This is an optimization exercise on Yosys and OpenROAD, whose aim is small area, not a production implementation. Where RTL was checked, it was by simulation tests only, not by an equivalence proof against the original. Not every run is shown, and edits may drop behaviour that the tests do not exercise. Only the layout flow was run in runs 2 to 4; the RTL was not checked for function there.

==> design.v <==
`timescale 1ns / 1ps
module key_detect
(
    clk,
    rst_n,
    key_in,
    H2L_Sig,
    L2H_Sig
);
    input clk;
    input rst_n;
    input key_in;
    output H2L_Sig;
    output L2H_Sig;
    parameter T100US = 13'd4_999;
    reg [12:0]count;
    reg isEn;
    always @(posedge clk or negedge rst_n) begin
        if (!rst_n) begin
            count <= 13'd0;
            isEn <= 1'b0;
        end
        else if (count == T100US)
            isEn <= 1'b1;
        else
            count <= count + 1'b1;
    end
    reg H2L_F1;
    reg H2L_F2;
    reg L2H_F1;
    reg L2H_F2;
    always @(posedge clk or negedge rst_n) begin
        if (!rst_n) begin
            H2L_F1 <= 1'b1;
            H2L_F2 <= 1'b1;
            L2H_F1 <= 1'b0;
            L2H_F2 <= 1'b0;
        end
        else begin
            H2L_F1 <= key_in;
            H2L_F2 <= H2L_F1;
            L2H_F1 <= key_in;
            L2H_F2 <= L2H_F1;
        end
    end
    assign H2L_Sig = isEn ? (!H2L_F1 & H2L_F2) : 1'b0;
    assign L2H_Sig = isEn ? (L2H_F1 & !L2H_F2) : 1'b0;
endmodule
`timescale 1ns / 1ps
module key_delay
(
    clk,
    rst_n,
    H2L_Sig,
    L2H_Sig,
    key_out
);
    input clk;
    input rst_n;
    input H2L_Sig;
    input L2H_Sig;
    output key_out;
    parameter T1MS = 16'd49_999;
    reg [15:0]count;
    always @(posedge clk or negedge rst_n) begin
        if (!rst_n)
            count <= 16'd0;
        else if (count == T1MS)
            count <= 16'd0;
        else if (isCount)
            count <= count + 1'b1;
        else
            count <= 16'd0;
    end
    reg [6:0]count_ms;
    always @(posedge clk or negedge rst_n) begin
        if (!rst_n)
            count_ms <= 7'd0;
        else if (count_ms == rTime)
            count_ms <= 7'd0;
        else if(count == T1MS)
            count_ms <= count_ms + 1'b1;
    end
    reg isCount;
    reg [7:0]rTime;
    reg rKey;
    reg [1:0]i;
    always @(posedge clk or negedge rst_n) begin
        if (!rst_n) begin
            i <= 2'd0;
            isCount <= 1'b0;
            rTime <= 7'd127;
            rKey <= 1'b0;
        end
        else begin
            case(i)
                0:
                    if (H2L_Sig)
                        i <= 2'd1;       
                    else if (L2H_Sig)
                        i <= 2'd3;       
                1:
                    if (count_ms == rTime) begin
                        isCount <= 1'b0;
                        rKey <= 1'b1;    
                        i <= 2'd2;
                    end
                    else begin
                        isCount <= 1'b1;
                        rTime <= 7'd20;  
                    end
                2:
                    begin
                        rKey <= 1'b0;    
                        i <= 2'd0;
                    end
                3:
                    if (count_ms == rTime) begin
                        isCount <= 1'b0;  
                        i <= 2'd0;
                    end
                    else begin
                        isCount <= 1'b1;
                        rTime <= 7'd20;  
                    end
            endcase
        end
    end
    assign key_out = rKey;
endmodule
`timescale 1ns / 1ps
module key_debounce
(
    clk,
    rst_n,
    key_in,
    key_out
);
    input clk;
    input rst_n;
    input key_in;
    output key_out;
    wire H2L_Sig;
    wire L2H_Sig;
    key_detect D1
    (
        .clk(clk),
        .rst_n(rst_n),
        .key_in(key_in),
        .H2L_Sig(H2L_Sig),
        .L2H_Sig(L2H_Sig)
    );
    key_delay D2
    (
        .clk(clk),
        .rst_n(rst_n),
        .H2L_Sig(H2L_Sig),
        .L2H_Sig(L2H_Sig),
        .key_out(key_out)
    );
endmodule
`timescale 1ns / 1ps
module keys_interface
(
    input clk,
    input rst_n,
    input [3:0] key_in,
    output [3:0] key_out
);
    key_debounce K1
    (
        .clk(clk),
        .rst_n(rst_n),
        .key_in(key_in[0]),
        .key_out(key_out[0])
    );
    key_debounce K2
    (
        .clk(clk),
        .rst_n(rst_n),
        .key_in(key_in[1]),
        .key_out(key_out[1])
    );
    key_debounce K3
    (
        .clk(clk),
        .rst_n(rst_n),
        .key_in(key_in[2]),
        .key_out(key_out[2])
    );
    key_debounce K4
    (
        .clk(clk),
        .rst_n(rst_n),
        .key_in(key_in[3]),
        .key_out(key_out[3])
    );
endmodule
`timescale 1ns / 1ps
module smg_control_module
(
    clk,
    rst_n,
    number_sig,
    number_data
);
    input clk;
    input rst_n;
    input [23:0]number_sig;
    output [3:0]number_data;
    localparam T1MS = 16'd49_999;
    reg [15:0]count;
    always @(posedge clk or negedge rst_n) begin
        if (!rst_n)
            count <= 16'd0;
        else if (count == T1MS)
            count <= 16'd0;
        else
            count <= count + 1'b1;
    end
    reg [2:0]i;
    reg [3:0]rData;
    always @(posedge clk or negedge rst_n)
    begin
        if (!rst_n) begin
            i <= 3'd0;
            rData <= 4'd0;
        end
        else begin
            case(i)
                0:
                    if (count == T1MS)
                        i <= i + 1'b1;
                    else
                        rData <= number_sig[23:20];
                1:
                    if (count == T1MS)
                        i <= i + 1'b1;
                    else
                        rData <= number_sig[19:16];
                2:
                    if (count == T1MS)
                        i <= i + 1'b1;
                    else
                        rData <= number_sig[15:12];
                3:
                    if (count == T1MS)
                        i <= i + 1'b1;
                    else
                        rData <= number_sig[11:8];
                4:
                    if (count == T1MS)
                        i <= i + 1'b1;
                    else
                        rData <= number_sig[7:4];
                5:
                    if (count == T1MS)
                        i <= 3'd0;
                    else
                        rData <= number_sig[3:0];
            endcase
        end
    end
    assign number_data = rData;
endmodule
`timescale 1ns / 1ps
module smg_encode_module(
    clk,
    rst_n,
    number_data,
    smg_data
    );
    input clk;
    input rst_n;
    input [3:0]number_data;
    output [7:0]smg_data;
    parameter _0 = 8'b1100_0000;
    parameter _1 = 8'b1111_1001;
    parameter _2 = 8'b1010_0100;
    parameter _3 = 8'b1011_0000;
    parameter _4 = 8'b1001_1001;
    parameter _5 = 8'b1001_0010;
    parameter _6 = 8'b1000_0010;
    parameter _7 = 8'b1111_1000;
    parameter _8 = 8'b1000_0000;
    parameter _9 = 8'b1001_0000;
    parameter _a = 8'b1000_1000;
    parameter _b = 8'b1000_0011;
    parameter _c = 8'b1100_0110;
    parameter _d = 8'b1010_0001;
    parameter _e = 8'b1000_0110;
    parameter _f = 8'b1000_1110;
    parameter _z = 8'b1111_1111;
    reg [7:0]rSmg;
    always @(posedge clk or negedge rst_n) begin
        if (!rst_n)
            rSmg <= _z;
        else
            case(number_data)
                4'd0:  rSmg<= _0;
                4'd1:  rSmg<= _1;
                4'd2:  rSmg<= _2;
                4'd3:  rSmg<= _3;
                4'd4:  rSmg<= _4;
                4'd5:  rSmg<= _5;
                4'd6:  rSmg<= _6;
                4'd7:  rSmg<= _7;
                4'd8:  rSmg<= _8;
                4'd9:  rSmg<= _9;
                4'd10: rSmg<= _a;
                4'd11: rSmg<= _b;
                4'd12: rSmg<= _c;
                4'd13: rSmg<= _d;
                4'd14: rSmg<= _e;
                4'd15: rSmg<= _f;
            endcase
    end
    assign smg_data = rSmg;
endmodule
`timescale 1ns / 1ps
module smg_scan_module(
    clk,
    rst_n,
    scan_sig
    );
    input clk;
    input rst_n;
    output [5:0]scan_sig;
    localparam T1MS = 16'd49_999;
    reg [15:0]count;
    always @(posedge clk or negedge rst_n) begin
        if (!rst_n)
            count <= 16'd0;
        else if (count == T1MS)
            count <= 16'd0;
        else
            count <= count + 1'b1;
    end
    reg [2:0]i;
    reg [5:0]rScan;
    always @(posedge clk or negedge rst_n) begin
        if (!rst_n) begin
            i <= 3'd0;
            rScan <= 6'b11_1111;
        end
        else
            case(i)
                0:
                    if(count == T1MS)
                        i <= i + 1'b1;
                    else
                        rScan <= 6'b01_1111;
                1:
                    if(count == T1MS)
                        i <= i + 1'b1;
                    else
                        rScan <= 6'b10_1111;
                2:
                    if(count == T1MS)
                        i <= i + 1'b1;
                    else
                        rScan <= 6'b11_0111;
                3:
                    if(count == T1MS)
                        i <= i + 1'b1;
                    else
                        rScan <= 6'b11_1011;
                4:
                    if(count == T1MS)
                        i <= i + 1'b1;
                    else
                        rScan <= 6'b11_1101;
                5:
                    if(count == T1MS)
                        i <= 3'd0;
                    else
                        rScan <= 6'b11_1110;
            endcase
    end
    assign scan_sig = rScan;
endmodule
`timescale 1ns / 1ps
module smg_interface
(
    input clk,
    input rst_n,
    input [23:0] number_sig,
    output [7:0] smg_data,
    output [5:0] scan_sig
);
    wire [3:0] number_data;
    smg_control_module S1
    (
        .clk(clk),
        .rst_n(rst_n),
        .number_sig(number_sig),
        .number_data(number_data)
    );
    smg_encode_module S2
    (
        .clk(clk),
        .rst_n(rst_n),
        .number_data(number_data),
        .smg_data(smg_data)
    );
    smg_scan_module S3
    (
        .clk(clk),
        .rst_n(rst_n),
        .scan_sig(scan_sig)
    );
endmodule
module ds1302_function
(
    input clk,
    input rst_n,
    input [1:0] func_start,
    output reg func_done,
    input [7:0] register_addr,
    input [7:0] write_data,
    output reg [7:0] read_data,
    output reg rtc_sclk,
    output reg rtc_rst,
    input rtc_sio_i,
    output rtc_sio_o,
    output rtc_sio_oe
);
    parameter T0P5US = 5'd24;
    reg [4:0] count;
    always @(posedge clk or negedge rst_n)
    begin
        if(!rst_n)
            count <= 5'd0;
        else if(count == T0P5US)
            count <= 5'd0;
        else if(func_start[1] == 1'b1 | func_start[0] == 1'b1)
            count <= count + 1'b1;
        else
            count <= 5'd0;
    end
    reg [5:0] i;
    reg [5:0] go;
    reg isOut;
    reg rSIO;
    reg [7:0] rData;
    always @(posedge clk or negedge rst_n)
    begin
        if(!rst_n)
        begin
            i <= 6'd0;
            go <= 6'd0;
            isOut <= 1'b1;
            rSIO <= 1'b0;
            rData <= 8'd0;
            func_done <= 1'b0;
            read_data <= 8'd0;
            rtc_sclk <= 1'b0;
            rtc_rst <= 1'b0;
        end
        else if(func_start[1])  
        begin
            case(i)
                0:  
                    begin
                        i <= 2;
                        go <= i + 1;
                        isOut <= 1'b1;
                        rData <= register_addr;
                        rtc_sclk <= 1'b0;
                        rtc_rst <= 1'b1;
                    end
                1:  
                    begin
                        i <= 2;
                        go <= 19;
                        isOut <= 1'b1;
                        rData <= write_data;
                        rtc_sclk <= 1'b0;
                        rtc_rst <= 1'b1;
                    end
                2,4,6,8,10,12,14,16:
                    if(count == T0P5US)
                        i <= i + 1;
                    else
                    begin
                        rtc_sclk <= 1'b0;
                        rSIO <= rData[(i-2)>>1];  
                    end
                3,5,7,9,11,13,15,17:
                    if(count == T0P5US)
                        i <= i + 1'b1;
                    else
                        rtc_sclk <= 1'b1;
                18:
                    begin
                        i <= go;
                    end
                19:
                    begin
                        rtc_rst <= 1'b0;
                        i <= 20;
                    end
                20:
                    begin
                        func_done <= 1'b1;
                        i <= 21;
                    end
                21:
                    begin
                        func_done <= 1'b0;
                        i <= 0;
                    end
                default: i <= 0;
            endcase
        end
        else if(func_start[0])  
        begin
            case(i)
                0:
                    begin
                        i <= 1;
                        isOut <= 1'b1;
                        rData <= register_addr;
                        rtc_sclk <= 1'b0;
                        rtc_rst <= 1'b1;
                    end
                1,3,5,7,9,11,13,15:
                    if(count == T0P5US)
                        i <= i + 1;
                    else
                    begin
                        rtc_sclk <= 1'b0;
                        rSIO <= rData[(i-1)>>1];  
                    end
                2,4,6,8,10,12,14,16:
                    if(count == T0P5US)
                        i <= i + 1;
                    else
                        rtc_sclk <= 1'b1;
                17:
                    begin
                        i <= 18;
                        isOut <= 1'b0;
                    end
                18,20,22,24,26,28,30,32:
                    if(count == T0P5US)
                        i <= i + 1;
                    else
                    begin
                        rtc_sclk <= 1'b0;  
                        read_data[(i-18)>>1] <= rtc_sio_i;  
                    end
                19,21,23,25,27,29,31,33:
                    if(count == T0P5US)
                        i <= i + 1;
                    else
                        rtc_sclk <= 1'b1;
                34:
                    begin
                        rtc_rst <= 1'b0;
                        i <= 35;
                    end
                35:
                    begin
                        func_done <= 1'b1;
                        i <= 36;
                    end
                36:
                    begin
                        func_done <= 1'b0;
                        i <= 0;
                    end
                default: i <= 0;
            endcase
        end
    end
    assign rtc_sio_o = rSIO;
    assign rtc_sio_oe = isOut;
endmodule
module ds1302_command
(
    input clk,
    input rst_n,
    input [7:0] cmd_sig,
    output reg cmd_done,
    input [7:0]time_write_data,
    output reg [7:0] time_read_data,
    input func_done,
    output reg [1:0] func_start,
    input [7:0] read_data,
    output reg [7:0] register_addr,
    output reg [7:0] write_data
);
    parameter write_unprotect       = 8'b1000_0000;
    parameter write_hour            = 8'b0100_0000;
    parameter write_minute          = 8'b0010_0000;
    parameter write_second          = 8'b0001_0000;
    parameter write_protect         = 8'b0000_1000;
    parameter read_hour             = 8'b0000_0100;
    parameter read_minute           = 8'b0000_0010;
    parameter read_second           = 8'b0000_0001;
    always @(posedge clk or negedge rst_n)
    begin
        if(!rst_n)
        begin
            register_addr <= 8'd0;
            write_data <= 8'd0;
        end
        else
        begin
            case(cmd_sig)
                write_unprotect:
                    begin
                        register_addr <= {2'b10, 5'd7, 1'b0};
                        write_data <= 8'h00;
                    end
                write_hour:  
                    begin
                        register_addr <= {2'b10, 5'd2, 1'b0};
                        write_data <= time_write_data;
                    end
                write_minute:  
                    begin
                        register_addr <= {2'b10, 5'd1, 1'b0};
                        write_data <= time_write_data;
                    end
                write_second:  
                    begin
                        register_addr <= {2'b10, 5'd0, 1'b0};
                        write_data <= time_write_data;
                    end
                write_protect:
                    begin
                        register_addr <= {2'b10, 5'd7, 1'b0};
                        write_data <= 8'h80;
                    end
                read_hour:
                    begin
                        register_addr <= {2'b10, 5'd2, 1'b1};
                    end
                read_minute:
                    begin
                        register_addr <= {2'b10, 5'd1, 1'b1};
                    end
                read_second:
                    begin
                        register_addr <= {2'b10, 5'd0, 1'b1};
                    end
            endcase
        end
    end
    reg [3:0] i;
    always @(posedge clk or negedge rst_n)
    begin
        if(!rst_n)
        begin
            i <= 4'd0;
            func_start <= 2'b00;
            cmd_done <= 1'b0;
            time_read_data <= 8'd0;
        end
        else if(cmd_sig[7:3])  
        begin
            case(i)
                0:
                    if(func_done)
                    begin
                        i <= 1;
                        func_start <= 2'b00;
                    end
                    else
                        func_start <= 2'b10;
                1:
                    begin
                        i <= 2;
                        cmd_done <= 1'b1;
                    end
                2:
                    begin
                        i <= 0;
                        cmd_done <= 1'b0;
                    end
            endcase
        end
        else if(cmd_sig[2:0])  
        begin
            case(i)
                0:
                    if(func_done)
                    begin
                        i <= 1;
                        func_start <= 2'b00;
                        time_read_data <= read_data;
                    end
                    else
                        func_start <= 2'b01;
                1:
                    begin
                        i <= 2;
                        cmd_done <= 1'b1;
                    end
                2:
                    begin
                        i <= 0;
                        cmd_done <= 1'b0;
                    end
            endcase
        end
    end
endmodule
module ds1302_module
(
    input clk,
    input rst_n,
    input [7:0] cmd_sig,
    output cmd_done,
    input [7:0]time_write_data,
    output [7:0] time_read_data,
    output rtc_sclk,
    output rtc_rst,
    input rtc_sio_i,
    output rtc_sio_o,
    output rtc_sio_oe
);
    wire [1:0] func_start;
    wire func_done;
    wire [7:0] register_addr;
    wire [7:0] write_data;
    wire [7:0] read_data;
    ds1302_function u1
    (
        .clk(clk),
        .rst_n(rst_n),
        .func_start(func_start),
        .func_done(func_done),
        .register_addr(register_addr),
        .write_data(write_data),
        .read_data(read_data),
        .rtc_sclk(rtc_sclk),
        .rtc_rst(rtc_rst),
        .rtc_sio_i(rtc_sio_i),
        .rtc_sio_o(rtc_sio_o),
        .rtc_sio_oe(rtc_sio_oe)
    );
    ds1302_command u2
    (
        .clk(clk),
        .rst_n(rst_n),
        .cmd_sig(cmd_sig),
        .cmd_done(cmd_done),
        .time_write_data(time_write_data),
        .time_read_data(time_read_data),
        .func_done(func_done),
        .func_start(func_start),
        .read_data(read_data),
        .register_addr(register_addr),
        .write_data(write_data)
    );
endmodule
module rtc_control
(
    input clk,
    input rst_n,
    input [3:0] rtc_config,
    output [23:0] rtc_time,
    input cmd_done,
    output reg [7:0] cmd_sig,
    input [7:0] time_read_data,
    output reg [7:0] time_write_data,
    output config_sig
);
    parameter write_unprotect       = 8'b1000_0000;
    parameter write_hour            = 8'b0100_0000;
    parameter write_minute          = 8'b0010_0000;
    parameter write_second          = 8'b0001_0000;
    parameter write_protect         = 8'b0000_1000;
    parameter read_hour             = 8'b0000_0100;
    parameter read_minute           = 8'b0000_0010;
    parameter read_second           = 8'b0000_0001;
    reg isConfig;  
    always @(posedge clk or negedge rst_n)
    begin
        if(!rst_n)
            isConfig <= 1'b0;
        else if(rtc_config[3])
            isConfig <= ~isConfig;
    end
    assign config_sig = isConfig;
    reg [5:0] i;             
    reg [5:0] go;            
    reg [7:0] hour;          
    reg [7:0] minute;        
    reg [7:0] second;        
    reg [7:0] temp;          
    reg [7:0] comp;          
    always @(posedge clk or negedge rst_n)
    begin
        if(!rst_n)
        begin
            i <= 6'd0;
            go <= 6'd0;
            cmd_sig <= 8'd0;
            time_write_data <= 8'd0;
            hour <= 8'd0;
            minute <= 8'd0;
            second <= 8'd0;
            temp <= 8'd0;
            comp <= 8'd0;
        end
        else
        begin
            case(i)
                0:
                begin  
                    if(cmd_done)
                    begin
                        i <= 1;
                        cmd_sig <= 8'd0;
                        hour <= time_read_data;
                    end
                    else
                        cmd_sig <= read_hour;
                end
                1:
                begin  
                    if(cmd_done)
                    begin
                        i <= 2;
                        cmd_sig <= 8'd0;
                        minute <= time_read_data;
                    end
                    else
                        cmd_sig <= read_minute;
                end
                2:
                begin  
                    if(cmd_done)
                    begin
                        i <= 3;
                        cmd_sig <= 8'd0;
                        second <= time_read_data;
                    end
                    else
                        cmd_sig <= read_second;
                end
                3:
                begin  
                    if(cmd_done)
                    begin
                        i <= 4;
                        cmd_sig <= 8'd0;
                    end
                    else
                        cmd_sig <= write_unprotect;
                end
                4:
                begin  
                    if(cmd_done)
                    begin
                        i <= 5;
                        cmd_sig <= 8'd0;
                    end
                    else
                    begin
                        cmd_sig <= write_hour;
                        time_write_data <= hour;
                    end
                end
                5:
                begin  
                    if(cmd_done)
                    begin
                        i <= 6;
                        cmd_sig <= 8'd0;
                    end
                    else
                    begin
                        cmd_sig <= write_minute;
                        time_write_data <= minute;
                    end
                end
                6:
                begin  
                    if(cmd_done)
                    begin
                        i <= 7;
                        cmd_sig <= 8'd0;
                    end
                    else
                    begin
                        cmd_sig <= write_second;
                        time_write_data <= (second & 8'h7F);  
                    end
                end
                7:
                begin  
                    if(cmd_done)
                    begin
                        i <= 8;
                        cmd_sig <= 8'd0;
                    end
                    else
                        cmd_sig <= write_protect;
                end
                8:
                begin  
                    if(isConfig)
                        i <= 12;
                    else
                        i <= 9;
                end
                9:
                begin  
                    if(cmd_done)
                    begin
                        i <= 10;
                        cmd_sig <= 8'd0;
                        hour <= time_read_data;
                    end
                    else
                        cmd_sig <= read_hour;
                end
                10:
                begin  
                    if(cmd_done)
                    begin
                        i <= 11;
                        cmd_sig <= 8'd0;
                        minute <= time_read_data;
                    end
                    else
                        cmd_sig <= read_minute;
                end
               11:
                begin  
                    if(cmd_done)
                    begin
                        i <= 8;
                        cmd_sig <= 8'd0;
                        second <= time_read_data;
                    end
                    else
                        cmd_sig <= read_second;
                end
                12:
                begin  
                    if(cmd_done)
                    begin
                        i <= 13;
                        cmd_sig <= 8'd0;
                    end
                    else
                        cmd_sig <= write_unprotect;
                end
                13:
                begin  
                    if(cmd_done)
                    begin
                        i <= 14;
                        cmd_sig <= 8'd0;
                        temp <= hour;  
                    end
                    else
                    begin
                        cmd_sig <= write_second;
                        time_write_data <= 8'h80;  
                    end
                end
                14:
                begin  
                    if(!isConfig)  
                        i <= 4;
                    else if(rtc_config[2])  
                    begin
                        i <= 17;
                        go <= 14;
                        temp <= hour;
                        comp <= 8'h23;
                    end
                    else if(rtc_config[1])  
                    begin
                        i <= 20;
                        go <= 14;
                        temp <= hour;
                    end
                    else if(rtc_config[0])  
                    begin
                        i <= 15;
                        temp <= minute;
                    end
                    else
                        hour <= temp;  
                end
                15:
                begin  
                    if(!isConfig)  
                        i <= 4;
                    else if(rtc_config[2])  
                    begin
                        i <= 17;
                        go <= 15;
                        temp <= minute;
                        comp <= 8'h59;
                    end
                    else if(rtc_config[1])  
                    begin
                        i <= 20;
                        go <= 15;
                        temp <= minute;
                    end
                    else if(rtc_config[0])  
                    begin
                        i <= 16;
                        temp <= second;
                    end
                    else
                        minute <= temp;
                end
                16:
                begin  
                    if(!isConfig)  
                        i <= 4;
                    else if(rtc_config[2])  
                    begin
                        i <= 17;
                        go <= 16;
                        temp <= second;
                        comp <= 8'h59;
                    end
                    else if(rtc_config[1])  
                    begin
                        i <= 20;
                        go <= 16;
                        temp <= second;
                    end
                    else if(rtc_config[0])  
                    begin
                        i <= 14;
                        temp <= hour;
                    end
                    else
                        second <= temp;
                end
                17:  
                begin
                    if(temp < comp)
                    begin
                        temp <= temp + 1'b1;
                        i <= 18;
                    end
                    else
                    begin
                        hour <= temp;
                        i <= go;
                    end
                end
                18:
                begin
                    if(temp[3:0] > 4'd9)
                    begin
                        temp <= {temp[7:4]+1'b1, 4'd0};
                        i <= 19;
                    end
                    else
                        i <= 19;
                end
                19:
                begin
                    if(temp[7:4] > comp[7:4])
                    begin
                        temp <= comp;
                        i <= go;
                    end
                    else
                        i <= go;
                end
                20:  
                begin
                    if(temp[3:0] > 0)
                    begin
                        temp[3:0] <= temp[3:0] - 1'b1;
                        i <= go;
                    end
                    else if(temp[3:0] == 0 & temp[7:4] > 0)
                    begin
                        temp <= {temp[7:4]-1'b1, 4'd9};
                        i <= go;
                    end
                    else
                    begin
                        temp <= 8'h00;
                        i <= go;
                    end
                end
            endcase
        end
    end
    assign rtc_time = {hour, minute, second};
endmodule
module rtc_interface
(
    input clk,
    input rst_n,
    input [3:0] rtc_config,
    output [23:0] rtc_time,
    output rtc_sclk,
    output rtc_rst,
    input rtc_sio_i,
    output rtc_sio_o,
    output rtc_sio_oe,
    output config_sig    
);
    wire cmd_done;
    wire [7:0] cmd_sig;
    wire [7:0] time_read_data;
    wire [7:0] time_write_data;
    rtc_control u1
    (
        .clk(clk),
        .rst_n(rst_n),
        .rtc_config(rtc_config),
        .rtc_time(rtc_time),
        .cmd_done(cmd_done),
        .cmd_sig(cmd_sig),
        .time_read_data(time_read_data),
        .time_write_data(time_write_data),
        .config_sig(config_sig)
    );
    ds1302_module u2
    (
        .clk(clk),
        .rst_n(rst_n),
        .cmd_sig(cmd_sig),
        .cmd_done(cmd_done),
        .time_write_data(time_write_data),
        .time_read_data(time_read_data),
        .rtc_sclk(rtc_sclk),
        .rtc_rst(rtc_rst),
        .rtc_sio_i(rtc_sio_i),
        .rtc_sio_o(rtc_sio_o),
        .rtc_sio_oe(rtc_sio_oe)
    );
endmodule
module rtc_system
(
    input clk,
    input rst_n,
    input [3:0] key_in,
    output rtc_sclk,
    input rtc_sio_i,
    output rtc_sio_o,
    output rtc_sio_oe,
    output rtc_rst,
    output [7:0] smg_data,
    output [5:0] scan_sig,
    output config_sig
);
    wire [3:0] key_out;
    wire [23:0] rtc_time;
    keys_interface u1
    (
        .clk(clk),
        .rst_n(rst_n),
        .key_in(key_in),
        .key_out(key_out)
    );
    rtc_interface u2
    (
        .clk(clk),
        .rst_n(rst_n),
        .rtc_config(key_out),
        .rtc_time(rtc_time),
        .rtc_sclk(rtc_sclk),
        .rtc_rst(rtc_rst),
        .rtc_sio_i(rtc_sio_i),
        .rtc_sio_o(rtc_sio_o),
        .rtc_sio_oe(rtc_sio_oe),
        .config_sig(config_sig)
    );
    smg_interface u3
    (
        .clk(clk),
        .rst_n(rst_n),
        .number_sig(rtc_time),
        .smg_data(smg_data),
        .scan_sig(scan_sig)
    );
endmodule
==> run.sh <==
#!/bin/bash
# synth_recipe.tcl (not shown) runs the flow's synth.tcl, then flattens the netlist and writes it again
# the make line also repeats each setting of config.mk as NAME=value (left out here)
make -C /OpenROAD-flow-scripts/flow DESIGN_CONFIG=/design/flow/config.mk WORK_HOME=/design/flow/orfs CLKGATE_MAP_FILE= SYNTH_SCRIPT=/design/flow/synth_recipe.tcl finish
==> config.mk <==
export PLATFORM = sky130hd
export DESIGN_NAME = rtc_system
export DESIGN_NICKNAME = rtc_system
export VERILOG_FILES = /design/flow/design.v
export SDC_FILE = /design/flow/constraint.sdc
export NUM_CORES = 4
export LEC_CHECK = 0
export CAP_MARGIN = 20
export CORE_MARGIN = 2
export CORE_UTILIZATION = 40
export SLEW_MARGIN = 20
==> constraint.sdc <==
create_clock -name core_clock -period 20.0 [get_ports {clk}]
set_input_delay 4.0000 -clock core_clock [delete_from_list [all_inputs] [get_ports {clk}]]
set_output_delay 4.0000 -clock core_clock [all_outputs]
set_load 0.01 [all_outputs]
### Placement view, run 1

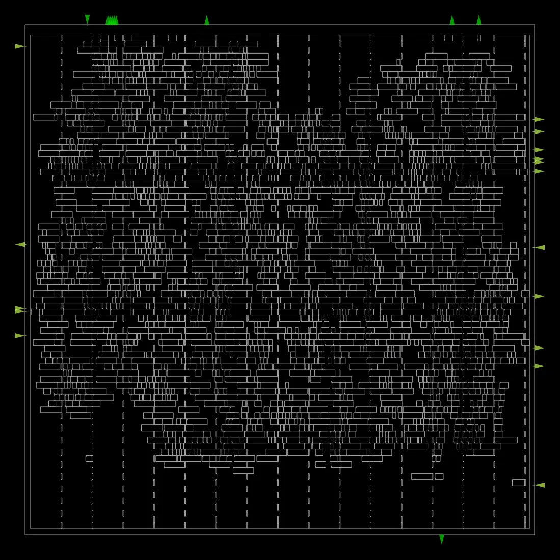
fillers: 4660
non-filler cells, final: 2747
num rows: 81
sequential cell count of the final layout: 363

### Flops by top-level scope, run 1

Scale bar: 50 um. Other cells in gray.
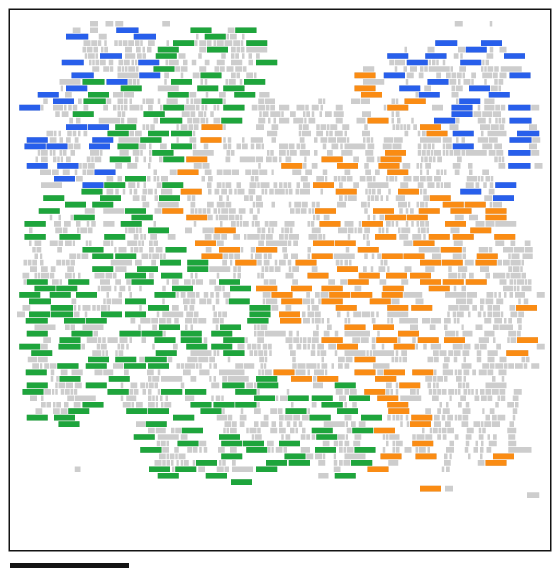
color	scope	placed flops
blue	`u3`	55
green	`u1`	184
orange	`u2`	124

### Clock distribution, run 1

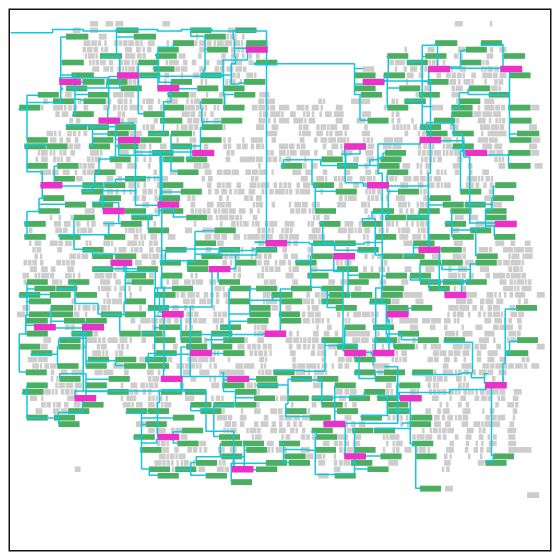
[green] flip-flops | count: 363
[magenta] clock-net drivers | count: 41
[cyan] clock wires | length: 5000 um
routed clock nets	42
flops lie	widely spread

==> parameters.txt, run 1 <==
Parameter                              Value

Cells and area
  Multi-input gates    1546
  Commonest non-fill, non-tap cell in the layout    sky130_fd_sc_hd__dfrtp_1
  Commonest cells after routing, fill and taps aside    sky130_fd_sc_hd__dfrtp_1, sky130_fd_sc_hd__nor2_1, sky130_fd_sc_hd__nand2_1
  Clock buffers    58
  Fraction of area in multi-input gates    46.2%
  Sequential cell area share    41.3%
  Area of the multi-input gates    10200 um^2
  Dominant kind of cell    multi-input combinational cells
  Cell area after layout    22100 um^2
  Final core utilization    44.9%

Yosys
  Top cells by area in the synthesized netlist    sky130_fd_sc_hd__dfrtp_1, sky130_fd_sc_hd__ha_1, sky130_fd_sc_hd__nor2_1
  Most numerous cell in the Yosys netlist    sky130_fd_sc_hd__dfrtp_1
  Parity-gate share of the synthesized area counting xor and xnor cells    7.72%
  Top cell type by total area after synthesis    sky130_fd_sc_hd__dfrtp_1
  Top cell type's share of synthesized area    42.2%
  Post-synthesis simple-gate area fraction    20.2%
  Number of instances in the synthesized netlist    2070
  Syn Std Cell Area    20000 um^2
  Leading cell types by count after synthesis    sky130_fd_sc_hd__dfrtp_1, sky130_fd_sc_hd__nor2_1, sky130_fd_sc_hd__nand2_1
  Warnings, synthesis    8
  Main flop type after synthesis    sky130_fd_sc_hd__dfrtp_1
  Synth Net Count    2154
  Arithmetic-cell share of the synthesized area counting full adders, half adders and majority gates    4.82%
  Portion of the post-synthesis area used by sequential elements    45.6%
  Dominant combinational cell family by area after synthesis    simple AND/OR/NAND/NOR gates

Placement
  Half-perimeter wire length after placement    30100 um
  Count of port buffers added during placement    24
  Cells after DPL    2672
  Routability congestion estimate    0.916
  Post-placement cell area    20700 um^2
  Pre-CTS WS    14.34 ns

Timing
  Post-Route Skew    0.0226 ns
  Setup repair after global routing missed its margin    no
  Count of endpoints failing setup in the final report    0
  Max-slew violation count    0
  Hold Vio Cnt, Final    0
  Upper clock frequency limit    0.171 GHz
  Final critical delay including setup and external delays    5.84 ns
  Actual slew at the worst max-slew pin    1.11 ns

Floorplanning
  Well-Tap Cells    664
  Die Y    227 um
  Starting utilization of the core area    40.6%
  Area of the core    49200 um^2
  DIE AREA    51700 um^2

Job
  Number of maximum-capacitance constraint violations    0

CTS
  Hold buffers post-CTS    0
  TritonCTS clock tree    built
  Total clock sinks    363
  Root buffer cell    sky130_fd_sc_hd__clkbuf_16
  Number of clock buffers inserted by TritonCTS    41
  Setup Buffers After CTS    0

Setup path
  Critical path's top delay family    buffers and inverters
  Buffer and inverter count on the worst path    1
  Peak fanout along the critical path    14
  Start point of the critical path    u2.u1.isConfig$_DFFE_PN0P_
  Longest individual stage delay on the worst path    0.68 ns
  Capture point of the worst reg-to-reg path    u2.u2.u1.read_data[2]$_DFFE_PN0P_

Route
  Met3 WL post-DR    2250 um
  Drt wl/cell    15.9 um
  Number of detailed-routing iterations run before antenna repair    6
  Highest routed layer    met4

Run status
  Outcome    finished clean

Min path
  Worst hold path endpoint    u1.K3.D1.H2L_F2$_DFF_PN1_
  Worst hold path stage count    0

Global routing
  Routing usage on met3    2.96%
  Global route total overflow    0
  Global-route met1 utilization    24.5%
  Most Used Layer, Global Route    met2
  Total GRT Usage    17.4%
  Number of global-route vias before repair    14600
### Signal wires on met4, run 1

Supply wires on this layer in gray. Cells faint in the background.
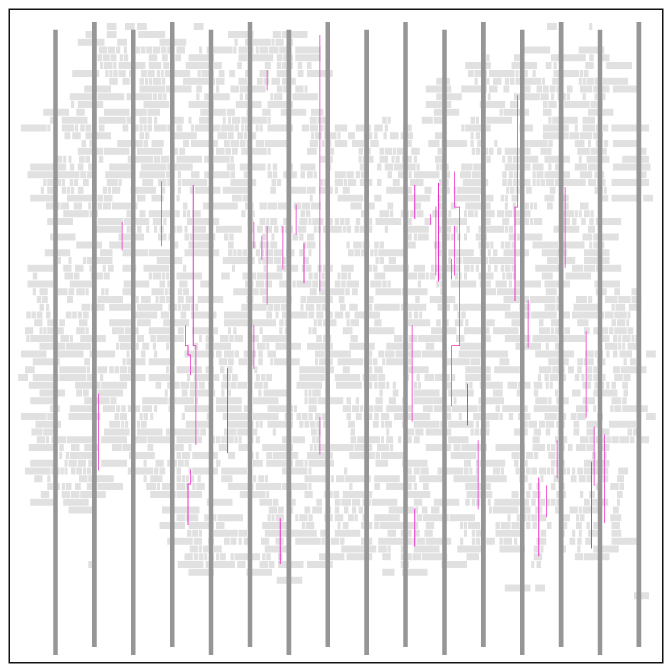

==> run 2: a larger rewrite; changed files in full <==
==> design.v <==
module rtc_system
(
    input clk,
    input rst_n,
    input [3:0] key_in,
    output rtc_sclk,
    input rtc_sio_i,
    output rtc_sio_o,
    output rtc_sio_oe,
    output rtc_rst,
    output [7:0] smg_data,
    output [5:0] scan_sig,
    output config_sig
);
    localparam [15:0] C_4999  = 16'h191d;
    localparam [15:0] C_49999 = 16'h638b;
    localparam [15:0] TP = 16'haaaa;
    reg [15:0] tc;
    wire tc_wrap = (tc == (C_49999 ^ TP));
    always @(posedge clk or negedge rst_n)
        if (!rst_n)
            tc <= TP;
        else if (tc_wrap)
            tc <= TP;
        else
            tc <= {~tc[14:0], tc[15] ^ tc[12]};
    reg isEn;
    always @(posedge clk or negedge rst_n)
        if (!rst_n)
            isEn <= 1'b0;
        else if (tc == (C_4999 ^ TP))
            isEn <= 1'b1;
    localparam [19:0] K_END = 20'h0ebd4;    
    localparam [19:0] KP = 20'haaaaa;       
    reg [3:0] kf1, kf2;
    always @(posedge clk) begin
        kf1 <= key_in;
        kf2 <= kf1;
    end
    wire [3:0] key_out;
    genvar g;
    generate
        for (g = 0; g < 4; g = g + 1) begin : key
            wire h2l = isEn & ~kf1[g] & kf2[g];
            wire l2h = isEn & kf1[g] & ~kf2[g];
            reg [1:0] ks;
            reg [19:0] kt;
            wire done = (kt == (K_END ^ KP));
            always @(posedge clk)
                if (ks[0])
                    kt <= {~kt[18:0], kt[19] ^ kt[16]};
                else
                    kt <= KP;
            always @(posedge clk or negedge rst_n)
                if (!rst_n)
                    ks <= 2'b00;
                else
                    case (ks)
                        2'b00: if (h2l) ks <= 2'b01; else if (l2h) ks <= 2'b11;
                        2'b01: if (done) ks <= 2'b10;
                        2'b10: ks <= 2'b00;
                        2'b11: if (done) ks <= 2'b00;
                    endcase
            assign key_out[g] = (ks == 2'b10);
        end
    endgenerate
    reg isConfig;
    always @(posedge clk or negedge rst_n)
        if (!rst_n)
            isConfig <= 1'b0;
        else if (key_out[3])
            isConfig <= ~isConfig;
    assign config_sig = isConfig;
    reg [4:0] i;             
    reg [1:0] go;            
    reg [7:0] hour, minute, second;
    reg [7:0] temp;
    wire cmd_done;
    wire [7:0] sh_q;         
    wire cmd_state = (i <= 5'd7) | (i >= 5'd9 && i <= 5'd13);
    wire is_wr = (i >= 5'd3 && i <= 5'd7) | (i == 5'd12) | (i == 5'd13);
    wire [7:0] comp = (go == 2'd0) ? 8'h23 : 8'h59;
    wire [7:0] fld = (i == 5'd14) ? hour : (i == 5'd15) ? minute : second;
    always @(posedge clk or negedge rst_n)
        if (!rst_n) begin
            i <= 5'd0;
            hour <= 8'd0;
            minute <= 8'd0;
            second <= 8'd0;
        end
        else begin
            case (i)
                0:  if (cmd_done) begin i <= 1; hour <= sh_q; end
                1:  if (cmd_done) begin i <= 2; minute <= sh_q; end
                2:  if (cmd_done) begin i <= 3; second <= sh_q; end
                3:  if (cmd_done) i <= 4;
                4:  if (cmd_done) i <= 5;
                5:  if (cmd_done) i <= 6;
                6:  if (cmd_done) i <= 7;
                7:  if (cmd_done) i <= 8;
                8:  i <= isConfig ? 5'd12 : 5'd9;
                9:  if (cmd_done) begin i <= 10; hour <= sh_q; end
                10: if (cmd_done) begin i <= 11; minute <= sh_q; end
                11: if (cmd_done) begin i <= 8; second <= sh_q; end
                12: if (cmd_done) i <= 13;
                13: if (cmd_done) i <= 14;
                14, 15, 16: begin
                    if (!isConfig)
                        i <= 4;
                    else if (key_out[2])
                        i <= 17;
                    else if (key_out[1])
                        i <= 20;
                    else if (key_out[0])
                        i <= (i == 5'd16) ? 5'd14 : i + 1'b1;
                    else case (i)
                        14: hour <= temp;
                        15: minute <= temp;
                        default: second <= temp;
                    endcase
                end
                17: if (temp < comp) i <= 18;
                    else begin hour <= temp; i <= 5'd14 + go; end
                18: i <= 19;
                19: i <= 5'd14 + go;
                20: i <= 5'd14 + go;
                default: ;
            endcase
        end
    always @(posedge clk) begin
        case (i)
            13: if (cmd_done) temp <= hour;
            14, 15, 16:
                if (isConfig) begin
                    if (key_out[2] | key_out[1])
                        temp <= fld;
                    else if (key_out[0])
                        temp <= (i == 5'd14) ? minute : (i == 5'd15) ? second : hour;
                end
            17: if (temp < comp) temp <= temp + 1'b1;
            18: if (temp[3:0] > 4'd9) temp <= {temp[7:4] + 1'b1, 4'd0};
            19: if (temp[7:4] > comp[7:4]) temp <= comp;
            20: if (temp[3:0] != 4'd0) temp[3:0] <= temp[3:0] - 1'b1;
                else if (temp[7:4] != 4'd0) temp <= {temp[7:4] - 1'b1, 4'd9};
                else temp <= 8'h00;
            default: ;
        endcase
    end
    always @(posedge clk)
        if (i >= 5'd14 && i <= 5'd16 && isConfig && (key_out[2] | key_out[1]))
            go <= i[1:0] + 2'd2;     
    reg [7:0] addr;
    reg [7:0] wdata;
    always @(*) begin
        case (i)
            0, 9:   addr = 8'h85;
            1, 10:  addr = 8'h83;
            2, 11:  addr = 8'h81;
            4:      addr = 8'h84;
            5:      addr = 8'h82;
            6, 13:  addr = 8'h80;
            default: addr = 8'h8e;   
        endcase
        case (i)
            4:       wdata = hour;
            5:       wdata = minute;
            6:       wdata = {1'b0, second[6:0]};
            3, 12:   wdata = 8'h00;
            default: wdata = 8'h80;   
        endcase
    end
    reg [2:0] cs;
    wire func_done;
    always @(posedge clk or negedge rst_n)
        if (!rst_n)
            cs <= 3'b000;
        else
            case (cs)
                3'b000: if (cmd_state) cs <= 3'b001;
                3'b001: cs <= 3'b011;
                3'b011: if (func_done) cs <= 3'b010;
                3'b010: cs <= 3'b110;
                default: cs <= 3'b000;
            endcase
    assign cmd_done = cs[2];
    wire fs = (cs == 3'b011);
    wire fs_w = fs & is_wr;
    wire fs_r = fs & ~is_wr;
    reg [4:0] cnt;
    wire c24 = (cnt == 5'd24);
    always @(posedge clk)
        if (c24 | ~fs)
            cnt <= 5'd0;
        else
            cnt <= cnt + 1'b1;
    reg [5:0] fi;
    reg fgo;
    reg isOut, rSIO, sclk, ce;
    reg [7:0] sh;
    assign sh_q = sh;
    assign func_done = is_wr ? (fi == 6'd21) : (fi == 6'd36);
    always @(posedge clk or negedge rst_n)
        if (!rst_n) begin
            fi <= 6'd0;
            isOut <= 1'b1;
            rSIO <= 1'b0;
            sclk <= 1'b0;
            ce <= 1'b0;
        end
        else if (fs_w)
            case (fi)
                0, 1: begin
                    fi <= 2;
                    isOut <= 1'b1;
                    sclk <= 1'b0;
                    ce <= 1'b1;
                end
                2, 4, 6, 8, 10, 12, 14, 16:
                    if (c24) fi <= fi + 1'b1;
                    else begin sclk <= 1'b0; rSIO <= sh[0]; end
                3, 5, 7, 9, 11, 13, 15, 17:
                    if (c24) fi <= fi + 1'b1;
                    else sclk <= 1'b1;
                18: fi <= fgo ? 6'd19 : 6'd1;
                19: begin ce <= 1'b0; fi <= 20; end
                20: fi <= 21;
                default: fi <= 0;
            endcase
        else if (fs_r)
            case (fi)
                0: begin
                    fi <= 1;
                    isOut <= 1'b1;
                    sclk <= 1'b0;
                    ce <= 1'b1;
                end
                1, 3, 5, 7, 9, 11, 13, 15:
                    if (c24) fi <= fi + 1'b1;
                    else begin sclk <= 1'b0; rSIO <= sh[0]; end
                2, 4, 6, 8, 10, 12, 14, 16:
                    if (c24) fi <= fi + 1'b1;
                    else sclk <= 1'b1;
                17: begin fi <= 18; isOut <= 1'b0; end
                18, 20, 22, 24, 26, 28, 30, 32:
                    if (c24) fi <= fi + 1'b1;
                    else sclk <= 1'b0;
                19, 21, 23, 25, 27, 29, 31, 33:
                    if (c24) fi <= fi + 1'b1;
                    else sclk <= 1'b1;
                34: begin ce <= 1'b0; fi <= 35; end
                35: fi <= 36;
                default: fi <= 0;
            endcase
    always @(posedge clk)
        if (fs_w) begin
            if (fi == 6'd0) begin sh <= addr; fgo <= 1'b0; end
            else if (fi == 6'd1) begin sh <= wdata; fgo <= 1'b1; end
            else if (fi[0] && fi <= 6'd17 && c24) sh <= {1'b0, sh[7:1]};
        end
        else if (fs_r) begin
            if (fi == 6'd0) sh <= addr;
            else if (!fi[0] && fi <= 6'd16 && c24) sh <= {1'b0, sh[7:1]};
            else if (!fi[0] && fi >= 6'd18 && fi <= 6'd32 && !c24) sh[7] <= rtc_sio_i;
            else if (fi[0] && fi >= 6'd19 && fi <= 6'd31 && c24) sh <= {sh[7], sh[7:1]};
        end
    assign rtc_sclk = sclk;
    assign rtc_rst = ce;
    assign rtc_sio_o = rSIO;
    assign rtc_sio_oe = isOut;
    reg [5:0] scan;          
    reg z;                   
    reg [3:0] nd;            
    reg [3:0] nd2;           
    wire [5:0] scan_n = z ? {~&scan[5:1], scan[5:1]} : scan;
    always @(posedge clk or negedge rst_n)
        if (!rst_n) begin
            scan <= 6'b111111;
            z <= 1'b1;
            nd <= 4'd0;
        end
        else begin
            scan <= scan_n;
            z <= tc_wrap;
            if (!tc_wrap)
                nd <= ~scan_n[5] ? hour[7:4] :
                      ~scan_n[4] ? hour[3:0] :
                      ~scan_n[3] ? minute[7:4] :
                      ~scan_n[2] ? minute[3:0] :
                      ~scan_n[1] ? second[7:4] : second[3:0];
        end
    always @(posedge clk)
        nd2 <= nd;
    reg [6:0] seg;
    always @(*)
        case (nd2)
            4'd0:  seg = 7'b100_0000;
            4'd1:  seg = 7'b111_1001;
            4'd2:  seg = 7'b010_0100;
            4'd3:  seg = 7'b011_0000;
            4'd4:  seg = 7'b001_1001;
            4'd5:  seg = 7'b001_0010;
            4'd6:  seg = 7'b000_0010;
            4'd7:  seg = 7'b111_1000;
            4'd8:  seg = 7'b000_0000;
            4'd9:  seg = 7'b001_0000;
            4'd10: seg = 7'b000_1000;
            4'd11: seg = 7'b000_0011;
            4'd12: seg = 7'b100_0110;
            4'd13: seg = 7'b010_0001;
            4'd14: seg = 7'b000_0110;
            default: seg = 7'b000_1110;
        endcase
    wire first = &scan;      
    assign smg_data = {1'b1, seg | {7{first}}};
    assign scan_sig = scan;
endmodule
### Signal wires on met4, run 2

Supply wires on this layer in gray. Cells faint in the background.
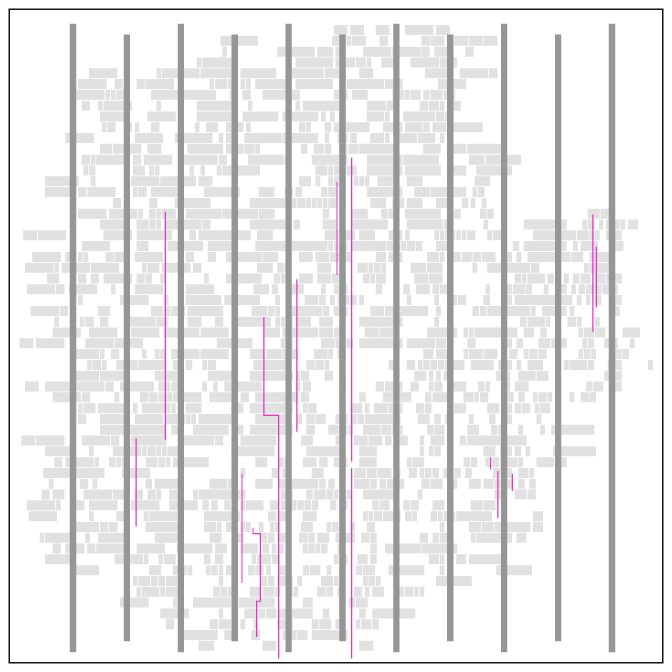
longest straight run	76.2 um
wire length on this layer	473 um
nets with wire on the layer	12
share of all routed wire	1.9%

### A small window of the routed layout, run 2

Window x 111 to 136, y 111 to 136 um. Cells in gray, sequential cells in the stronger gray; small squares are vias.
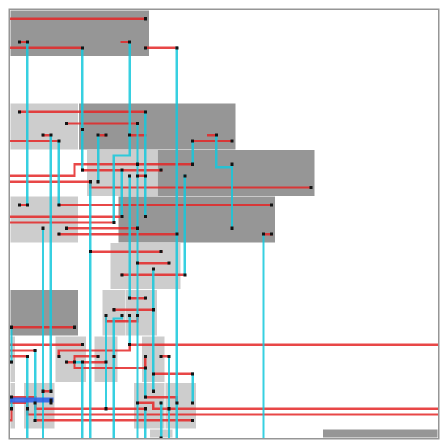
color	layer
red	M1
cyan	M2
blue	M3
cells with their middle in the window	16
most frequent	o21ai_0 (5), mux2_2 (4), dfrtp_1 (4)
netlist names of flops here include	`hour` (4)
sequential cells in the window	4

### Placement view, run 2

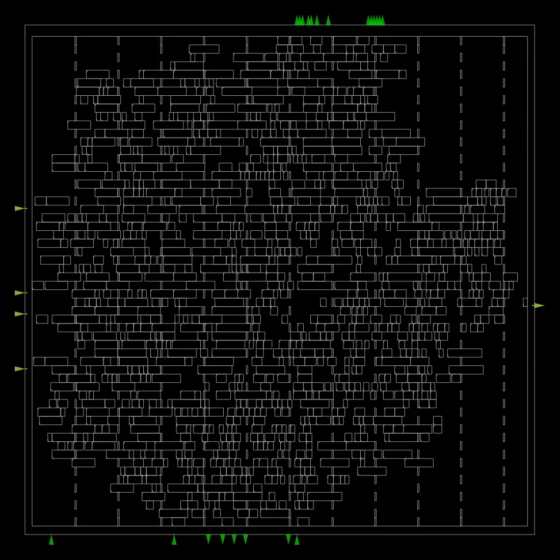
Well-Tap Cells: 330
sequential cell count of the final layout: 198
area of the core: 25200 um^2
num rows: 58

### Placement density heat map, run 2

The die is cut into 16 by 16 equal tiles; black is low, pale yellow is high, 0 to 100% covered.
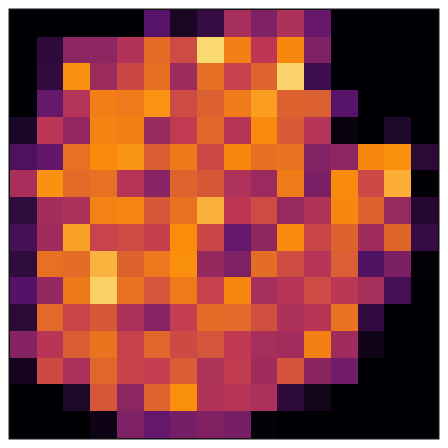
mean over tiles	40%
nearly empty tiles	20%
tiles over 75% full	5.9%
fullest tile	92%

==> run 2 against run 1 <==
  * Still clean
  * Synthesized cell count down 45%
  * Synthesized area down 49%
  * Core utilization shrank 0.32 points
  * Sequential cell count shrank 165
  * Sequential share of layout area shrank 0.60 points
  * Die area fell by 48%
  * Clock skew fell by 0.011 ns
  * Clock-buffer cell count is 37 lower
  * Cell area decreased by 49%
  * Critical path type unchanged
==> parameters.txt, run 2 <==
Parameter                              Value

Yosys
  Top cells by area in the synthesized netlist    sky130_fd_sc_hd__dfxtp_1, sky130_fd_sc_hd__dfrtp_1, sky130_fd_sc_hd__nand2_1
  Synth Net Count    1165 (-46%)
  Most numerous cell in the Yosys netlist    sky130_fd_sc_hd__nand2_1
  Syn Std Cell Area    10300 um^2 (-49%)
  Parity-gate share of the synthesized area counting xor and xnor cells    1.54% (-6.2 points)
  Leading cell types by count after synthesis    sky130_fd_sc_hd__nand2_1, sky130_fd_sc_hd__dfxtp_1, sky130_fd_sc_hd__nor2_1
  Dominant combinational cell family by area after synthesis    simple AND/OR/NAND/NOR gates
  Top cell type's share of synthesized area    19.5% (-23 points)
  Post-synthesis simple-gate area fraction    21.2% (+1.0 points)
  Number of instances in the synthesized netlist    1130 (-45%)

Placement
  Count of port buffers added during placement    24 (unchanged)
  Pre-CTS WS    14.40 ns (+0.0617 ns)
  Cells after DPL    1426 (-47%)
  Half-perimeter wire length after placement    17400 um (-42%)

Cells and area
  Commonest non-fill, non-tap cell in the layout    sky130_fd_sc_hd__nand2_1
  Fraction of area in multi-input gates    46.8% (+0.57 points)
  Area of the multi-input gates    5260 um^2 (-49%)
  Multi-input gates    825 (-47%)
  Final core utilization    44.6% (-0.32 points)
  Sequential cell area share    40.7% (-0.60 points)
  Fillers    2440 (-48%)
  Dominant kind of cell    multi-input combinational cells
  Cell area after layout    11200 um^2 (-49%)

Timing
  Actual slew at the worst max-slew pin    1.04 ns (-0.0724 ns)
  Hold Vio Cnt, Final    0 (unchanged)
  Final critical delay including setup and external delays    6.04 ns (+0.195 ns)
  Count of endpoints failing setup in the final report    0 (unchanged)
  Post-Route Skew    0.0118 ns (-0.0108 ns)

CTS
  TritonCTS clock tree    built
  Root buffer cell    sky130_fd_sc_hd__clkbuf_16
  Number of clock buffers inserted by TritonCTS    17 (-59%)

Min path
  Worst hold path endpoint    tc[7]$_DFF_PN1_
  Worst hold path stage count    1 (+1)

Setup path
  Capture point of the worst reg-to-reg path    temp[7]$_DFFE_PP_
  Critical path's top delay family    flip-flops
  Buffer and inverter count on the worst path    1 (unchanged)

Route
  Highest routed layer    met4
  Number of detailed-routing iterations run before antenna repair    5 (-1)
  Drt wl/cell    17.1 um (+7.1%)

Floorplanning
  Die Y    164 um (-28%)

Global routing
  Global-route met1 utilization    28.0% (+3.5 points)
  Total GRT Usage    19.0% (+1.6 points)
  Routing usage on met3    2.85% (-0.10 points)
  Global route total overflow    0 (unchanged)
  Number of global-route vias before repair    7562 (-48%)

Run status
  Outcome    finished clean

Job
  Number of maximum-capacitance constraint violations    0 (unchanged)
==> inputs of run 3 (changes only) <==
--- a/config.mk
+++ b/config.mk
@@ -8,4 +8,6 @@
 export CAP_MARGIN = 20
 export CORE_MARGIN = 2
 export CORE_UTILIZATION = 40
+export CTS_CLUSTER_DIAMETER = 150
+export CTS_CLUSTER_SIZE = 40
 export SLEW_MARGIN = 20
### Clock distribution, run 3

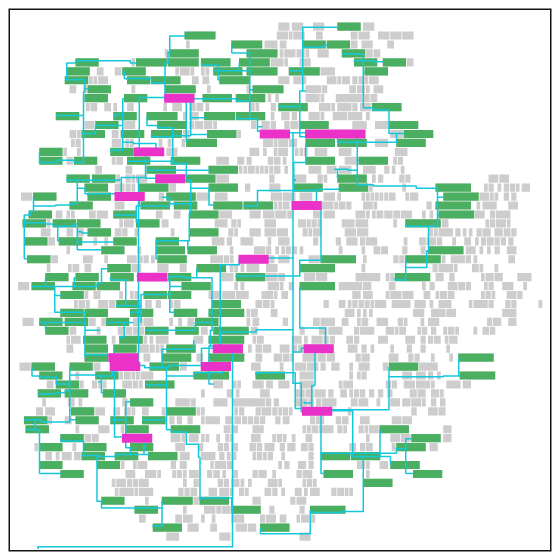
[magenta] clock-net drivers | count: 17
[cyan] clock wires | length: 2390 um
[green] flip-flops | count: 198
routed clock nets	18

==> run 3 against run 2 <==
  * Clock skew did not move
  * Cell area stayed put
  * Synthesized cell count did not move
==> parameters.txt, run 3 <==
Parameter                              Value

Run status
  Outcome    finished clean

Yosys
  Most numerous cell in the Yosys netlist    sky130_fd_sc_hd__nand2_1
  Number of instances in the synthesized netlist    1130 (unchanged)
  Synth Net Count    1165 (unchanged)
  Yosys cell types    85
  Dominant combinational cell family by area after synthesis    simple AND/OR/NAND/NOR gates
  Top cell type's share of synthesized area    19.5% (unchanged)
  Top cells by area in the synthesized netlist    sky130_fd_sc_hd__dfxtp_1, sky130_fd_sc_hd__dfrtp_1, sky130_fd_sc_hd__nand2_1
  Syn Std Cell Area    10300 um^2 (unchanged)
  Leading cell types by count after synthesis    sky130_fd_sc_hd__nand2_1, sky130_fd_sc_hd__dfxtp_1, sky130_fd_sc_hd__nor2_1
  Warnings, synthesis    1

Cells and area
  Area Overhead vs Synth    9.49%
  Fillers    2440 (unchanged)
  Multi-input gates    825 (unchanged)
  Final core utilization    44.6% (unchanged)
  Commonest non-fill, non-tap cell in the layout    sky130_fd_sc_hd__nand2_1
  Sequential cell area share    40.7% (unchanged)
  Sequential cell count of the final layout    198 (unchanged)
  Fraction of area in multi-input gates    46.8% (unchanged)
  Cell area after layout    11200 um^2 (unchanged)
  Area of the multi-input gates    5260 um^2 (unchanged)
  Total area of sequential cells    4570 um^2
  Dominant kind of cell    multi-input combinational cells
  Number of inverters outside the clock class in the layout    40
  Clock buf/inv share    4.79%

Timing
  Final critical delay including setup and external delays    6.04 ns (unchanged)
  Post-Route Skew    0.0118 ns (unchanged)
  Actual slew at the worst max-slew pin    1.04 ns (unchanged)
  Count of endpoints failing setup in the final report    0 (unchanged)
  Hold Vio Cnt, Final    0 (unchanged)

Floorplanning
  Die Y    164 um (unchanged)
  Area of the core    25200 um^2 (unchanged)
  Num rows    58 (unchanged)
  I/O pin count    26
  Well-Tap Cells    330 (unchanged)
  Width of the die    164 um

Setup path
  Buffer and inverter count on the worst path    1 (unchanged)
  Crit path DAT    2.04 ns
  Required time of the worst setup path    16.00 ns
  Critical path's top delay family    flip-flops
  Capture point of the worst reg-to-reg path    temp[7]$_DFFE_PP_

Placement
  Count of port buffers added during placement    24 (unchanged)
  Pre-CTS WS    14.40 ns (unchanged)
  Half-perimeter wire length after placement    17400 um (unchanged)
  Cells after DPL    1426 (unchanged)

Route
  Number of detailed-routing iterations run before antenna repair    5 (unchanged)
  Drt wl/cell    17.1 um (unchanged)
  Highest routed layer    met4

CTS
  Number of clock buffers inserted by TritonCTS    17 (unchanged)
  Setup Buffers After CTS    0
  Root buffer cell    sky130_fd_sc_hd__clkbuf_16
  TritonCTS clock tree    built
  Hold buffers post-CTS    0
  Total clock sinks    198

Min path
  Worst hold path endpoint    tc[7]$_DFF_PN1_
  Worst hold path stage count    1 (unchanged)

Global routing
  Global route total overflow    0 (unchanged)
  Global-route met1 utilization    28.0% (unchanged)
  Number of global-route vias before repair    7562 (unchanged)
  Total GRT Usage    19.0% (unchanged)

Job
  Number of maximum-capacitance constraint violations    0 (unchanged)
==> inputs of run 4 (changes only) <==
--- a/config.mk
+++ b/config.mk
@@ -8,6 +8,7 @@
 export CAP_MARGIN = 20
 export CORE_MARGIN = 2
 export CORE_UTILIZATION = 40
-export CTS_CLUSTER_DIAMETER = 150
-export CTS_CLUSTER_SIZE = 40
+export CTS_BUF_LIST = sky130_fd_sc_hd__clkbuf_8
+export CTS_CLUSTER_DIAMETER = 200
+export CTS_CLUSTER_SIZE = 60
 export SLEW_MARGIN = 20
### Placement view, run 4

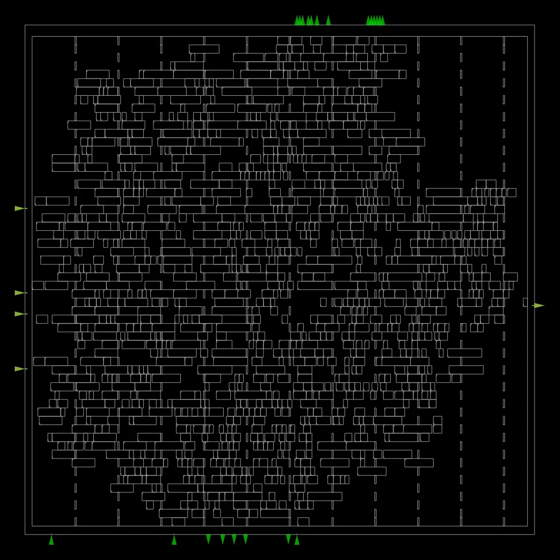
non-filler cells, final: 1458
sequential cell area share: 41.4%
final core utilization: 43.9%

### A small window of the routed layout, run 4

Window x 111 to 136, y 111 to 136 um. Cells in gray, sequential cells in the stronger gray; small squares are vias.
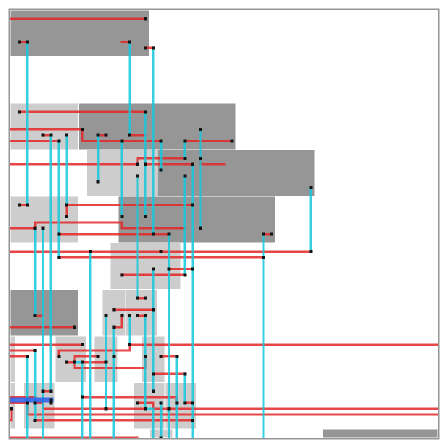
color	layer
blue	M3
red	M1
cyan	M2
most frequent	o21ai_0 (5), mux2_2 (4), dfrtp_1 (4)
sequential cells in the window	4
cells with their middle in the window	16
netlist names of flops here include	`hour` (4)

==> run 4 against run 3 <==
  * Clock skew increased by 0.0095 ns
  * Synthesized area unchanged
  * Synthesized cell count unchanged
  * Global-route usage about the same
  * Core utilization decreased by 0.76 points
  * Die area unchanged
  * Cell area decreased by 1.7%
  * Highest routed layer unchanged
  * Critical endpoint unchanged
  * First-iteration DRC count increased by 0.36%
  * Final cell count unchanged
==> parameters.txt, run 4 <==
Parameter                              Value

Yosys
  Top cell type's share of synthesized area    19.5% (unchanged)
  Leading cell types by count after synthesis    sky130_fd_sc_hd__nand2_1, sky130_fd_sc_hd__dfxtp_1, sky130_fd_sc_hd__nor2_1
  Dominant combinational cell family by area after synthesis    simple AND/OR/NAND/NOR gates
  Top cells by area in the synthesized netlist    sky130_fd_sc_hd__dfxtp_1, sky130_fd_sc_hd__dfrtp_1, sky130_fd_sc_hd__nand2_1
  Syn Std Cell Area    10300 um^2 (unchanged)
  Yosys cell types    85 (unchanged)

Cells and area
  Sequential cell count of the final layout    198 (unchanged)
  Fillers    2463 (+0.94%)
  Commonest non-fill, non-tap cell in the layout    sky130_fd_sc_hd__nand2_1
  Total area of sequential cells    4570 um^2 (unchanged)
  Dominant kind of cell    multi-input combinational cells
  Number of inverters outside the clock class in the layout    40 (unchanged)
  Clock buf/inv share    3.14% (-1.7 points)
  Multi-input gates    825 (unchanged)
  Area Overhead vs Synth    7.62%
  Cell area after layout    11000 um^2 (-1.7%)
  Fraction of area in multi-input gates    47.6% (+0.81 points)

CTS
  TritonCTS clock tree    built
  Root buffer cell    sky130_fd_sc_hd__clkbuf_8
  Total clock sinks    198 (unchanged)
  Setup Buffers After CTS    0 (unchanged)

Timing
  Hold Vio Cnt, Final    0 (unchanged)
  Final critical delay including setup and external delays    6.08 ns (+0.0424 ns)
  Count of endpoints failing setup in the final report    0 (unchanged)

Min path
  Worst hold path endpoint    tc[11]$_DFF_PN1_

Setup path
  Crit path DAT    2.08 ns (+0.04 ns)
  Buffer and inverter count on the worst path    1 (unchanged)
  Critical path's top delay family    flip-flops

Floorplanning
  Num rows    58 (unchanged)

Route
  Number of detailed-routing iterations run before antenna repair    8 (+3)
  Highest routed layer    met4

Job
  Number of maximum-capacitance constraint violations    0 (unchanged)

Run status
  Outcome    finished clean

Global routing
  Number of global-route vias before repair    7549 (-0.17%)
  Total GRT Usage    19.0% (about the same)

Placement
  Half-perimeter wire length after placement    17400 um (unchanged)
### Signal wires on met4, run 4

Supply wires on this layer in gray. Cells faint in the background.
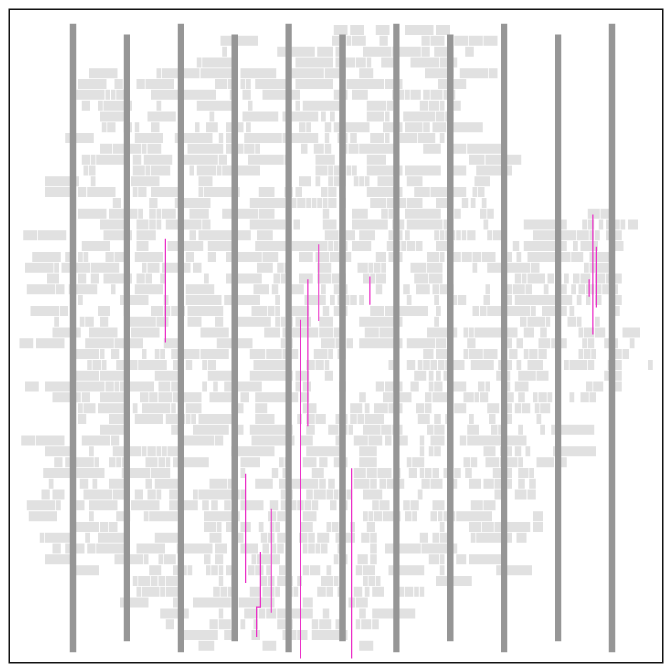
nets with wire on the layer	12
main direction	vertical
longest straight run	85.0 um
wire length on this layer	345 um
share of all routed wire	1.4%

### Clock distribution, run 4

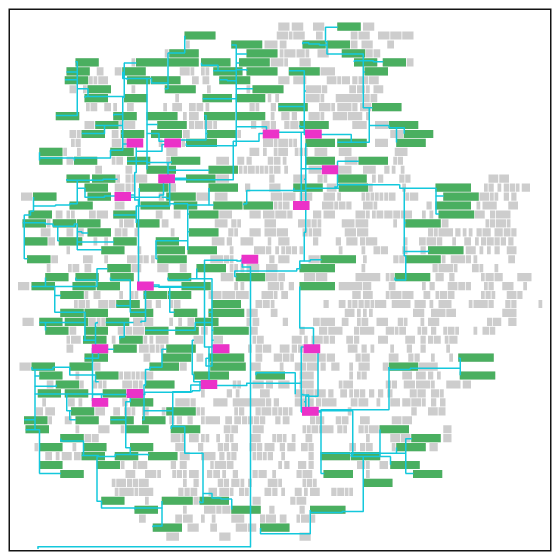
[cyan] clock wires | length: 2380 um
[green] flip-flops | count: 198
[magenta] clock-net drivers | count: 17
routed clock nets	18

### Placement density heat map, run 4

The die is cut into 16 by 16 equal tiles; black is low, pale yellow is high, 0 to 100% covered.
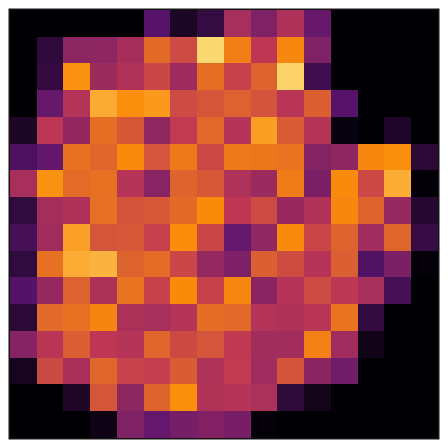

==> inputs of run 5 (changes only) <==
--- a/design.v
+++ b/design.v
@@ -14,24 +14,22 @@
 );
     localparam [15:0] C_4999  = 16'h191d;
     localparam [15:0] C_49999 = 16'h638b;
-    localparam [15:0] TP = 16'haaaa;
     reg [15:0] tc;
-    wire tc_wrap = (tc == (C_49999 ^ TP));
+    wire tc_wrap = (tc == C_49999);
     always @(posedge clk or negedge rst_n)
         if (!rst_n)
-            tc <= TP;
+            tc <= 16'd0;
         else if (tc_wrap)
-            tc <= TP;
+            tc <= 16'd0;
         else
-            tc <= {~tc[14:0], tc[15] ^ tc[12]};
+            tc <= {tc[14:0], ~(tc[15] ^ tc[12])};
     reg isEn;
     always @(posedge clk or negedge rst_n)
         if (!rst_n)
             isEn <= 1'b0;
-        else if (tc == (C_4999 ^ TP))
+        else if (tc == C_4999)
             isEn <= 1'b1;
     localparam [19:0] K_END = 20'h0ebd4;    
-    localparam [19:0] KP = 20'haaaaa;       
     reg [3:0] kf1, kf2;
     always @(posedge clk) begin
         kf1 <= key_in;
@@ -45,12 +43,12 @@
             wire l2h = isEn & kf1[g] & ~kf2[g];
             reg [1:0] ks;
             reg [19:0] kt;
-            wire done = (kt == (K_END ^ KP));
+            wire done = (kt == K_END);
             always @(posedge clk)
                 if (ks[0])
-                    kt <= {~kt[18:0], kt[19] ^ kt[16]};
+                    kt <= {kt[18:0], ~(kt[19] ^ kt[16])};
                 else
-                    kt <= KP;
+                    kt <= 20'd0;
             always @(posedge clk or negedge rst_n)
                 if (!rst_n)
                     ks <= 2'b00;
@@ -75,10 +73,16 @@
     reg [1:0] go;            
     reg [7:0] hour, minute, second;
     reg [7:0] temp;
+    reg act;                 
     wire cmd_done;
     wire [7:0] sh_q;         
     wire cmd_state = (i <= 5'd7) | (i >= 5'd9 && i <= 5'd13);
     wire is_wr = (i >= 5'd3 && i <= 5'd7) | (i == 5'd12) | (i == 5'd13);
+    always @(posedge clk or negedge rst_n)
+        if (!rst_n)
+            act <= 1'b0;
+        else
+            act <= cmd_state & ~cmd_done;
     wire [7:0] comp = (go == 2'd0) ? 8'h23 : 8'h59;
     wire [7:0] fld = (i == 5'd14) ? hour : (i == 5'd15) ? minute : second;
     always @(posedge clk or negedge rst_n)
@@ -169,21 +173,23 @@
             default: wdata = 8'h80;   
         endcase
     end
-    reg [2:0] cs;
+    reg [1:0] ci;
+    reg fs;                  
     wire func_done;
     always @(posedge clk or negedge rst_n)
-        if (!rst_n)
-            cs <= 3'b000;
-        else
-            case (cs)
-                3'b000: if (cmd_state) cs <= 3'b001;
-                3'b001: cs <= 3'b011;
-                3'b011: if (func_done) cs <= 3'b010;
-                3'b010: cs <= 3'b110;
-                default: cs <= 3'b000;
+        if (!rst_n) begin
+            ci <= 2'd0;
+            fs <= 1'b0;
+        end
+        else if (act)
+            case (ci)
+                0: if (func_done) begin ci <= 1; fs <= 1'b0; end
+                   else fs <= 1'b1;
+                1: ci <= 2;
+                2: ci <= 0;
+                default: ;
             endcase
-    assign cmd_done = cs[2];
-    wire fs = (cs == 3'b011);
+    assign cmd_done = (ci == 2'd2);
     wire fs_w = fs & is_wr;
     wire fs_r = fs & ~is_wr;
     reg [4:0] cnt;
--- a/config.mk
+++ b/config.mk
@@ -8,7 +8,4 @@
 export CAP_MARGIN = 20
 export CORE_MARGIN = 2
 export CORE_UTILIZATION = 40
-export CTS_BUF_LIST = sky130_fd_sc_hd__clkbuf_8
-export CTS_CLUSTER_DIAMETER = 200
-export CTS_CLUSTER_SIZE = 60
 export SLEW_MARGIN = 20
### Placement density heat map, run 5

The die is cut into 17 by 17 equal tiles; black is low, pale yellow is high, 0 to 100% covered.
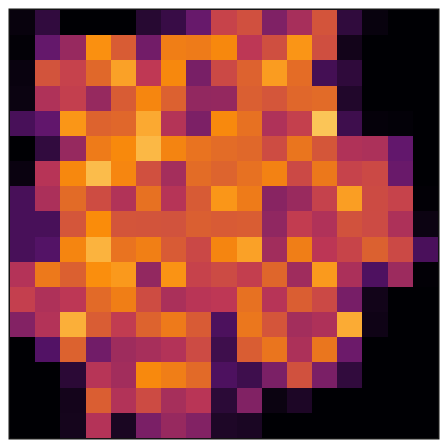
tiles over 75% full	6.6%
mean over tiles	40%
fullest tile	87%

### Placement view, run 5

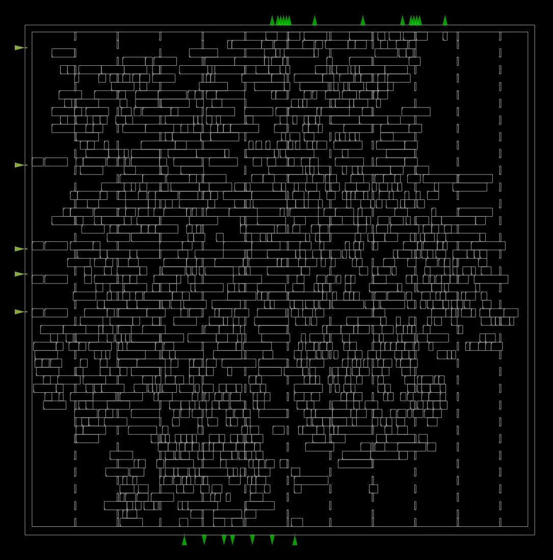
num rows: 59
final core utilization: 44.4%

### Clock distribution, run 5

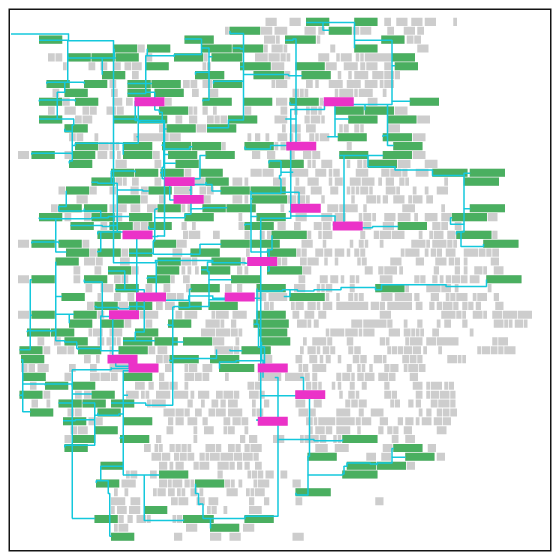
[magenta] clock-net drivers | count: 17
[green] flip-flops | count: 199
[cyan] clock wires | length: 2480 um
routed clock nets	18

### Signal wires on met4, run 5

Supply wires on this layer in gray. Cells faint in the background.
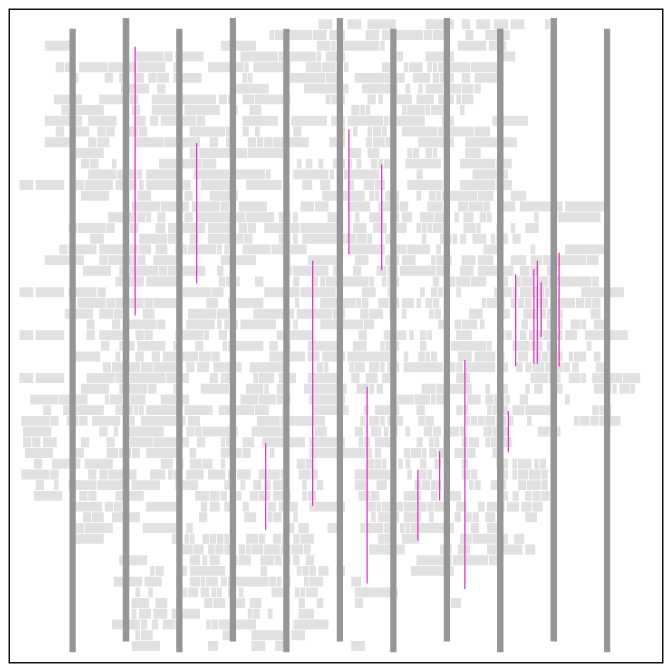
nets with wire on the layer	13
wire length on this layer	507 um

==> run 5 against run 4 <==
  * Global-route usage is 0.29 points lower
  * Sequential share of layout area down 1.4 points
  * Sequential cell count is 1 higher
==> parameters.txt, run 5 <==
Parameter                              Value

Run status
  Outcome    finished clean

Cells and area
  Sequential cell count of the final layout    199 (+0.51%)
  Commonest non-fill, non-tap cell in the layout    sky130_fd_sc_hd__nor2_1
  Non-filler cells, final    1445 (-0.89%)
  Fillers    2503 (+1.6%)
  Fraction of area in multi-input gates    46.9% (-0.64 points)
  Sequential cell area share    40.0% (-1.4 points)
  Dominant kind of cell    multi-input combinational cells
  Clock buf/inv share    5.72% (+2.6 points)
  Cell area after layout    11500 um^2 (+3.8%)
  Area Overhead vs Synth    9.90%
  Number of inverters outside the clock class in the layout    37 (-7.5%)
  Multi-input gates    812 (-1.6%)

CTS
  Total clock sinks    199 (+0.51%)
  Setup Buffers After CTS    0 (unchanged)
  TritonCTS clock tree    built
  Root buffer cell    sky130_fd_sc_hd__clkbuf_16

Setup path
  Register-to-Register Path Depth    9
  Crit path DAT    2.04 ns (-0.04 ns)
  Buffer and inverter count on the worst path    1 (unchanged)
  Critical Path Start Type    flip-flop
  Critical path's top delay family    flip-flops
  Capture point of the worst reg-to-reg path    temp[4]$_DFFE_PP_

Global routing
  Maximum number of pins on one net before global-route repair    72
  Number of global-route vias before repair    7528 (-0.28%)
  Total GRT Usage    18.7% (-0.29 points)

Floorplanning
  Width of the die    165 um
  Area of the core    25800 um^2

Route
  Number of nets with antenna violations after detailed routing    0
  Number of detailed-routing iterations run before antenna repair    5 (-3)
  Highest routed layer    met4

Min path
  Worst hold path endpoint    tc[6]$_DFF_PN0_

Timing
  Hold Vio Cnt, Final    0 (unchanged)
  Final critical delay including setup and external delays    6.04 ns (-0.0379 ns)
  Count of endpoints failing setup in the final report    0 (unchanged)

Yosys
  Dominant combinational cell family by area after synthesis    simple AND/OR/NAND/NOR gates
  Top cell type's share of synthesized area    19.2% (-0.32 points)
  Top cells by area in the synthesized netlist    sky130_fd_sc_hd__dfxtp_1, sky130_fd_sc_hd__dfrtp_1, sky130_fd_sc_hd__and2_1
  Leading cell types by count after synthesis    sky130_fd_sc_hd__nor2_1, sky130_fd_sc_hd__and2_1, sky130_fd_sc_hd__dfxtp_1
  Syn Std Cell Area    10400 um^2 (+1.6%)
  Yosys cell types    89 (+4.7%)

Placement
  Half-perimeter wire length after placement    17400 um (-0.38%)
### A small window of the routed layout, run 5

Window x 112 to 137, y 112 to 137 um. Cells in gray, sequential cells in the stronger gray; small squares are vias.
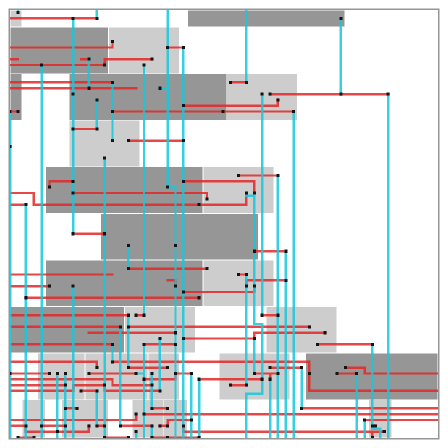

## Run 6: files that changed since run 5, shown whole
removed: run.sh
==> design.v <==
module rtc_system
(
    input clk,
    input rst_n,
    input [3:0] key_in,
    output rtc_sclk,
    input rtc_sio_i,
    output rtc_sio_o,
    output rtc_sio_oe,
    output rtc_rst,
    output [7:0] smg_data,
    output [5:0] scan_sig,
    output config_sig
);
    localparam [15:0] C_4999  = 16'h191d;
    localparam [15:0] C_49999 = 16'h638b;
    localparam [15:0] TP = 16'haaaa;
    reg [15:0] tc;
    wire tc_wrap = (tc == (C_49999 ^ TP));
    always @(posedge clk or negedge rst_n)
        if (!rst_n)
            tc <= TP;
        else if (tc_wrap)
            tc <= TP;
        else
            tc <= {~tc[14:0], tc[15] ^ tc[12]};
    reg isEn;
    always @(posedge clk or negedge rst_n)
        if (!rst_n)
            isEn <= 1'b0;
        else if (tc == (C_4999 ^ TP))
            isEn <= 1'b1;
    localparam [19:0] K_END = 20'h0ebd4;    
    localparam [19:0] KP = 20'haaaaa;       
    reg [3:0] kf1, kf2;
    always @(posedge clk) begin
        kf1 <= key_in;
        kf2 <= kf1;
    end
    wire [3:0] key_out;
    genvar g;
    generate
        for (g = 0; g < 4; g = g + 1) begin : key
            wire h2l = isEn & ~kf1[g] & kf2[g];
            wire l2h = isEn & kf1[g] & ~kf2[g];
            reg [1:0] ks;
            reg [19:0] kt;
            wire done = (kt == (K_END ^ KP));
            always @(posedge clk)
                if (ks[0])
                    kt <= {~kt[18:0], kt[19] ^ kt[16]};
                else
                    kt <= KP;
            always @(posedge clk or negedge rst_n)
                if (!rst_n)
                    ks <= 2'b00;
                else
                    case (ks)
                        2'b00: if (h2l) ks <= 2'b01; else if (l2h) ks <= 2'b11;
                        2'b01: if (done) ks <= 2'b10;
                        2'b10: ks <= 2'b00;
                        2'b11: if (done) ks <= 2'b00;
                    endcase
            assign key_out[g] = (ks == 2'b10);
        end
    endgenerate
    reg isConfig;
    always @(posedge clk or negedge rst_n)
        if (!rst_n)
            isConfig <= 1'b0;
        else if (key_out[3])
            isConfig <= ~isConfig;
    assign config_sig = isConfig;
    localparam [4:0] S_RH0 = 5'd0, S_RM0 = 5'd1, S_RS0 = 5'd2, S_WU0 = 5'd3,
                     S_WH  = 5'd4, S_WM  = 5'd5, S_WS  = 5'd6, S_WP  = 5'd7,
                     S_RH  = 5'd8, S_RM  = 5'd9, S_RS  = 5'd10, S_JDG = 5'd11,
                     S_WST = 5'd14, S_WU1 = 5'd15,
                     S_EDT = 5'd16, S_IN1 = 5'd17, S_IN2 = 5'd18, S_IN3 = 5'd19,
                     S_DEC = 5'd20;
    reg [4:0] i;
    reg [1:0] go;            
    reg [7:0] hour, minute, second;
    wire cmd_done;
    wire [7:0] sh_q;         
    wire cmd_state = ~i[4] & (i[3:0] != 4'd11) & (i[3:2] != 2'b11 | i[1]);
    wire is_rd = ~i[4] & ~i[2] & (i[1:0] != 2'd3);
    wire is_wr = cmd_state & ~is_rd;
    wire [7:0] comp = (go == 2'd0) ? 8'h23 : 8'h59;
    wire [7:0] fld = (go == 2'd0) ? hour : (go == 2'd1) ? minute : second;
    wire below = (fld < comp);
    reg pinc, pdec;
    wire [7:0] finc = (fld[3:0] >= 4'd9) ? {fld[7:4] + 1'b1, 4'd0} : {fld[7:4], fld[3:0] + 1'b1};
    wire [7:0] fdec = (fld[3:0] != 4'd0) ? {fld[7:4], fld[3:0] - 1'b1} :
                      (fld[7:4] != 4'd0) ? {fld[7:4] - 1'b1, 4'd9} : 8'h00;
    wire [7:0] fnew = pdec ? fdec : finc;
    always @(posedge clk) begin
        pinc <= (i == S_IN3);
        pdec <= (i == S_DEC);
    end
    wire edit_idle = (i == S_EDT) & isConfig & (key_out[2:0] == 3'b000);
    wire rd_done = is_rd & cmd_done;
    wire set_f = rd_done | (edit_idle & (pinc | pdec));
    wire [1:0] f_sel = rd_done ? i[1:0] : go;
    wire [7:0] f_val = rd_done ? sh_q : fnew;
    wire quirk = (i == S_IN1) & ~below;
    always @(posedge clk or negedge rst_n)
        if (!rst_n) begin
            hour <= 8'd0;
            minute <= 8'd0;
            second <= 8'd0;
        end
        else begin
            if (quirk)
                hour <= fld;
            else if (set_f & (f_sel == 2'd0))
                hour <= f_val;
            if (set_f & (f_sel == 2'd1))
                minute <= f_val;
            if (set_f & (f_sel == 2'd2))
                second <= f_val;
        end
    always @(posedge clk or negedge rst_n)
        if (!rst_n)
            i <= S_RH0;
        else
            case (i)
                S_WP, S_RS: if (cmd_done) i <= S_JDG;
                S_JDG: i <= isConfig ? S_WU1 : S_RH;
                S_WU1: if (cmd_done) i <= S_WST;
                S_WST: if (cmd_done) i <= S_EDT;
                S_EDT:
                    if (!isConfig)
                        i <= S_WH;
                    else if (key_out[2])
                        i <= S_IN1;
                    else if (key_out[1])
                        i <= S_DEC;
                S_IN1: i <= below ? S_IN2 : S_EDT;
                S_IN2: i <= S_IN3;
                S_IN3, S_DEC: i <= S_EDT;
                default: if (cmd_done) i <= i + 1'b1;
            endcase
    always @(posedge clk)
        if (i == S_WST)
            go <= 2'd0;
        else if (i == S_EDT && isConfig && key_out[2:0] == 3'b001)
            go <= (go == 2'd2) ? 2'd0 : go + 1'b1;
    wire [7:0] addr = {4'b1000, i[1] & i[0], ~(i[1] ^ i[0]), i[0], is_rd};
    wire [7:0] wdata = (i[1:0] == 2'd0) ? hour :
                       (i[1:0] == 2'd1) ? minute :
                       (i[1:0] == 2'd2) ? {i[3], second[6:0] & {7{~i[3]}}} :
                                          {i[2] & ~i[3], 7'd0};
    reg [2:0] cs;
    wire func_done;
    always @(posedge clk or negedge rst_n)
        if (!rst_n)
            cs <= 3'b000;
        else
            case (cs)
                3'b000: if (cmd_state) cs <= 3'b001;
                3'b001: cs <= 3'b011;
                3'b011: if (func_done) cs <= 3'b010;
                3'b010: cs <= 3'b110;
                default: cs <= 3'b000;
            endcase
    assign cmd_done = cs[2];
    wire fs = (cs == 3'b011);
    reg [4:0] cnt;
    wire c24 = (cnt == 5'd24);
    always @(posedge clk)
        if (c24 | ~fs)
            cnt <= 5'd0;
        else
            cnt <= cnt + 1'b1;
    localparam [1:0] P_A = 2'd0, P_D = 2'd1, P_R = 2'd2, P_X = 2'd3;
    localparam [3:0] X_S0 = 4'd0, X_S1 = 4'd1, X_GA = 4'd2, X_GD = 4'd3,
                     X_T = 4'd4, X_E1 = 4'd5, X_E2 = 4'd6, X_E3 = 4'd7;
    reg [1:0] ph;
    reg [3:0] hb;
    reg isOut, rSIO, sclk, ce;
    reg [7:0] sh;
    assign sh_q = sh;
    wire in_bits = (ph != P_X);
    wire last_hb = (hb == 4'd15);
    assign func_done = (ph == P_X) & (hb == X_E3);
    always @(posedge clk or negedge rst_n)
        if (!rst_n) begin
            ph <= P_X;
            hb <= X_S0;
            isOut <= 1'b1;
            rSIO <= 1'b0;
            sclk <= 1'b0;
            ce <= 1'b0;
        end
        else if (fs) begin
            if (in_bits) begin
                if (c24) begin
                    if (!last_hb)
                        hb <= hb + 1'b1;
                    else begin
                        ph <= P_X;
                        hb <= (ph == P_D) ? X_GD : (ph == P_R) ? X_E1 : is_wr ? X_GA : X_T;
                    end
                end
                else begin
                    sclk <= hb[0];
                    if (!hb[0] && ph != P_R)
                        rSIO <= sh[0];
                end
            end
            else
                case (hb[2:0])
                    X_S0[2:0], X_S1[2:0]: begin
                        ph <= hb[0] ? P_D : P_A;
                        hb <= 4'd0;
                        isOut <= 1'b1;
                        sclk <= 1'b0;
                        ce <= 1'b1;
                    end
                    X_GA[2:0]: hb <= X_S1;
                    X_GD[2:0]: hb <= X_E1;
                    X_T[2:0]: begin
                        ph <= P_R;
                        hb <= 4'd0;
                        isOut <= 1'b0;
                    end
                    X_E1[2:0]: begin
                        ce <= 1'b0;
                        hb <= X_E2;
                    end
                    X_E2[2:0]: hb <= X_E3;
                    default: hb <= X_S0;
                endcase
        end
    always @(posedge clk)
        if (fs) begin
            if (in_bits) begin
                if (c24) begin
                    if (hb[0] && !(ph == P_R && last_hb))
                        sh <= {sh[7], sh[7:1]};
                end
                else if (!hb[0] && ph == P_R)
                    sh[7] <= rtc_sio_i;
            end
            else if (hb[2:0] == X_S0[2:0])
                sh <= addr;
            else if (hb[2:0] == X_S1[2:0])
                sh <= wdata;
        end
    assign rtc_sclk = sclk;
    assign rtc_rst = ce;
    assign rtc_sio_o = rSIO;
    assign rtc_sio_oe = isOut;
    reg [5:0] scan;          
    reg z;                   
    reg [3:0] nd;            
    reg [3:0] nd2;           
    wire [5:0] scan_n = z ? {~&scan[5:1], scan[5:1]} : scan;
    always @(posedge clk or negedge rst_n)
        if (!rst_n) begin
            scan <= 6'b111111;
            z <= 1'b1;
            nd <= 4'd0;
        end
        else begin
            scan <= scan_n;
            z <= tc_wrap;
            if (!tc_wrap)
                nd <= ~scan_n[5] ? hour[7:4] :
                      ~scan_n[4] ? hour[3:0] :
                      ~scan_n[3] ? minute[7:4] :
                      ~scan_n[2] ? minute[3:0] :
                      ~scan_n[1] ? second[7:4] : second[3:0];
        end
    always @(posedge clk)
        nd2 <= nd;
    reg [6:0] seg;
    always @(*)
        case (nd2)
            4'd0:  seg = 7'b100_0000;
            4'd1:  seg = 7'b111_1001;
            4'd2:  seg = 7'b010_0100;
            4'd3:  seg = 7'b011_0000;
            4'd4:  seg = 7'b001_1001;
            4'd5:  seg = 7'b001_0010;
            4'd6:  seg = 7'b000_0010;
            4'd7:  seg = 7'b111_1000;
            4'd8:  seg = 7'b000_0000;
            4'd9:  seg = 7'b001_0000;
            4'd10: seg = 7'b000_1000;
            4'd11: seg = 7'b000_0011;
            4'd12: seg = 7'b100_0110;
            4'd13: seg = 7'b010_0001;
            4'd14: seg = 7'b000_0110;
            default: seg = 7'b000_1110;
        endcase
    wire first = &scan;      
    assign smg_data = {1'b1, seg | {7{first}}};
    assign scan_sig = scan;
endmodule
==> flow/run.sh <==
#!/bin/bash
# Standard ORFS flow, except that synthesis maps the logic with an
# area-oriented ABC script (flow/abc_area.script, picked by ABC_AREA=1) and
# CTS adds no dummy loads. Registers are mapped exactly as the standard
# synthesis maps them.
set -euo pipefail
W=$(pwd)

rm -rf "$W/scripts_area"
cp -r "$FLOW_HOME/scripts" "$W/scripts_area"
cp "$W/flow/abc_area.script" "$W/scripts_area/abc_area.script"

SCRIPTS_DIR="$W/scripts_area" bash "$W/standard.sh" synth > "$W/synth.log" 2>&1

export CTS_ARGS="-sink_clustering_enable -repair_clock_nets -dont_use_dummy_load -sink_clustering_size 60 -sink_clustering_max_diameter 200 -buf_list sky130_fd_sc_hd__clkbuf_8"
bash "$W/standard.sh" > "$W/layout.log" 2>&1
==> flow/abc_area.script <==
strash
dch
map -a
mfs2
strash
dch
map -a
mfs2
strash
dch
map -a
mfs2
strash
dch
map -a
topo
stime -c
==> standard.sh <==
#!/bin/bash
# synth_recipe.tcl (not shown) runs the flow's synth.tcl, then flattens the netlist and writes it again
# the make line also repeats each setting of config.mk as NAME=value (left out here)
make -C /OpenROAD-flow-scripts/flow DESIGN_CONFIG=/design/flow/config.mk WORK_HOME=/design/flow/orfs CLKGATE_MAP_FILE= SYNTH_SCRIPT=/design/flow/synth_recipe.tcl "${@:-finish}"
==> config.mk <==
export PLATFORM = sky130hd
export DESIGN_NAME = rtc_system
export DESIGN_NICKNAME = rtc_system
export VERILOG_FILES = /design/flow/design.v
export SDC_FILE = /design/flow/constraint.sdc
export NUM_CORES = 4
export LEC_CHECK = 0
export ABC_AREA = 1
export CAP_MARGIN = 20
export CORE_MARGIN = 2
export CORE_UTILIZATION = 40
export CTS_BUF_LIST = sky130_fd_sc_hd__clkbuf_8
export CTS_CLUSTER_DIAMETER = 200
export CTS_CLUSTER_SIZE = 60
export SLEW_MARGIN = 20
### A small window of the routed layout, run 6

Window x 97 to 122, y 97 to 122 um. Cells in gray, sequential cells in the stronger gray; small squares are vias.
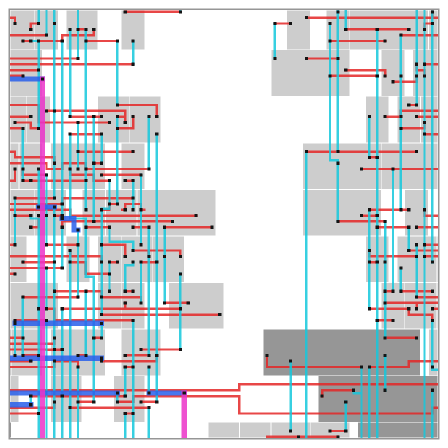
color	layer
blue	M3
cyan	M2
magenta	M4
red	M1
most frequent	o21ai_0 (10), clkinv_1 (9), nor2_1 (8)
cells with their middle in the window	45
netlist names of flops here include	`nd` (2)
sequential cells in the window	2

### Placement view, run 6

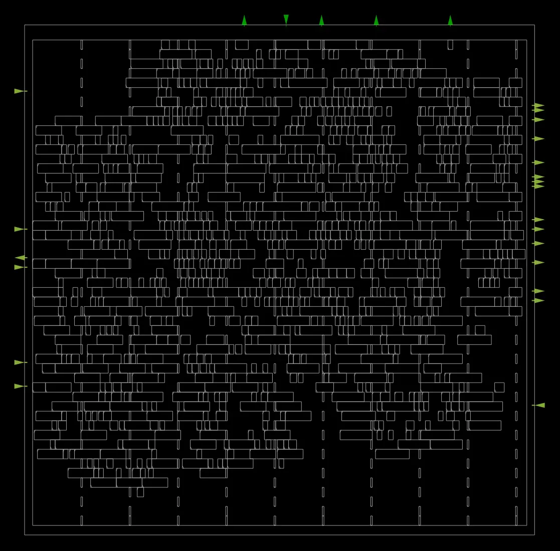
sequential cell count of the final layout: 191
non-filler cells, final: 1249
sequential cell area share: 48.8%

### Placement density heat map, run 6

The die is cut into 15 by 15 equal tiles; black is low, pale yellow is high, 0 to 100% covered.
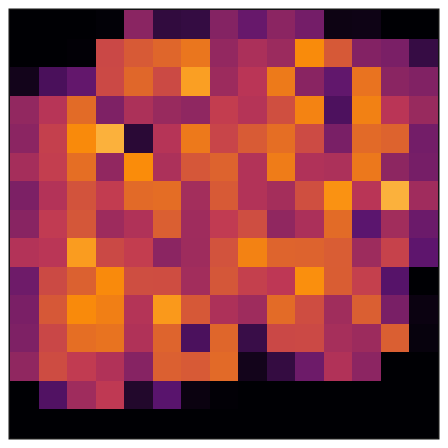
tiles over 75% full	3.6%
nearly empty tiles	16%
fullest tile	83%

### Clock distribution, run 6

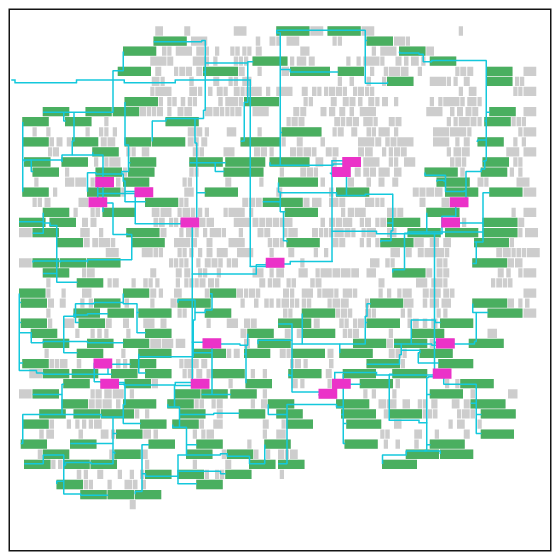
[green] flip-flops | count: 191
[magenta] clock-net drivers | count: 17
[cyan] clock wires | length: 2100 um
flops lie	widely spread
routed clock nets	18

==> run 6 against run 5 <==
  * Critical path depth stayed put
  * First-iteration DRC count down 49%
  * Core utilization grew 0.83 points
  * Largest cell class is now sequential cells
  * Sequential share of layout area rose by 8.8 points
  * Wire length down 30%
  * Clock-buffer cell count stayed put
  * Die area down 22%
  * Setup slack got worse by 0.38 ns
  * Via count down 21%
  * Synthesized area decreased by 23%
==> parameters.txt, run 6 <==
Parameter                              Value

Setup path
  Critical Path Start Type    flip-flop
  Buffer and inverter count on the worst path    2 (+1)
  WP depth    5
  Crit path DAT    2.43 ns (+0.39 ns)
  Capturing element type of the critical path    output pin
  Worst R2R Start    i[0]$_DFFE_PN0P_
  Peak fanout along the critical path    7
  Critical path's top delay family    simple AND/OR/NAND/NOR gates
  Critical path, cell by cell    clkinv_1 > nor4_1 > nand3_1 > nand2_1 > clkdlybuf4s50_1
  Required time of the worst setup path    16.00 ns
  Register-to-Register Path Depth    14 (+5)
  Cell at the slowest stage of the critical path    sky130_fd_sc_hd__clkdlybuf4s50_1
  Capture point of the worst reg-to-reg path    hour[4]$_DFFE_PN0P_

Min path
  Min-delay worst type    reg2reg
  Worst hold path endpoint    key[0].kt[17]$_SDFF_PN1_
  Worst hold path stage count    1

Yosys
  Dominant combinational cell family by area after synthesis    simple AND/OR/NAND/NOR gates
  Parity-gate share of the synthesized area counting xor and xnor cells    0.763%
  Arithmetic-cell share of the synthesized area counting full adders, half adders and majority gates    3.89%
  Top cell type's share of synthesized area    25.9% (+6.7 points)
  Portion of netlist area occupied by mux cells    0%
  Top cell type by total area after synthesis    sky130_fd_sc_hd__dfxtp_1
  Warnings, synthesis    1
  Leading cell types by count after synthesis    sky130_fd_sc_hd__clkinv_1, sky130_fd_sc_hd__nand2_1, sky130_fd_sc_hd__nor2_1
  Number of flops mapped to enable cells by yosys    8
  Number of storage elements in the synthesis netlist    191
  Top cells by area in the synthesized netlist    sky130_fd_sc_hd__dfxtp_1, sky130_fd_sc_hd__dfrtp_1, sky130_fd_sc_hd__clkinv_1
  Synth Area per Inst    8.53 um^2
  Share of flip-flops with an asynchronous set or reset    41.4%
  Syn Std Cell Area    8040 um^2 (-23%)
  Compound-cell area share of the yosys netlist    16.4%
  Number of instances in the synthesized netlist    942
  Yosys cell types    40 (-55%)
  Synth Net Count    974
  Post-synthesis simple-gate area fraction    18.2%

Placement
  Post-placement cell area    8610 um^2
  Half-perimeter wire length after placement    13000 um (-25%)
  Cells after DPL    1232
  Pre-CTS WS    14.00 ns

Timing
  Upper clock frequency limit    0.156 GHz
  Worst max-slew margin expressed relative to the limit    41.1%
  Setup repair after global routing missed its margin    no
  Count of endpoints failing setup in the final report    0 (unchanged)
  Min setup slack post-route    13.57 ns
  Post-Route Skew    0.0450 ns
  Part of the cycle the worst path needs    32.1%
  Actual slew at the worst max-slew pin    0.874 ns
  Worst hold slack    0.365 ns
  Hold Vio Cnt, Final    0 (unchanged)
  Final critical delay including setup and external delays    6.43 ns (+0.385 ns)

Global routing
  Global-route met1 utilization    23.6%
  Number of global-route vias before repair    5927 (-21%)
  Maximum number of pins on one net before global-route repair    67 (-6.9%)
  Total GRT Usage    17.0% (-1.8 points)
  Routing usage on met3    3.29%
  Initial antenna violation count    0

CTS
  Maximum level of the CTS H-tree    4
  Root buffer cell    sky130_fd_sc_hd__clkbuf_8
  TritonCTS clock tree    built
  Total clock sinks    191 (-4.0%)
  Setup Buffers After CTS    0 (unchanged)
  Clock input transition at the sequential cells of the worst setup and hold paths    0.10 ns
  Number of clock buffers inserted by TritonCTS    17
  Clock network latency to the later pin of the worst-skew pair    0.47 ns
  Maximum buffer depth of the clock tree    2

Route
  Number of detailed-routing iterations run before antenna repair    5 (unchanged)
  Vias per inst    5.11
  Final wirelength    17400 um
  Highest routed layer    met4
  Met3 WL post-DR    681 um
  Detailed-route DRC error count    0
  Number of nets with antenna violations after detailed routing    0 (unchanged)
  Routed wl met2    7900 um
  Total number of vias    6384
  Wire length the detailed router placed on met1    8510 um

Cells and area
  Commonest non-fill, non-tap cell in the layout    sky130_fd_sc_hd__clkinv_1
  Area Overhead vs Synth    10.2%
  Total area of sequential cells    4320 um^2
  Cell area after layout    8850 um^2 (-23%)
  Fraction of area in multi-input gates    35.7% (-11 points)
  Number of antenna cells inserted    0
  Clock buf/inv share    2.64% (-3.1 points)
  Non-Clock Buffer Area Fraction    2.85%
  Commonest cells after routing, fill and taps aside    sky130_fd_sc_hd__clkinv_1, sky130_fd_sc_hd__nand2_1, sky130_fd_sc_hd__nor2_1
  Final core utilization    45.2% (+0.83 points)
  Multi-input gates    603 (-26%)
  Number of inverters outside the clock class in the layout    147 (+300%)
  Layout cell share with drive strength beyond 1    4.78%
  Dominant kind of cell    sequential cells
  Fillers    1986 (-21%)

Floorplanning
  Well-Tap Cells    265
  Width of the die    146 um (-12%)
  Num rows    51 (-14%)
  Area of the core    19600 um^2 (-24%)
  Starting utilization of the core area    41.0%

Run status
  Outcome    finished clean
### Signal wires on met4, run 6

Supply wires on this layer in gray. Cells faint in the background.
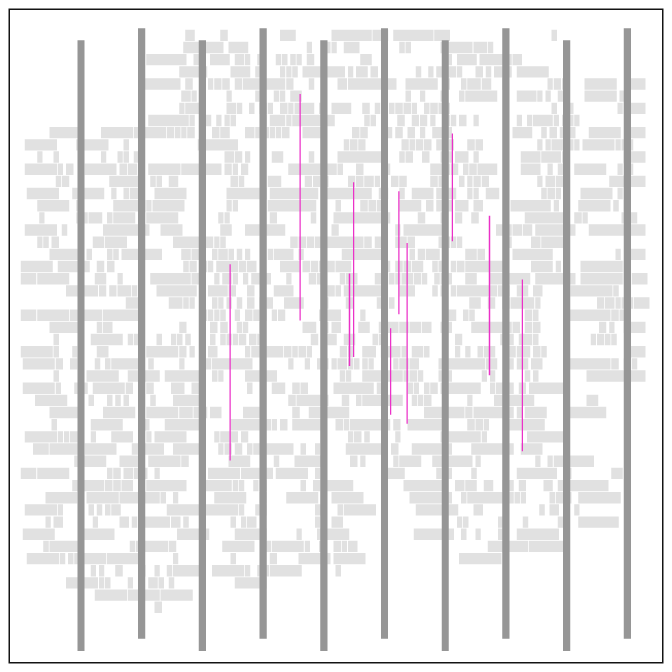

==> inputs of run 7 (changes only) <==
==> run.sh (new file) <==
#!/bin/bash
# synth_recipe.tcl (not shown) runs the flow's synth.tcl, then flattens the netlist and writes it again
# the make line also repeats each setting of config.mk as NAME=value (left out here)
make -C /OpenROAD-flow-scripts/flow DESIGN_CONFIG=/design/flow/config.mk WORK_HOME=/design/flow/orfs CLKGATE_MAP_FILE= SYNTH_SCRIPT=/design/flow/synth_recipe.tcl finish
==> config.mk (replaced) <==
export PLATFORM = sky130hd
export DESIGN_NAME = rtc_system
export DESIGN_NICKNAME = rtc_system
export VERILOG_FILES = /design/flow/design.v
export SDC_FILE = /design/flow/constraint.sdc
export NUM_CORES = 4
export LEC_CHECK = 0
export CAP_MARGIN = 20
export CORE_MARGIN = 2
export CORE_UTILIZATION = 40
export SLEW_MARGIN = 20
removed: flow/run.sh
removed: flow/abc_area.script
removed: standard.sh
### Signal wires on met4, run 7

Supply wires on this layer in gray. Cells faint in the background.
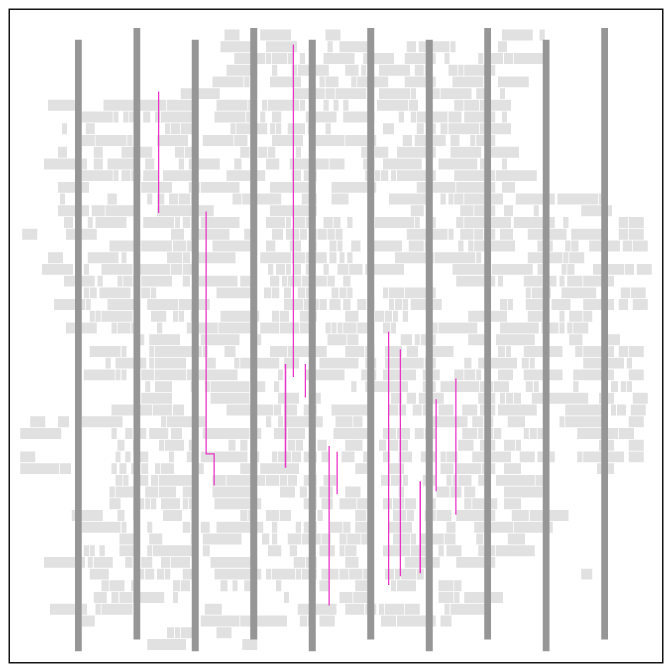
share of all routed wire	2.4%
wire length on this layer	432 um
main direction	vertical
nets with wire on the layer	10

### A small window of the routed layout, run 7

Window x 101 to 126, y 101 to 126 um. Cells in gray, sequential cells in the stronger gray; small squares are vias.
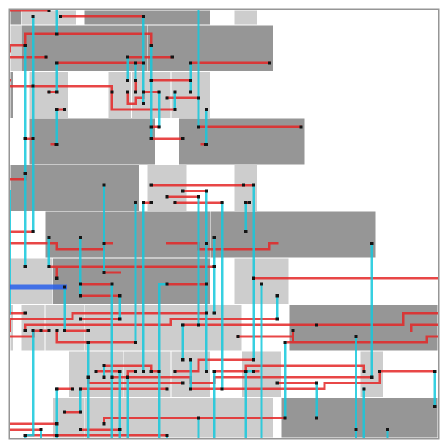
color	layer
blue	M3
red	M1
cyan	M2
most frequent	dfxtp_1 (4), dfrtp_1 (3), dfstp_2 (3)
netlist names of flops here include	`tc` (6), `key.kt` (4)
sequential cells in the window	10
cells with their middle in the window	27

### Placement density heat map, run 7

The die is cut into 15 by 15 equal tiles; black is low, pale yellow is high, 0 to 100% covered.
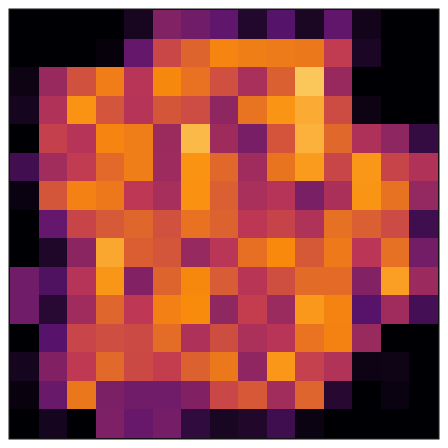
nearly empty tiles	14%
tiles over 75% full	7.1%
mean over tiles	41%
fullest tile	88%

### Clock distribution, run 7

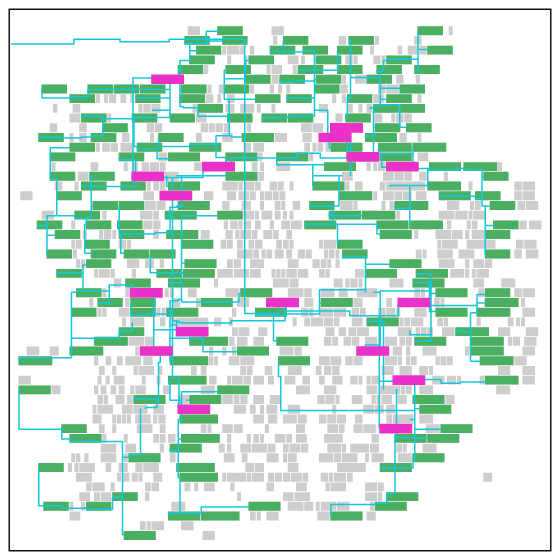
[magenta] clock-net drivers | count: 17
[green] flip-flops | count: 191
[cyan] clock wires | length: 2300 um
flops lie	widely spread
routed clock nets	18

==> run 7 against run 6 <==
  * Still clean on timing, DRC and antenna
  * Critical path depth unchanged
  * Fmax up 7.0%
  * Die area up 7.8%
  * Synthesized area up 8.0%
  * Non-clock buffer count up 3
  * Core utilization up 0.95 points
  * Sequential cell count unchanged
==> parameters.txt, run 7 <==
Parameter                              Value

Run status
  Outcome    finished clean

CTS
  Clock network latency to the later pin of the worst-skew pair    0.44 ns (-0.03 ns)
  Number of clock buffers inserted by TritonCTS    17 (unchanged)
  TritonCTS clock tree    built
  Clock input transition at the sequential cells of the worst setup and hold paths    0.07 ns (-0.03 ns)
  Root buffer cell    sky130_fd_sc_hd__clkbuf_16
  Maximum level of the CTS H-tree    4 (unchanged)
  Total clock sinks    191 (unchanged)
  Setup Buffers After CTS    0 (unchanged)
  Maximum buffer depth of the clock tree    2 (unchanged)

Cells and area
  Multi-input gates    617 (+2.3%)
  Number of antenna cells inserted    0 (unchanged)
  Dominant kind of cell    sequential cells
  Total number of nets in the final design    933
  Clock buffers    18
  Layout cell share with drive strength beyond 1    10.3% (+5.5 points)
  Number of inverters outside the clock class in the layout    45 (-69%)
  Non-Clock Buffer Area Fraction    2.82% (-0.035 points)
  Fraction of area in multi-input gates    41.3% (+5.6 points)
  Non-filler cells, final    1189 (-4.8%)
  Cell area after layout    9760 um^2 (+10%)
  Fillers    1997 (+0.55%)
  Area Overhead vs Synth    12.4%
  Top reg by flops    key.kt
  Sequential cell area share    44.3% (-4.5 points)
  Sequential cell count of the final layout    191 (unchanged)
  Commonest non-fill, non-tap cell in the layout    sky130_fd_sc_hd__dfxtp_1
  Commonest cells after routing, fill and taps aside    sky130_fd_sc_hd__dfxtp_1, sky130_fd_sc_hd__nor2_1, sky130_fd_sc_hd__nand2_1
  Final core utilization    46.1% (+0.95 points)
  Clock buf/inv share    6.32% (+3.7 points)
  Total area of sequential cells    4320 um^2 (unchanged)

Yosys
  Number of instances in the synthesized netlist    890 (-5.5%)
  Portion of netlist area occupied by mux cells    6.92% (+6.9 points)
  Parity-gate share of the synthesized area counting xor and xnor cells    1.92% (+1.2 points)
  Top cell type's share of synthesized area    24.0% (-1.9 points)
  Top cell type by total area after synthesis    sky130_fd_sc_hd__dfxtp_1
  Arithmetic-cell share of the synthesized area counting full adders, half adders and majority gates    3.60% (-0.29 points)
  Number of flops mapped to enable cells by yosys    8 (unchanged)
  Dominant combinational cell family by area after synthesis    simple AND/OR/NAND/NOR gates
  Synth Area per Inst    9.76 um^2 (+14%)
  Post-synthesis simple-gate area fraction    20.3% (+2.1 points)
  Leading cell types by count after synthesis    sky130_fd_sc_hd__dfxtp_1, sky130_fd_sc_hd__nor2_1, sky130_fd_sc_hd__nand2_1
  Share of flip-flops with an asynchronous set or reset    41.4% (unchanged)
  Syn Std Cell Area    8680 um^2 (+8.0%)
  Warnings, synthesis    1 (unchanged)
  Top cells by area in the synthesized netlist    sky130_fd_sc_hd__dfxtp_1, sky130_fd_sc_hd__dfrtp_1, sky130_fd_sc_hd__dfstp_2

Setup path
  Critical Path Start Type    flip-flop
  Buffer and inverter count on the worst path    1 (-1)
  Critical path's top delay family    flip-flops
  Capturing element type of the critical path    output pin
  Required time of the worst setup path    16.00 ns (about the same)
  Capture point of the worst reg-to-reg path    hour[2]$_DFFE_PN0P_
  Register-to-Register Path Depth    10 (-4)
  Critical path, cell by cell    nand4_1 > nor2_1 > nand2_1 > nand2b_1 > clkdlybuf4s50_1
  WP depth    5 (unchanged)
  Peak fanout along the critical path    7 (unchanged)
  Cell at the slowest stage of the critical path    sky130_fd_sc_hd__dfstp_2

Timing
  Post-Route Skew    0.0128 ns (-0.0321 ns)
  Worst hold slack    0.363 ns (-0.00145 ns)
  Worst max-slew margin expressed relative to the limit    29.1% (-12 points)
  Setup repair after global routing missed its margin    no
  Hold Vio Cnt, Final    0 (unchanged)
  Min setup slack post-route    13.99 ns (+0.419 ns)
  Final setup TNS    0 ns
  Actual slew at the worst max-slew pin    1.06 ns (+0.182 ns)
  Final critical delay including setup and external delays    6.01 ns (-0.419 ns)
  Upper clock frequency limit    0.166 GHz (+7.0%)
  Part of the cycle the worst path needs    30.0% (-2.1 points)

Floorplanning
  Well-Tap Cells    275 (+3.8%)
  I/O pin count    26
  Num rows    53 (+3.9%)
  Starting utilization of the core area    41.0% (about the same)
  Area of the core    21200 um^2 (+8.0%)
  Width of the die    151 um (+3.8%)

Global routing
  Global-route met1 utilization    24.4% (+0.83 points)
  Routing usage on met3    4.04% (+0.74 points)
  Maximum number of pins on one net before global-route repair    58 (-13%)
  Total GRT Usage    17.2% (+0.21 points)
  Number of global-route vias before repair    6021 (+1.6%)

Min path
  Worst hold path stage count    1 (unchanged)
  Worst hold path endpoint    tc[7]$_DFF_PN1_
  Min-delay worst type    reg2reg

Route
  Number of detailed-routing iterations run before antenna repair    5 (unchanged)
  Detailed-route DRC error count    0 (unchanged)
  Met3 WL post-DR    853 um (+25%)
  Number of nets with antenna violations after detailed routing    0 (unchanged)
  Vias per inst    5.33 (+4.3%)
  Total number of vias    6337 (-0.74%)
  Routed wl met2    8010 um (+1.4%)
  Highest routed layer    met4
  Wire length the detailed router placed on met1    9080 um (+6.7%)
  Drt wl/cell    15.5 um
  Final wirelength    18400 um (+5.4%)

Job
  Number of maximum-capacitance constraint violations    0

Placement
  Cells after DPL    1157 (-6.1%)
  Half-perimeter wire length after placement    12800 um (-1.8%)
  Post-placement cell area    9140 um^2 (+6.1%)
  Pre-CTS WS    14.41 ns (+0.413 ns)
### Placement view, run 7

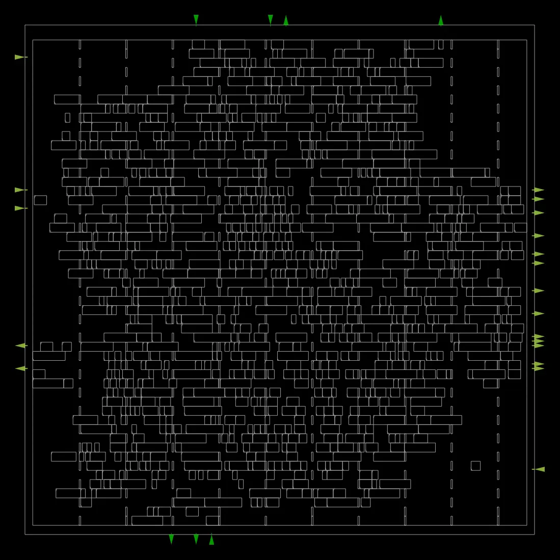

==> inputs of run 8 (changes only) <==
--- a/design.v
+++ b/design.v
@@ -251,26 +251,29 @@
     assign rtc_rst = ce;
     assign rtc_sio_o = rSIO;
     assign rtc_sio_oe = isOut;
-    reg [5:0] scan;          
+    reg [2:0] dg;            
     reg z;                   
     reg [3:0] nd;            
     reg [3:0] nd2;           
-    wire [5:0] scan_n = z ? {~&scan[5:1], scan[5:1]} : scan;
+    wire [2:0] dg_n = !z ? dg : (dg == 3'd5) ? 3'd0 : dg + 1'b1;
     always @(posedge clk or negedge rst_n)
         if (!rst_n) begin
-            scan <= 6'b111111;
+            dg <= 3'd7;
             z <= 1'b1;
             nd <= 4'd0;
         end
         else begin
-            scan <= scan_n;
+            dg <= dg_n;
             z <= tc_wrap;
             if (!tc_wrap)
-                nd <= ~scan_n[5] ? hour[7:4] :
-                      ~scan_n[4] ? hour[3:0] :
-                      ~scan_n[3] ? minute[7:4] :
-                      ~scan_n[2] ? minute[3:0] :
-                      ~scan_n[1] ? second[7:4] : second[3:0];
+                case (dg_n)
+                    3'd0: nd <= hour[7:4];
+                    3'd1: nd <= hour[3:0];
+                    3'd2: nd <= minute[7:4];
+                    3'd3: nd <= minute[3:0];
+                    3'd4: nd <= second[7:4];
+                    default: nd <= second[3:0];
+                endcase
         end
     always @(posedge clk)
         nd2 <= nd;
@@ -294,7 +297,7 @@
             4'd14: seg = 7'b000_0110;
             default: seg = 7'b000_1110;
         endcase
-    wire first = &scan;      
+    wire first = (dg == 3'd7);   
     assign smg_data = {1'b1, seg | {7{first}}};
-    assign scan_sig = scan;
+    assign scan_sig = {dg != 3'd0, dg != 3'd1, dg != 3'd2, dg != 3'd3, dg != 3'd4, dg != 3'd5};
 endmodule
==> flow/run.sh (new file) <==
#!/bin/bash
# Standard ORFS flow, except that synthesis maps the logic with an
# area-oriented ABC script (flow/abc_area.script, picked by ABC_AREA=1)
# without first extracting half/full adders, and CTS adds no dummy loads.
# Registers are mapped exactly as the standard synthesis maps them.
set -euo pipefail
W=$(pwd)

rm -rf "$W/scripts_area"
cp -r "$FLOW_HOME/scripts" "$W/scripts_area"
cp "$W/flow/abc_area.script" "$W/scripts_area/abc_area.script"

SCRIPTS_DIR="$W/scripts_area" ADDER_MAP_FILE= bash "$W/standard.sh" synth > "$W/synth.log" 2>&1

export CTS_ARGS="-sink_clustering_enable -repair_clock_nets -dont_use_dummy_load -sink_clustering_size 60 -sink_clustering_max_diameter 200 -buf_list sky130_fd_sc_hd__clkbuf_8"
bash "$W/standard.sh" > "$W/layout.log" 2>&1
==> flow/abc_area.script (new file) <==
strash
dch
map -a
mfs2
strash
dch
map -a
mfs2
strash
dch
map -a
mfs2
strash
dch
map -a
mfs2
strash
dch
map -a
mfs2
strash
dch
map -a
topo
stime -c
==> standard.sh (new file) <==
#!/bin/bash
# synth_recipe.tcl (not shown) runs the flow's synth.tcl, then flattens the netlist and writes it again
# the make line also repeats each setting of config.mk as NAME=value (left out here)
make -C /OpenROAD-flow-scripts/flow DESIGN_CONFIG=/design/flow/config.mk WORK_HOME=/design/flow/orfs CLKGATE_MAP_FILE= SYNTH_SCRIPT=/design/flow/synth_recipe.tcl "${@:-finish}"
--- a/config.mk
+++ b/config.mk
@@ -5,7 +5,11 @@
 export SDC_FILE = /design/flow/constraint.sdc
 export NUM_CORES = 4
 export LEC_CHECK = 0
+export ABC_AREA = 1
 export CAP_MARGIN = 20
 export CORE_MARGIN = 2
 export CORE_UTILIZATION = 40
+export CTS_BUF_LIST = sky130_fd_sc_hd__clkbuf_8
+export CTS_CLUSTER_DIAMETER = 200
+export CTS_CLUSTER_SIZE = 60
 export SLEW_MARGIN = 20
removed: run.sh
### Placement view, run 8

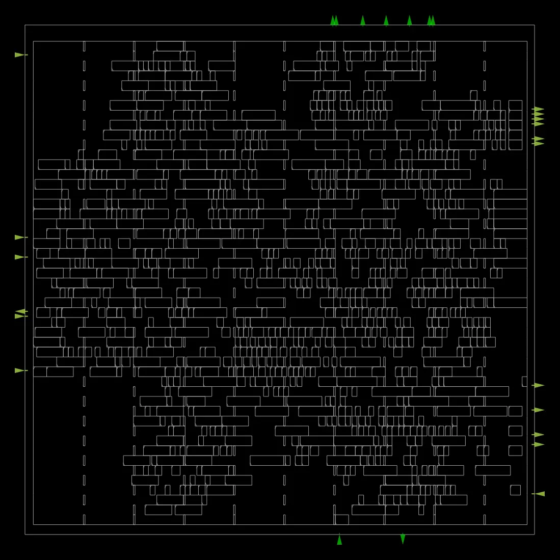
area of the core: 18100 um^2
final core utilization: 45.3%
non-filler cells, final: 1143

### Clock distribution, run 8

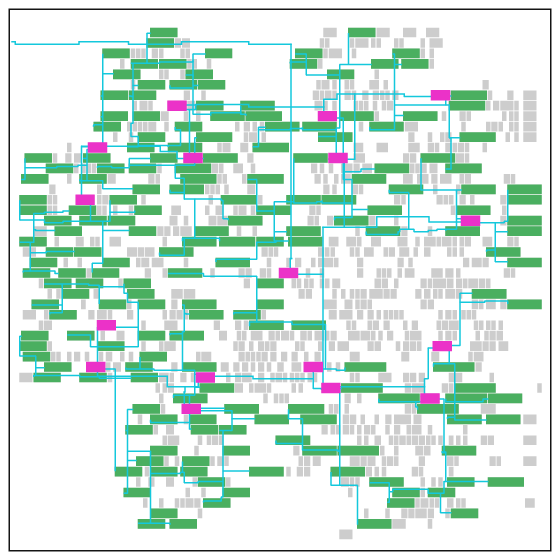
[green] flip-flops | count: 188
[cyan] clock wires | length: 2140 um
[magenta] clock-net drivers | count: 17
flops lie	widely spread
routed clock nets	18

==> run 8 against run 7 <==
  * Still clean on timing, DRC and antenna
  * Core utilization is 0.84 points lower
  * First-iteration DRC count is 18% lower
  * Critical path depth is 1 lower
  * Sequential share of layout area is 7.3 points higher
  * Critical endpoint is now scan_sig[3]
  * Largest cell class unchanged
  * Highest routed layer unchanged
==> parameters.txt, run 8 <==
Parameter                              Value

Run status
  Outcome    finished clean

Timing
  Final setup TNS    0 ns (unchanged)
  Upper clock frequency limit    0.169 GHz (+1.7%)
  Final critical delay including setup and external delays    5.91 ns (-0.101 ns)
  Worst hold slack    0.339 ns (-0.0246 ns)
  Min setup slack post-route    14.09 ns (+0.101 ns)
  Worst max-slew margin expressed relative to the limit    35.1% (+5.9 points)
  Post-Route Skew    0.0352 ns (+0.0224 ns)
  Part of the cycle the worst path needs    29.5% (-0.50 points)
  Setup repair after global routing missed its margin    no

Global routing
  Number of global-route vias before repair    5623 (-6.6%)
  Maximum number of pins on one net before global-route repair    77 (+33%)
  Global-route met1 utilization    24.3% (-0.083 points)
  Total GRT Usage    17.5% (+0.31 points)
  Routing usage on met3    4.96% (+0.92 points)

Job
  Number of maximum-capacitance constraint violations    0 (unchanged)

CTS
  Setup Buffers After CTS    0 (unchanged)
  Total clock sinks    188 (-1.6%)
  Maximum buffer depth of the clock tree    2 (unchanged)
  Number of clock buffers inserted by TritonCTS    17 (unchanged)
  Clock input transition at the sequential cells of the worst setup and hold paths    0.10 ns (+0.03 ns)
  TritonCTS clock tree    built
  Clock network latency to the later pin of the worst-skew pair    0.48 ns (+0.04 ns)
  Maximum level of the CTS H-tree    4 (unchanged)
  Root buffer cell    sky130_fd_sc_hd__clkbuf_8

Setup path
  Capture point of the worst reg-to-reg path    hour[2]$_DFFE_PN0P_
  Critical path's top delay family    buffers and inverters
  Required time of the worst setup path    16.00 ns (about the same)
  Capturing element type of the critical path    output pin
  Critical path, cell by cell    clkinv_1 > nor2_1 > nand2_1 > clkdlybuf4s50_1
  WP depth    4 (-1)

Route
  Total number of vias    5954 (-6.0%)
  Number of nets with antenna violations after detailed routing    0 (unchanged)
  Routed wl met2    6900 um (-14%)
  Highest routed layer    met4
  Detailed-route DRC error count    0 (unchanged)
  Number of detailed-routing iterations run before antenna repair    5 (unchanged)
  Vias per inst    5.21 (-2.3%)
  Met3 WL post-DR    819 um (-4.0%)
  Drt wl/cell    14.0 um (-9.2%)

Cells and area
  Area Overhead vs Synth    10.3%
  Sequential cell count of the final layout    188 (-1.6%)
  Top reg by flops    key.kt
  Total area of sequential cells    4240 um^2 (-1.8%)
  Dominant kind of cell    sequential cells
  Non-Clock Buffer Area Fraction    2.98% (+0.16 points)
  Number of inverters outside the clock class in the layout    116 (+160%)
  Fraction of area in multi-input gates    33.8% (-7.6 points)
  Layout cell share with drive strength beyond 1    5.14% (-5.1 points)

Yosys
  Portion of netlist area occupied by mux cells    0.151% (-6.8 points)
  Parity-gate share of the synthesized area counting xor and xnor cells    0.823% (-1.1 points)
  Number of instances in the synthesized netlist    873 (-1.9%)
  Warnings, synthesis    1 (unchanged)
  Top cell type's share of synthesized area    27.9% (+4.0 points)
  Dominant combinational cell family by area after synthesis    simple AND/OR/NAND/NOR gates
  Number of flops mapped to enable cells by yosys    8 (unchanged)
  Syn Std Cell Area    7450 um^2 (-14%)
  Post-synthesis simple-gate area fraction    19.4% (-0.95 points)
  Leading cell types by count after synthesis    sky130_fd_sc_hd__nand2_1, sky130_fd_sc_hd__nor2_1, sky130_fd_sc_hd__clkinv_1

Min path
  Min-delay worst type    reg2reg

Placement
  Pre-CTS WS    14.54 ns (+0.129 ns)
  Half-perimeter wire length after placement    11600 um (-8.8%)
  Cells after DPL    1126 (-2.7%)

Floorplanning
  Starting utilization of the core area    41.1% (about the same)
  I/O pin count    26 (unchanged)
  Width of the die    140 um (-7.2%)
### A small window of the routed layout, run 8

Window x 93 to 118, y 93 to 118 um. Cells in gray, sequential cells in the stronger gray; small squares are vias.
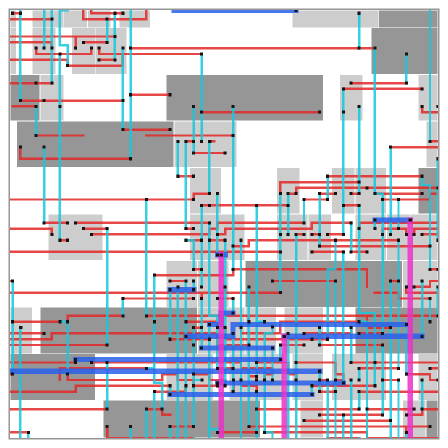
color	layer
magenta	M4
red	M1
cyan	M2
blue	M3
cells with their middle in the window	40
sequential cells in the window	7
most frequent	a21oi_1 (6), dfrtp_1 (6)
netlist names of flops here include	`minute` (2), `nd` (2), `second` (2)

### Signal wires on met4, run 8

Supply wires on this layer in gray. Cells faint in the background.
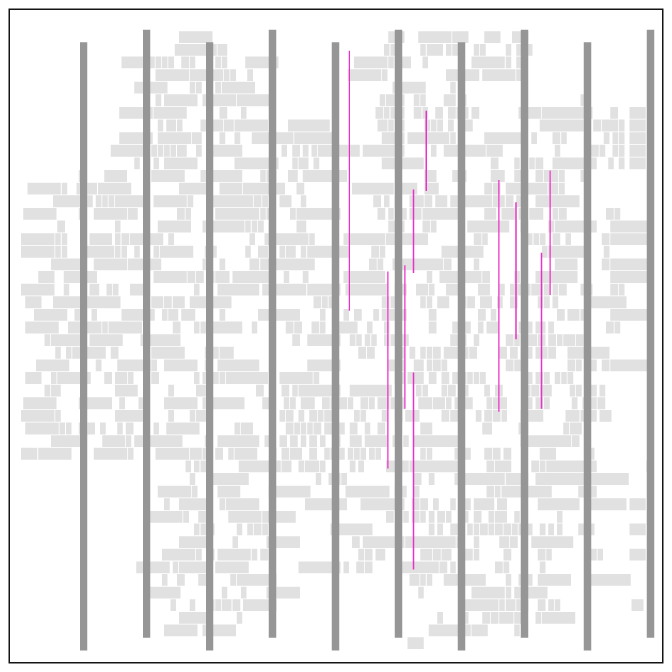
longest straight run	55.8 um
main direction	vertical
nets with wire on the layer	8

afterwards: timing with drivers on the ports:
In the flow no input, the clock included, has a driving cell. The finished layouts below were timed again as built, in two steps. Step 1: set_driving_cell puts a clkbuf_16 on clk and a buf_2 on each other input, an assumption about the parent block. Step 2 moves the port delays by t, midway between the first and last clock arrival at a register: inputs arrive t later, outputs are due t later. That takes back most of the time a late clock gives input paths. Slacks: ideal ports / drivers / drivers and shift; pairs: ideal ports / drivers.
run | t, ns | slack for setup (ns) | hold slack, ns | cell pins on the clock port's net
run 1 | 0.620 | 14.159 / 14.103 / 14.485 | 0.366 / 0.366 / 0.366 | 1
run 2 | 0.471 | 13.963 / 13.918 / 14.389 | 0.388 / 0.388 / 0.388 | 1
run 3 | 0.471 | 13.963 / 13.918 / 14.389 | 0.388 / 0.388 / 0.388 | 1
run 4 | 0.494 | 13.921 / 13.877 / 14.372 | 0.381 / 0.381 / 0.381 | 1
run 5 | 0.480 | 13.959 / 13.912 / 14.392 | 0.373 / 0.373 / 0.373 | 1
run 6 | 0.489 | 13.574 / 13.535 / 14.024 | 0.365 / 0.365 / 0.365 | 1
run 7 | 0.478 | 13.993 / 13.945 / 14.423 | 0.363 / 0.363 / 0.363 | 1
run 8 | 0.502 | 14.094 / 14.057 / 14.559 | 0.339 / 0.339 / 0.339 | 1
After both steps setup and hold are still met in every run listed. Setup slack includes reset recovery checks.
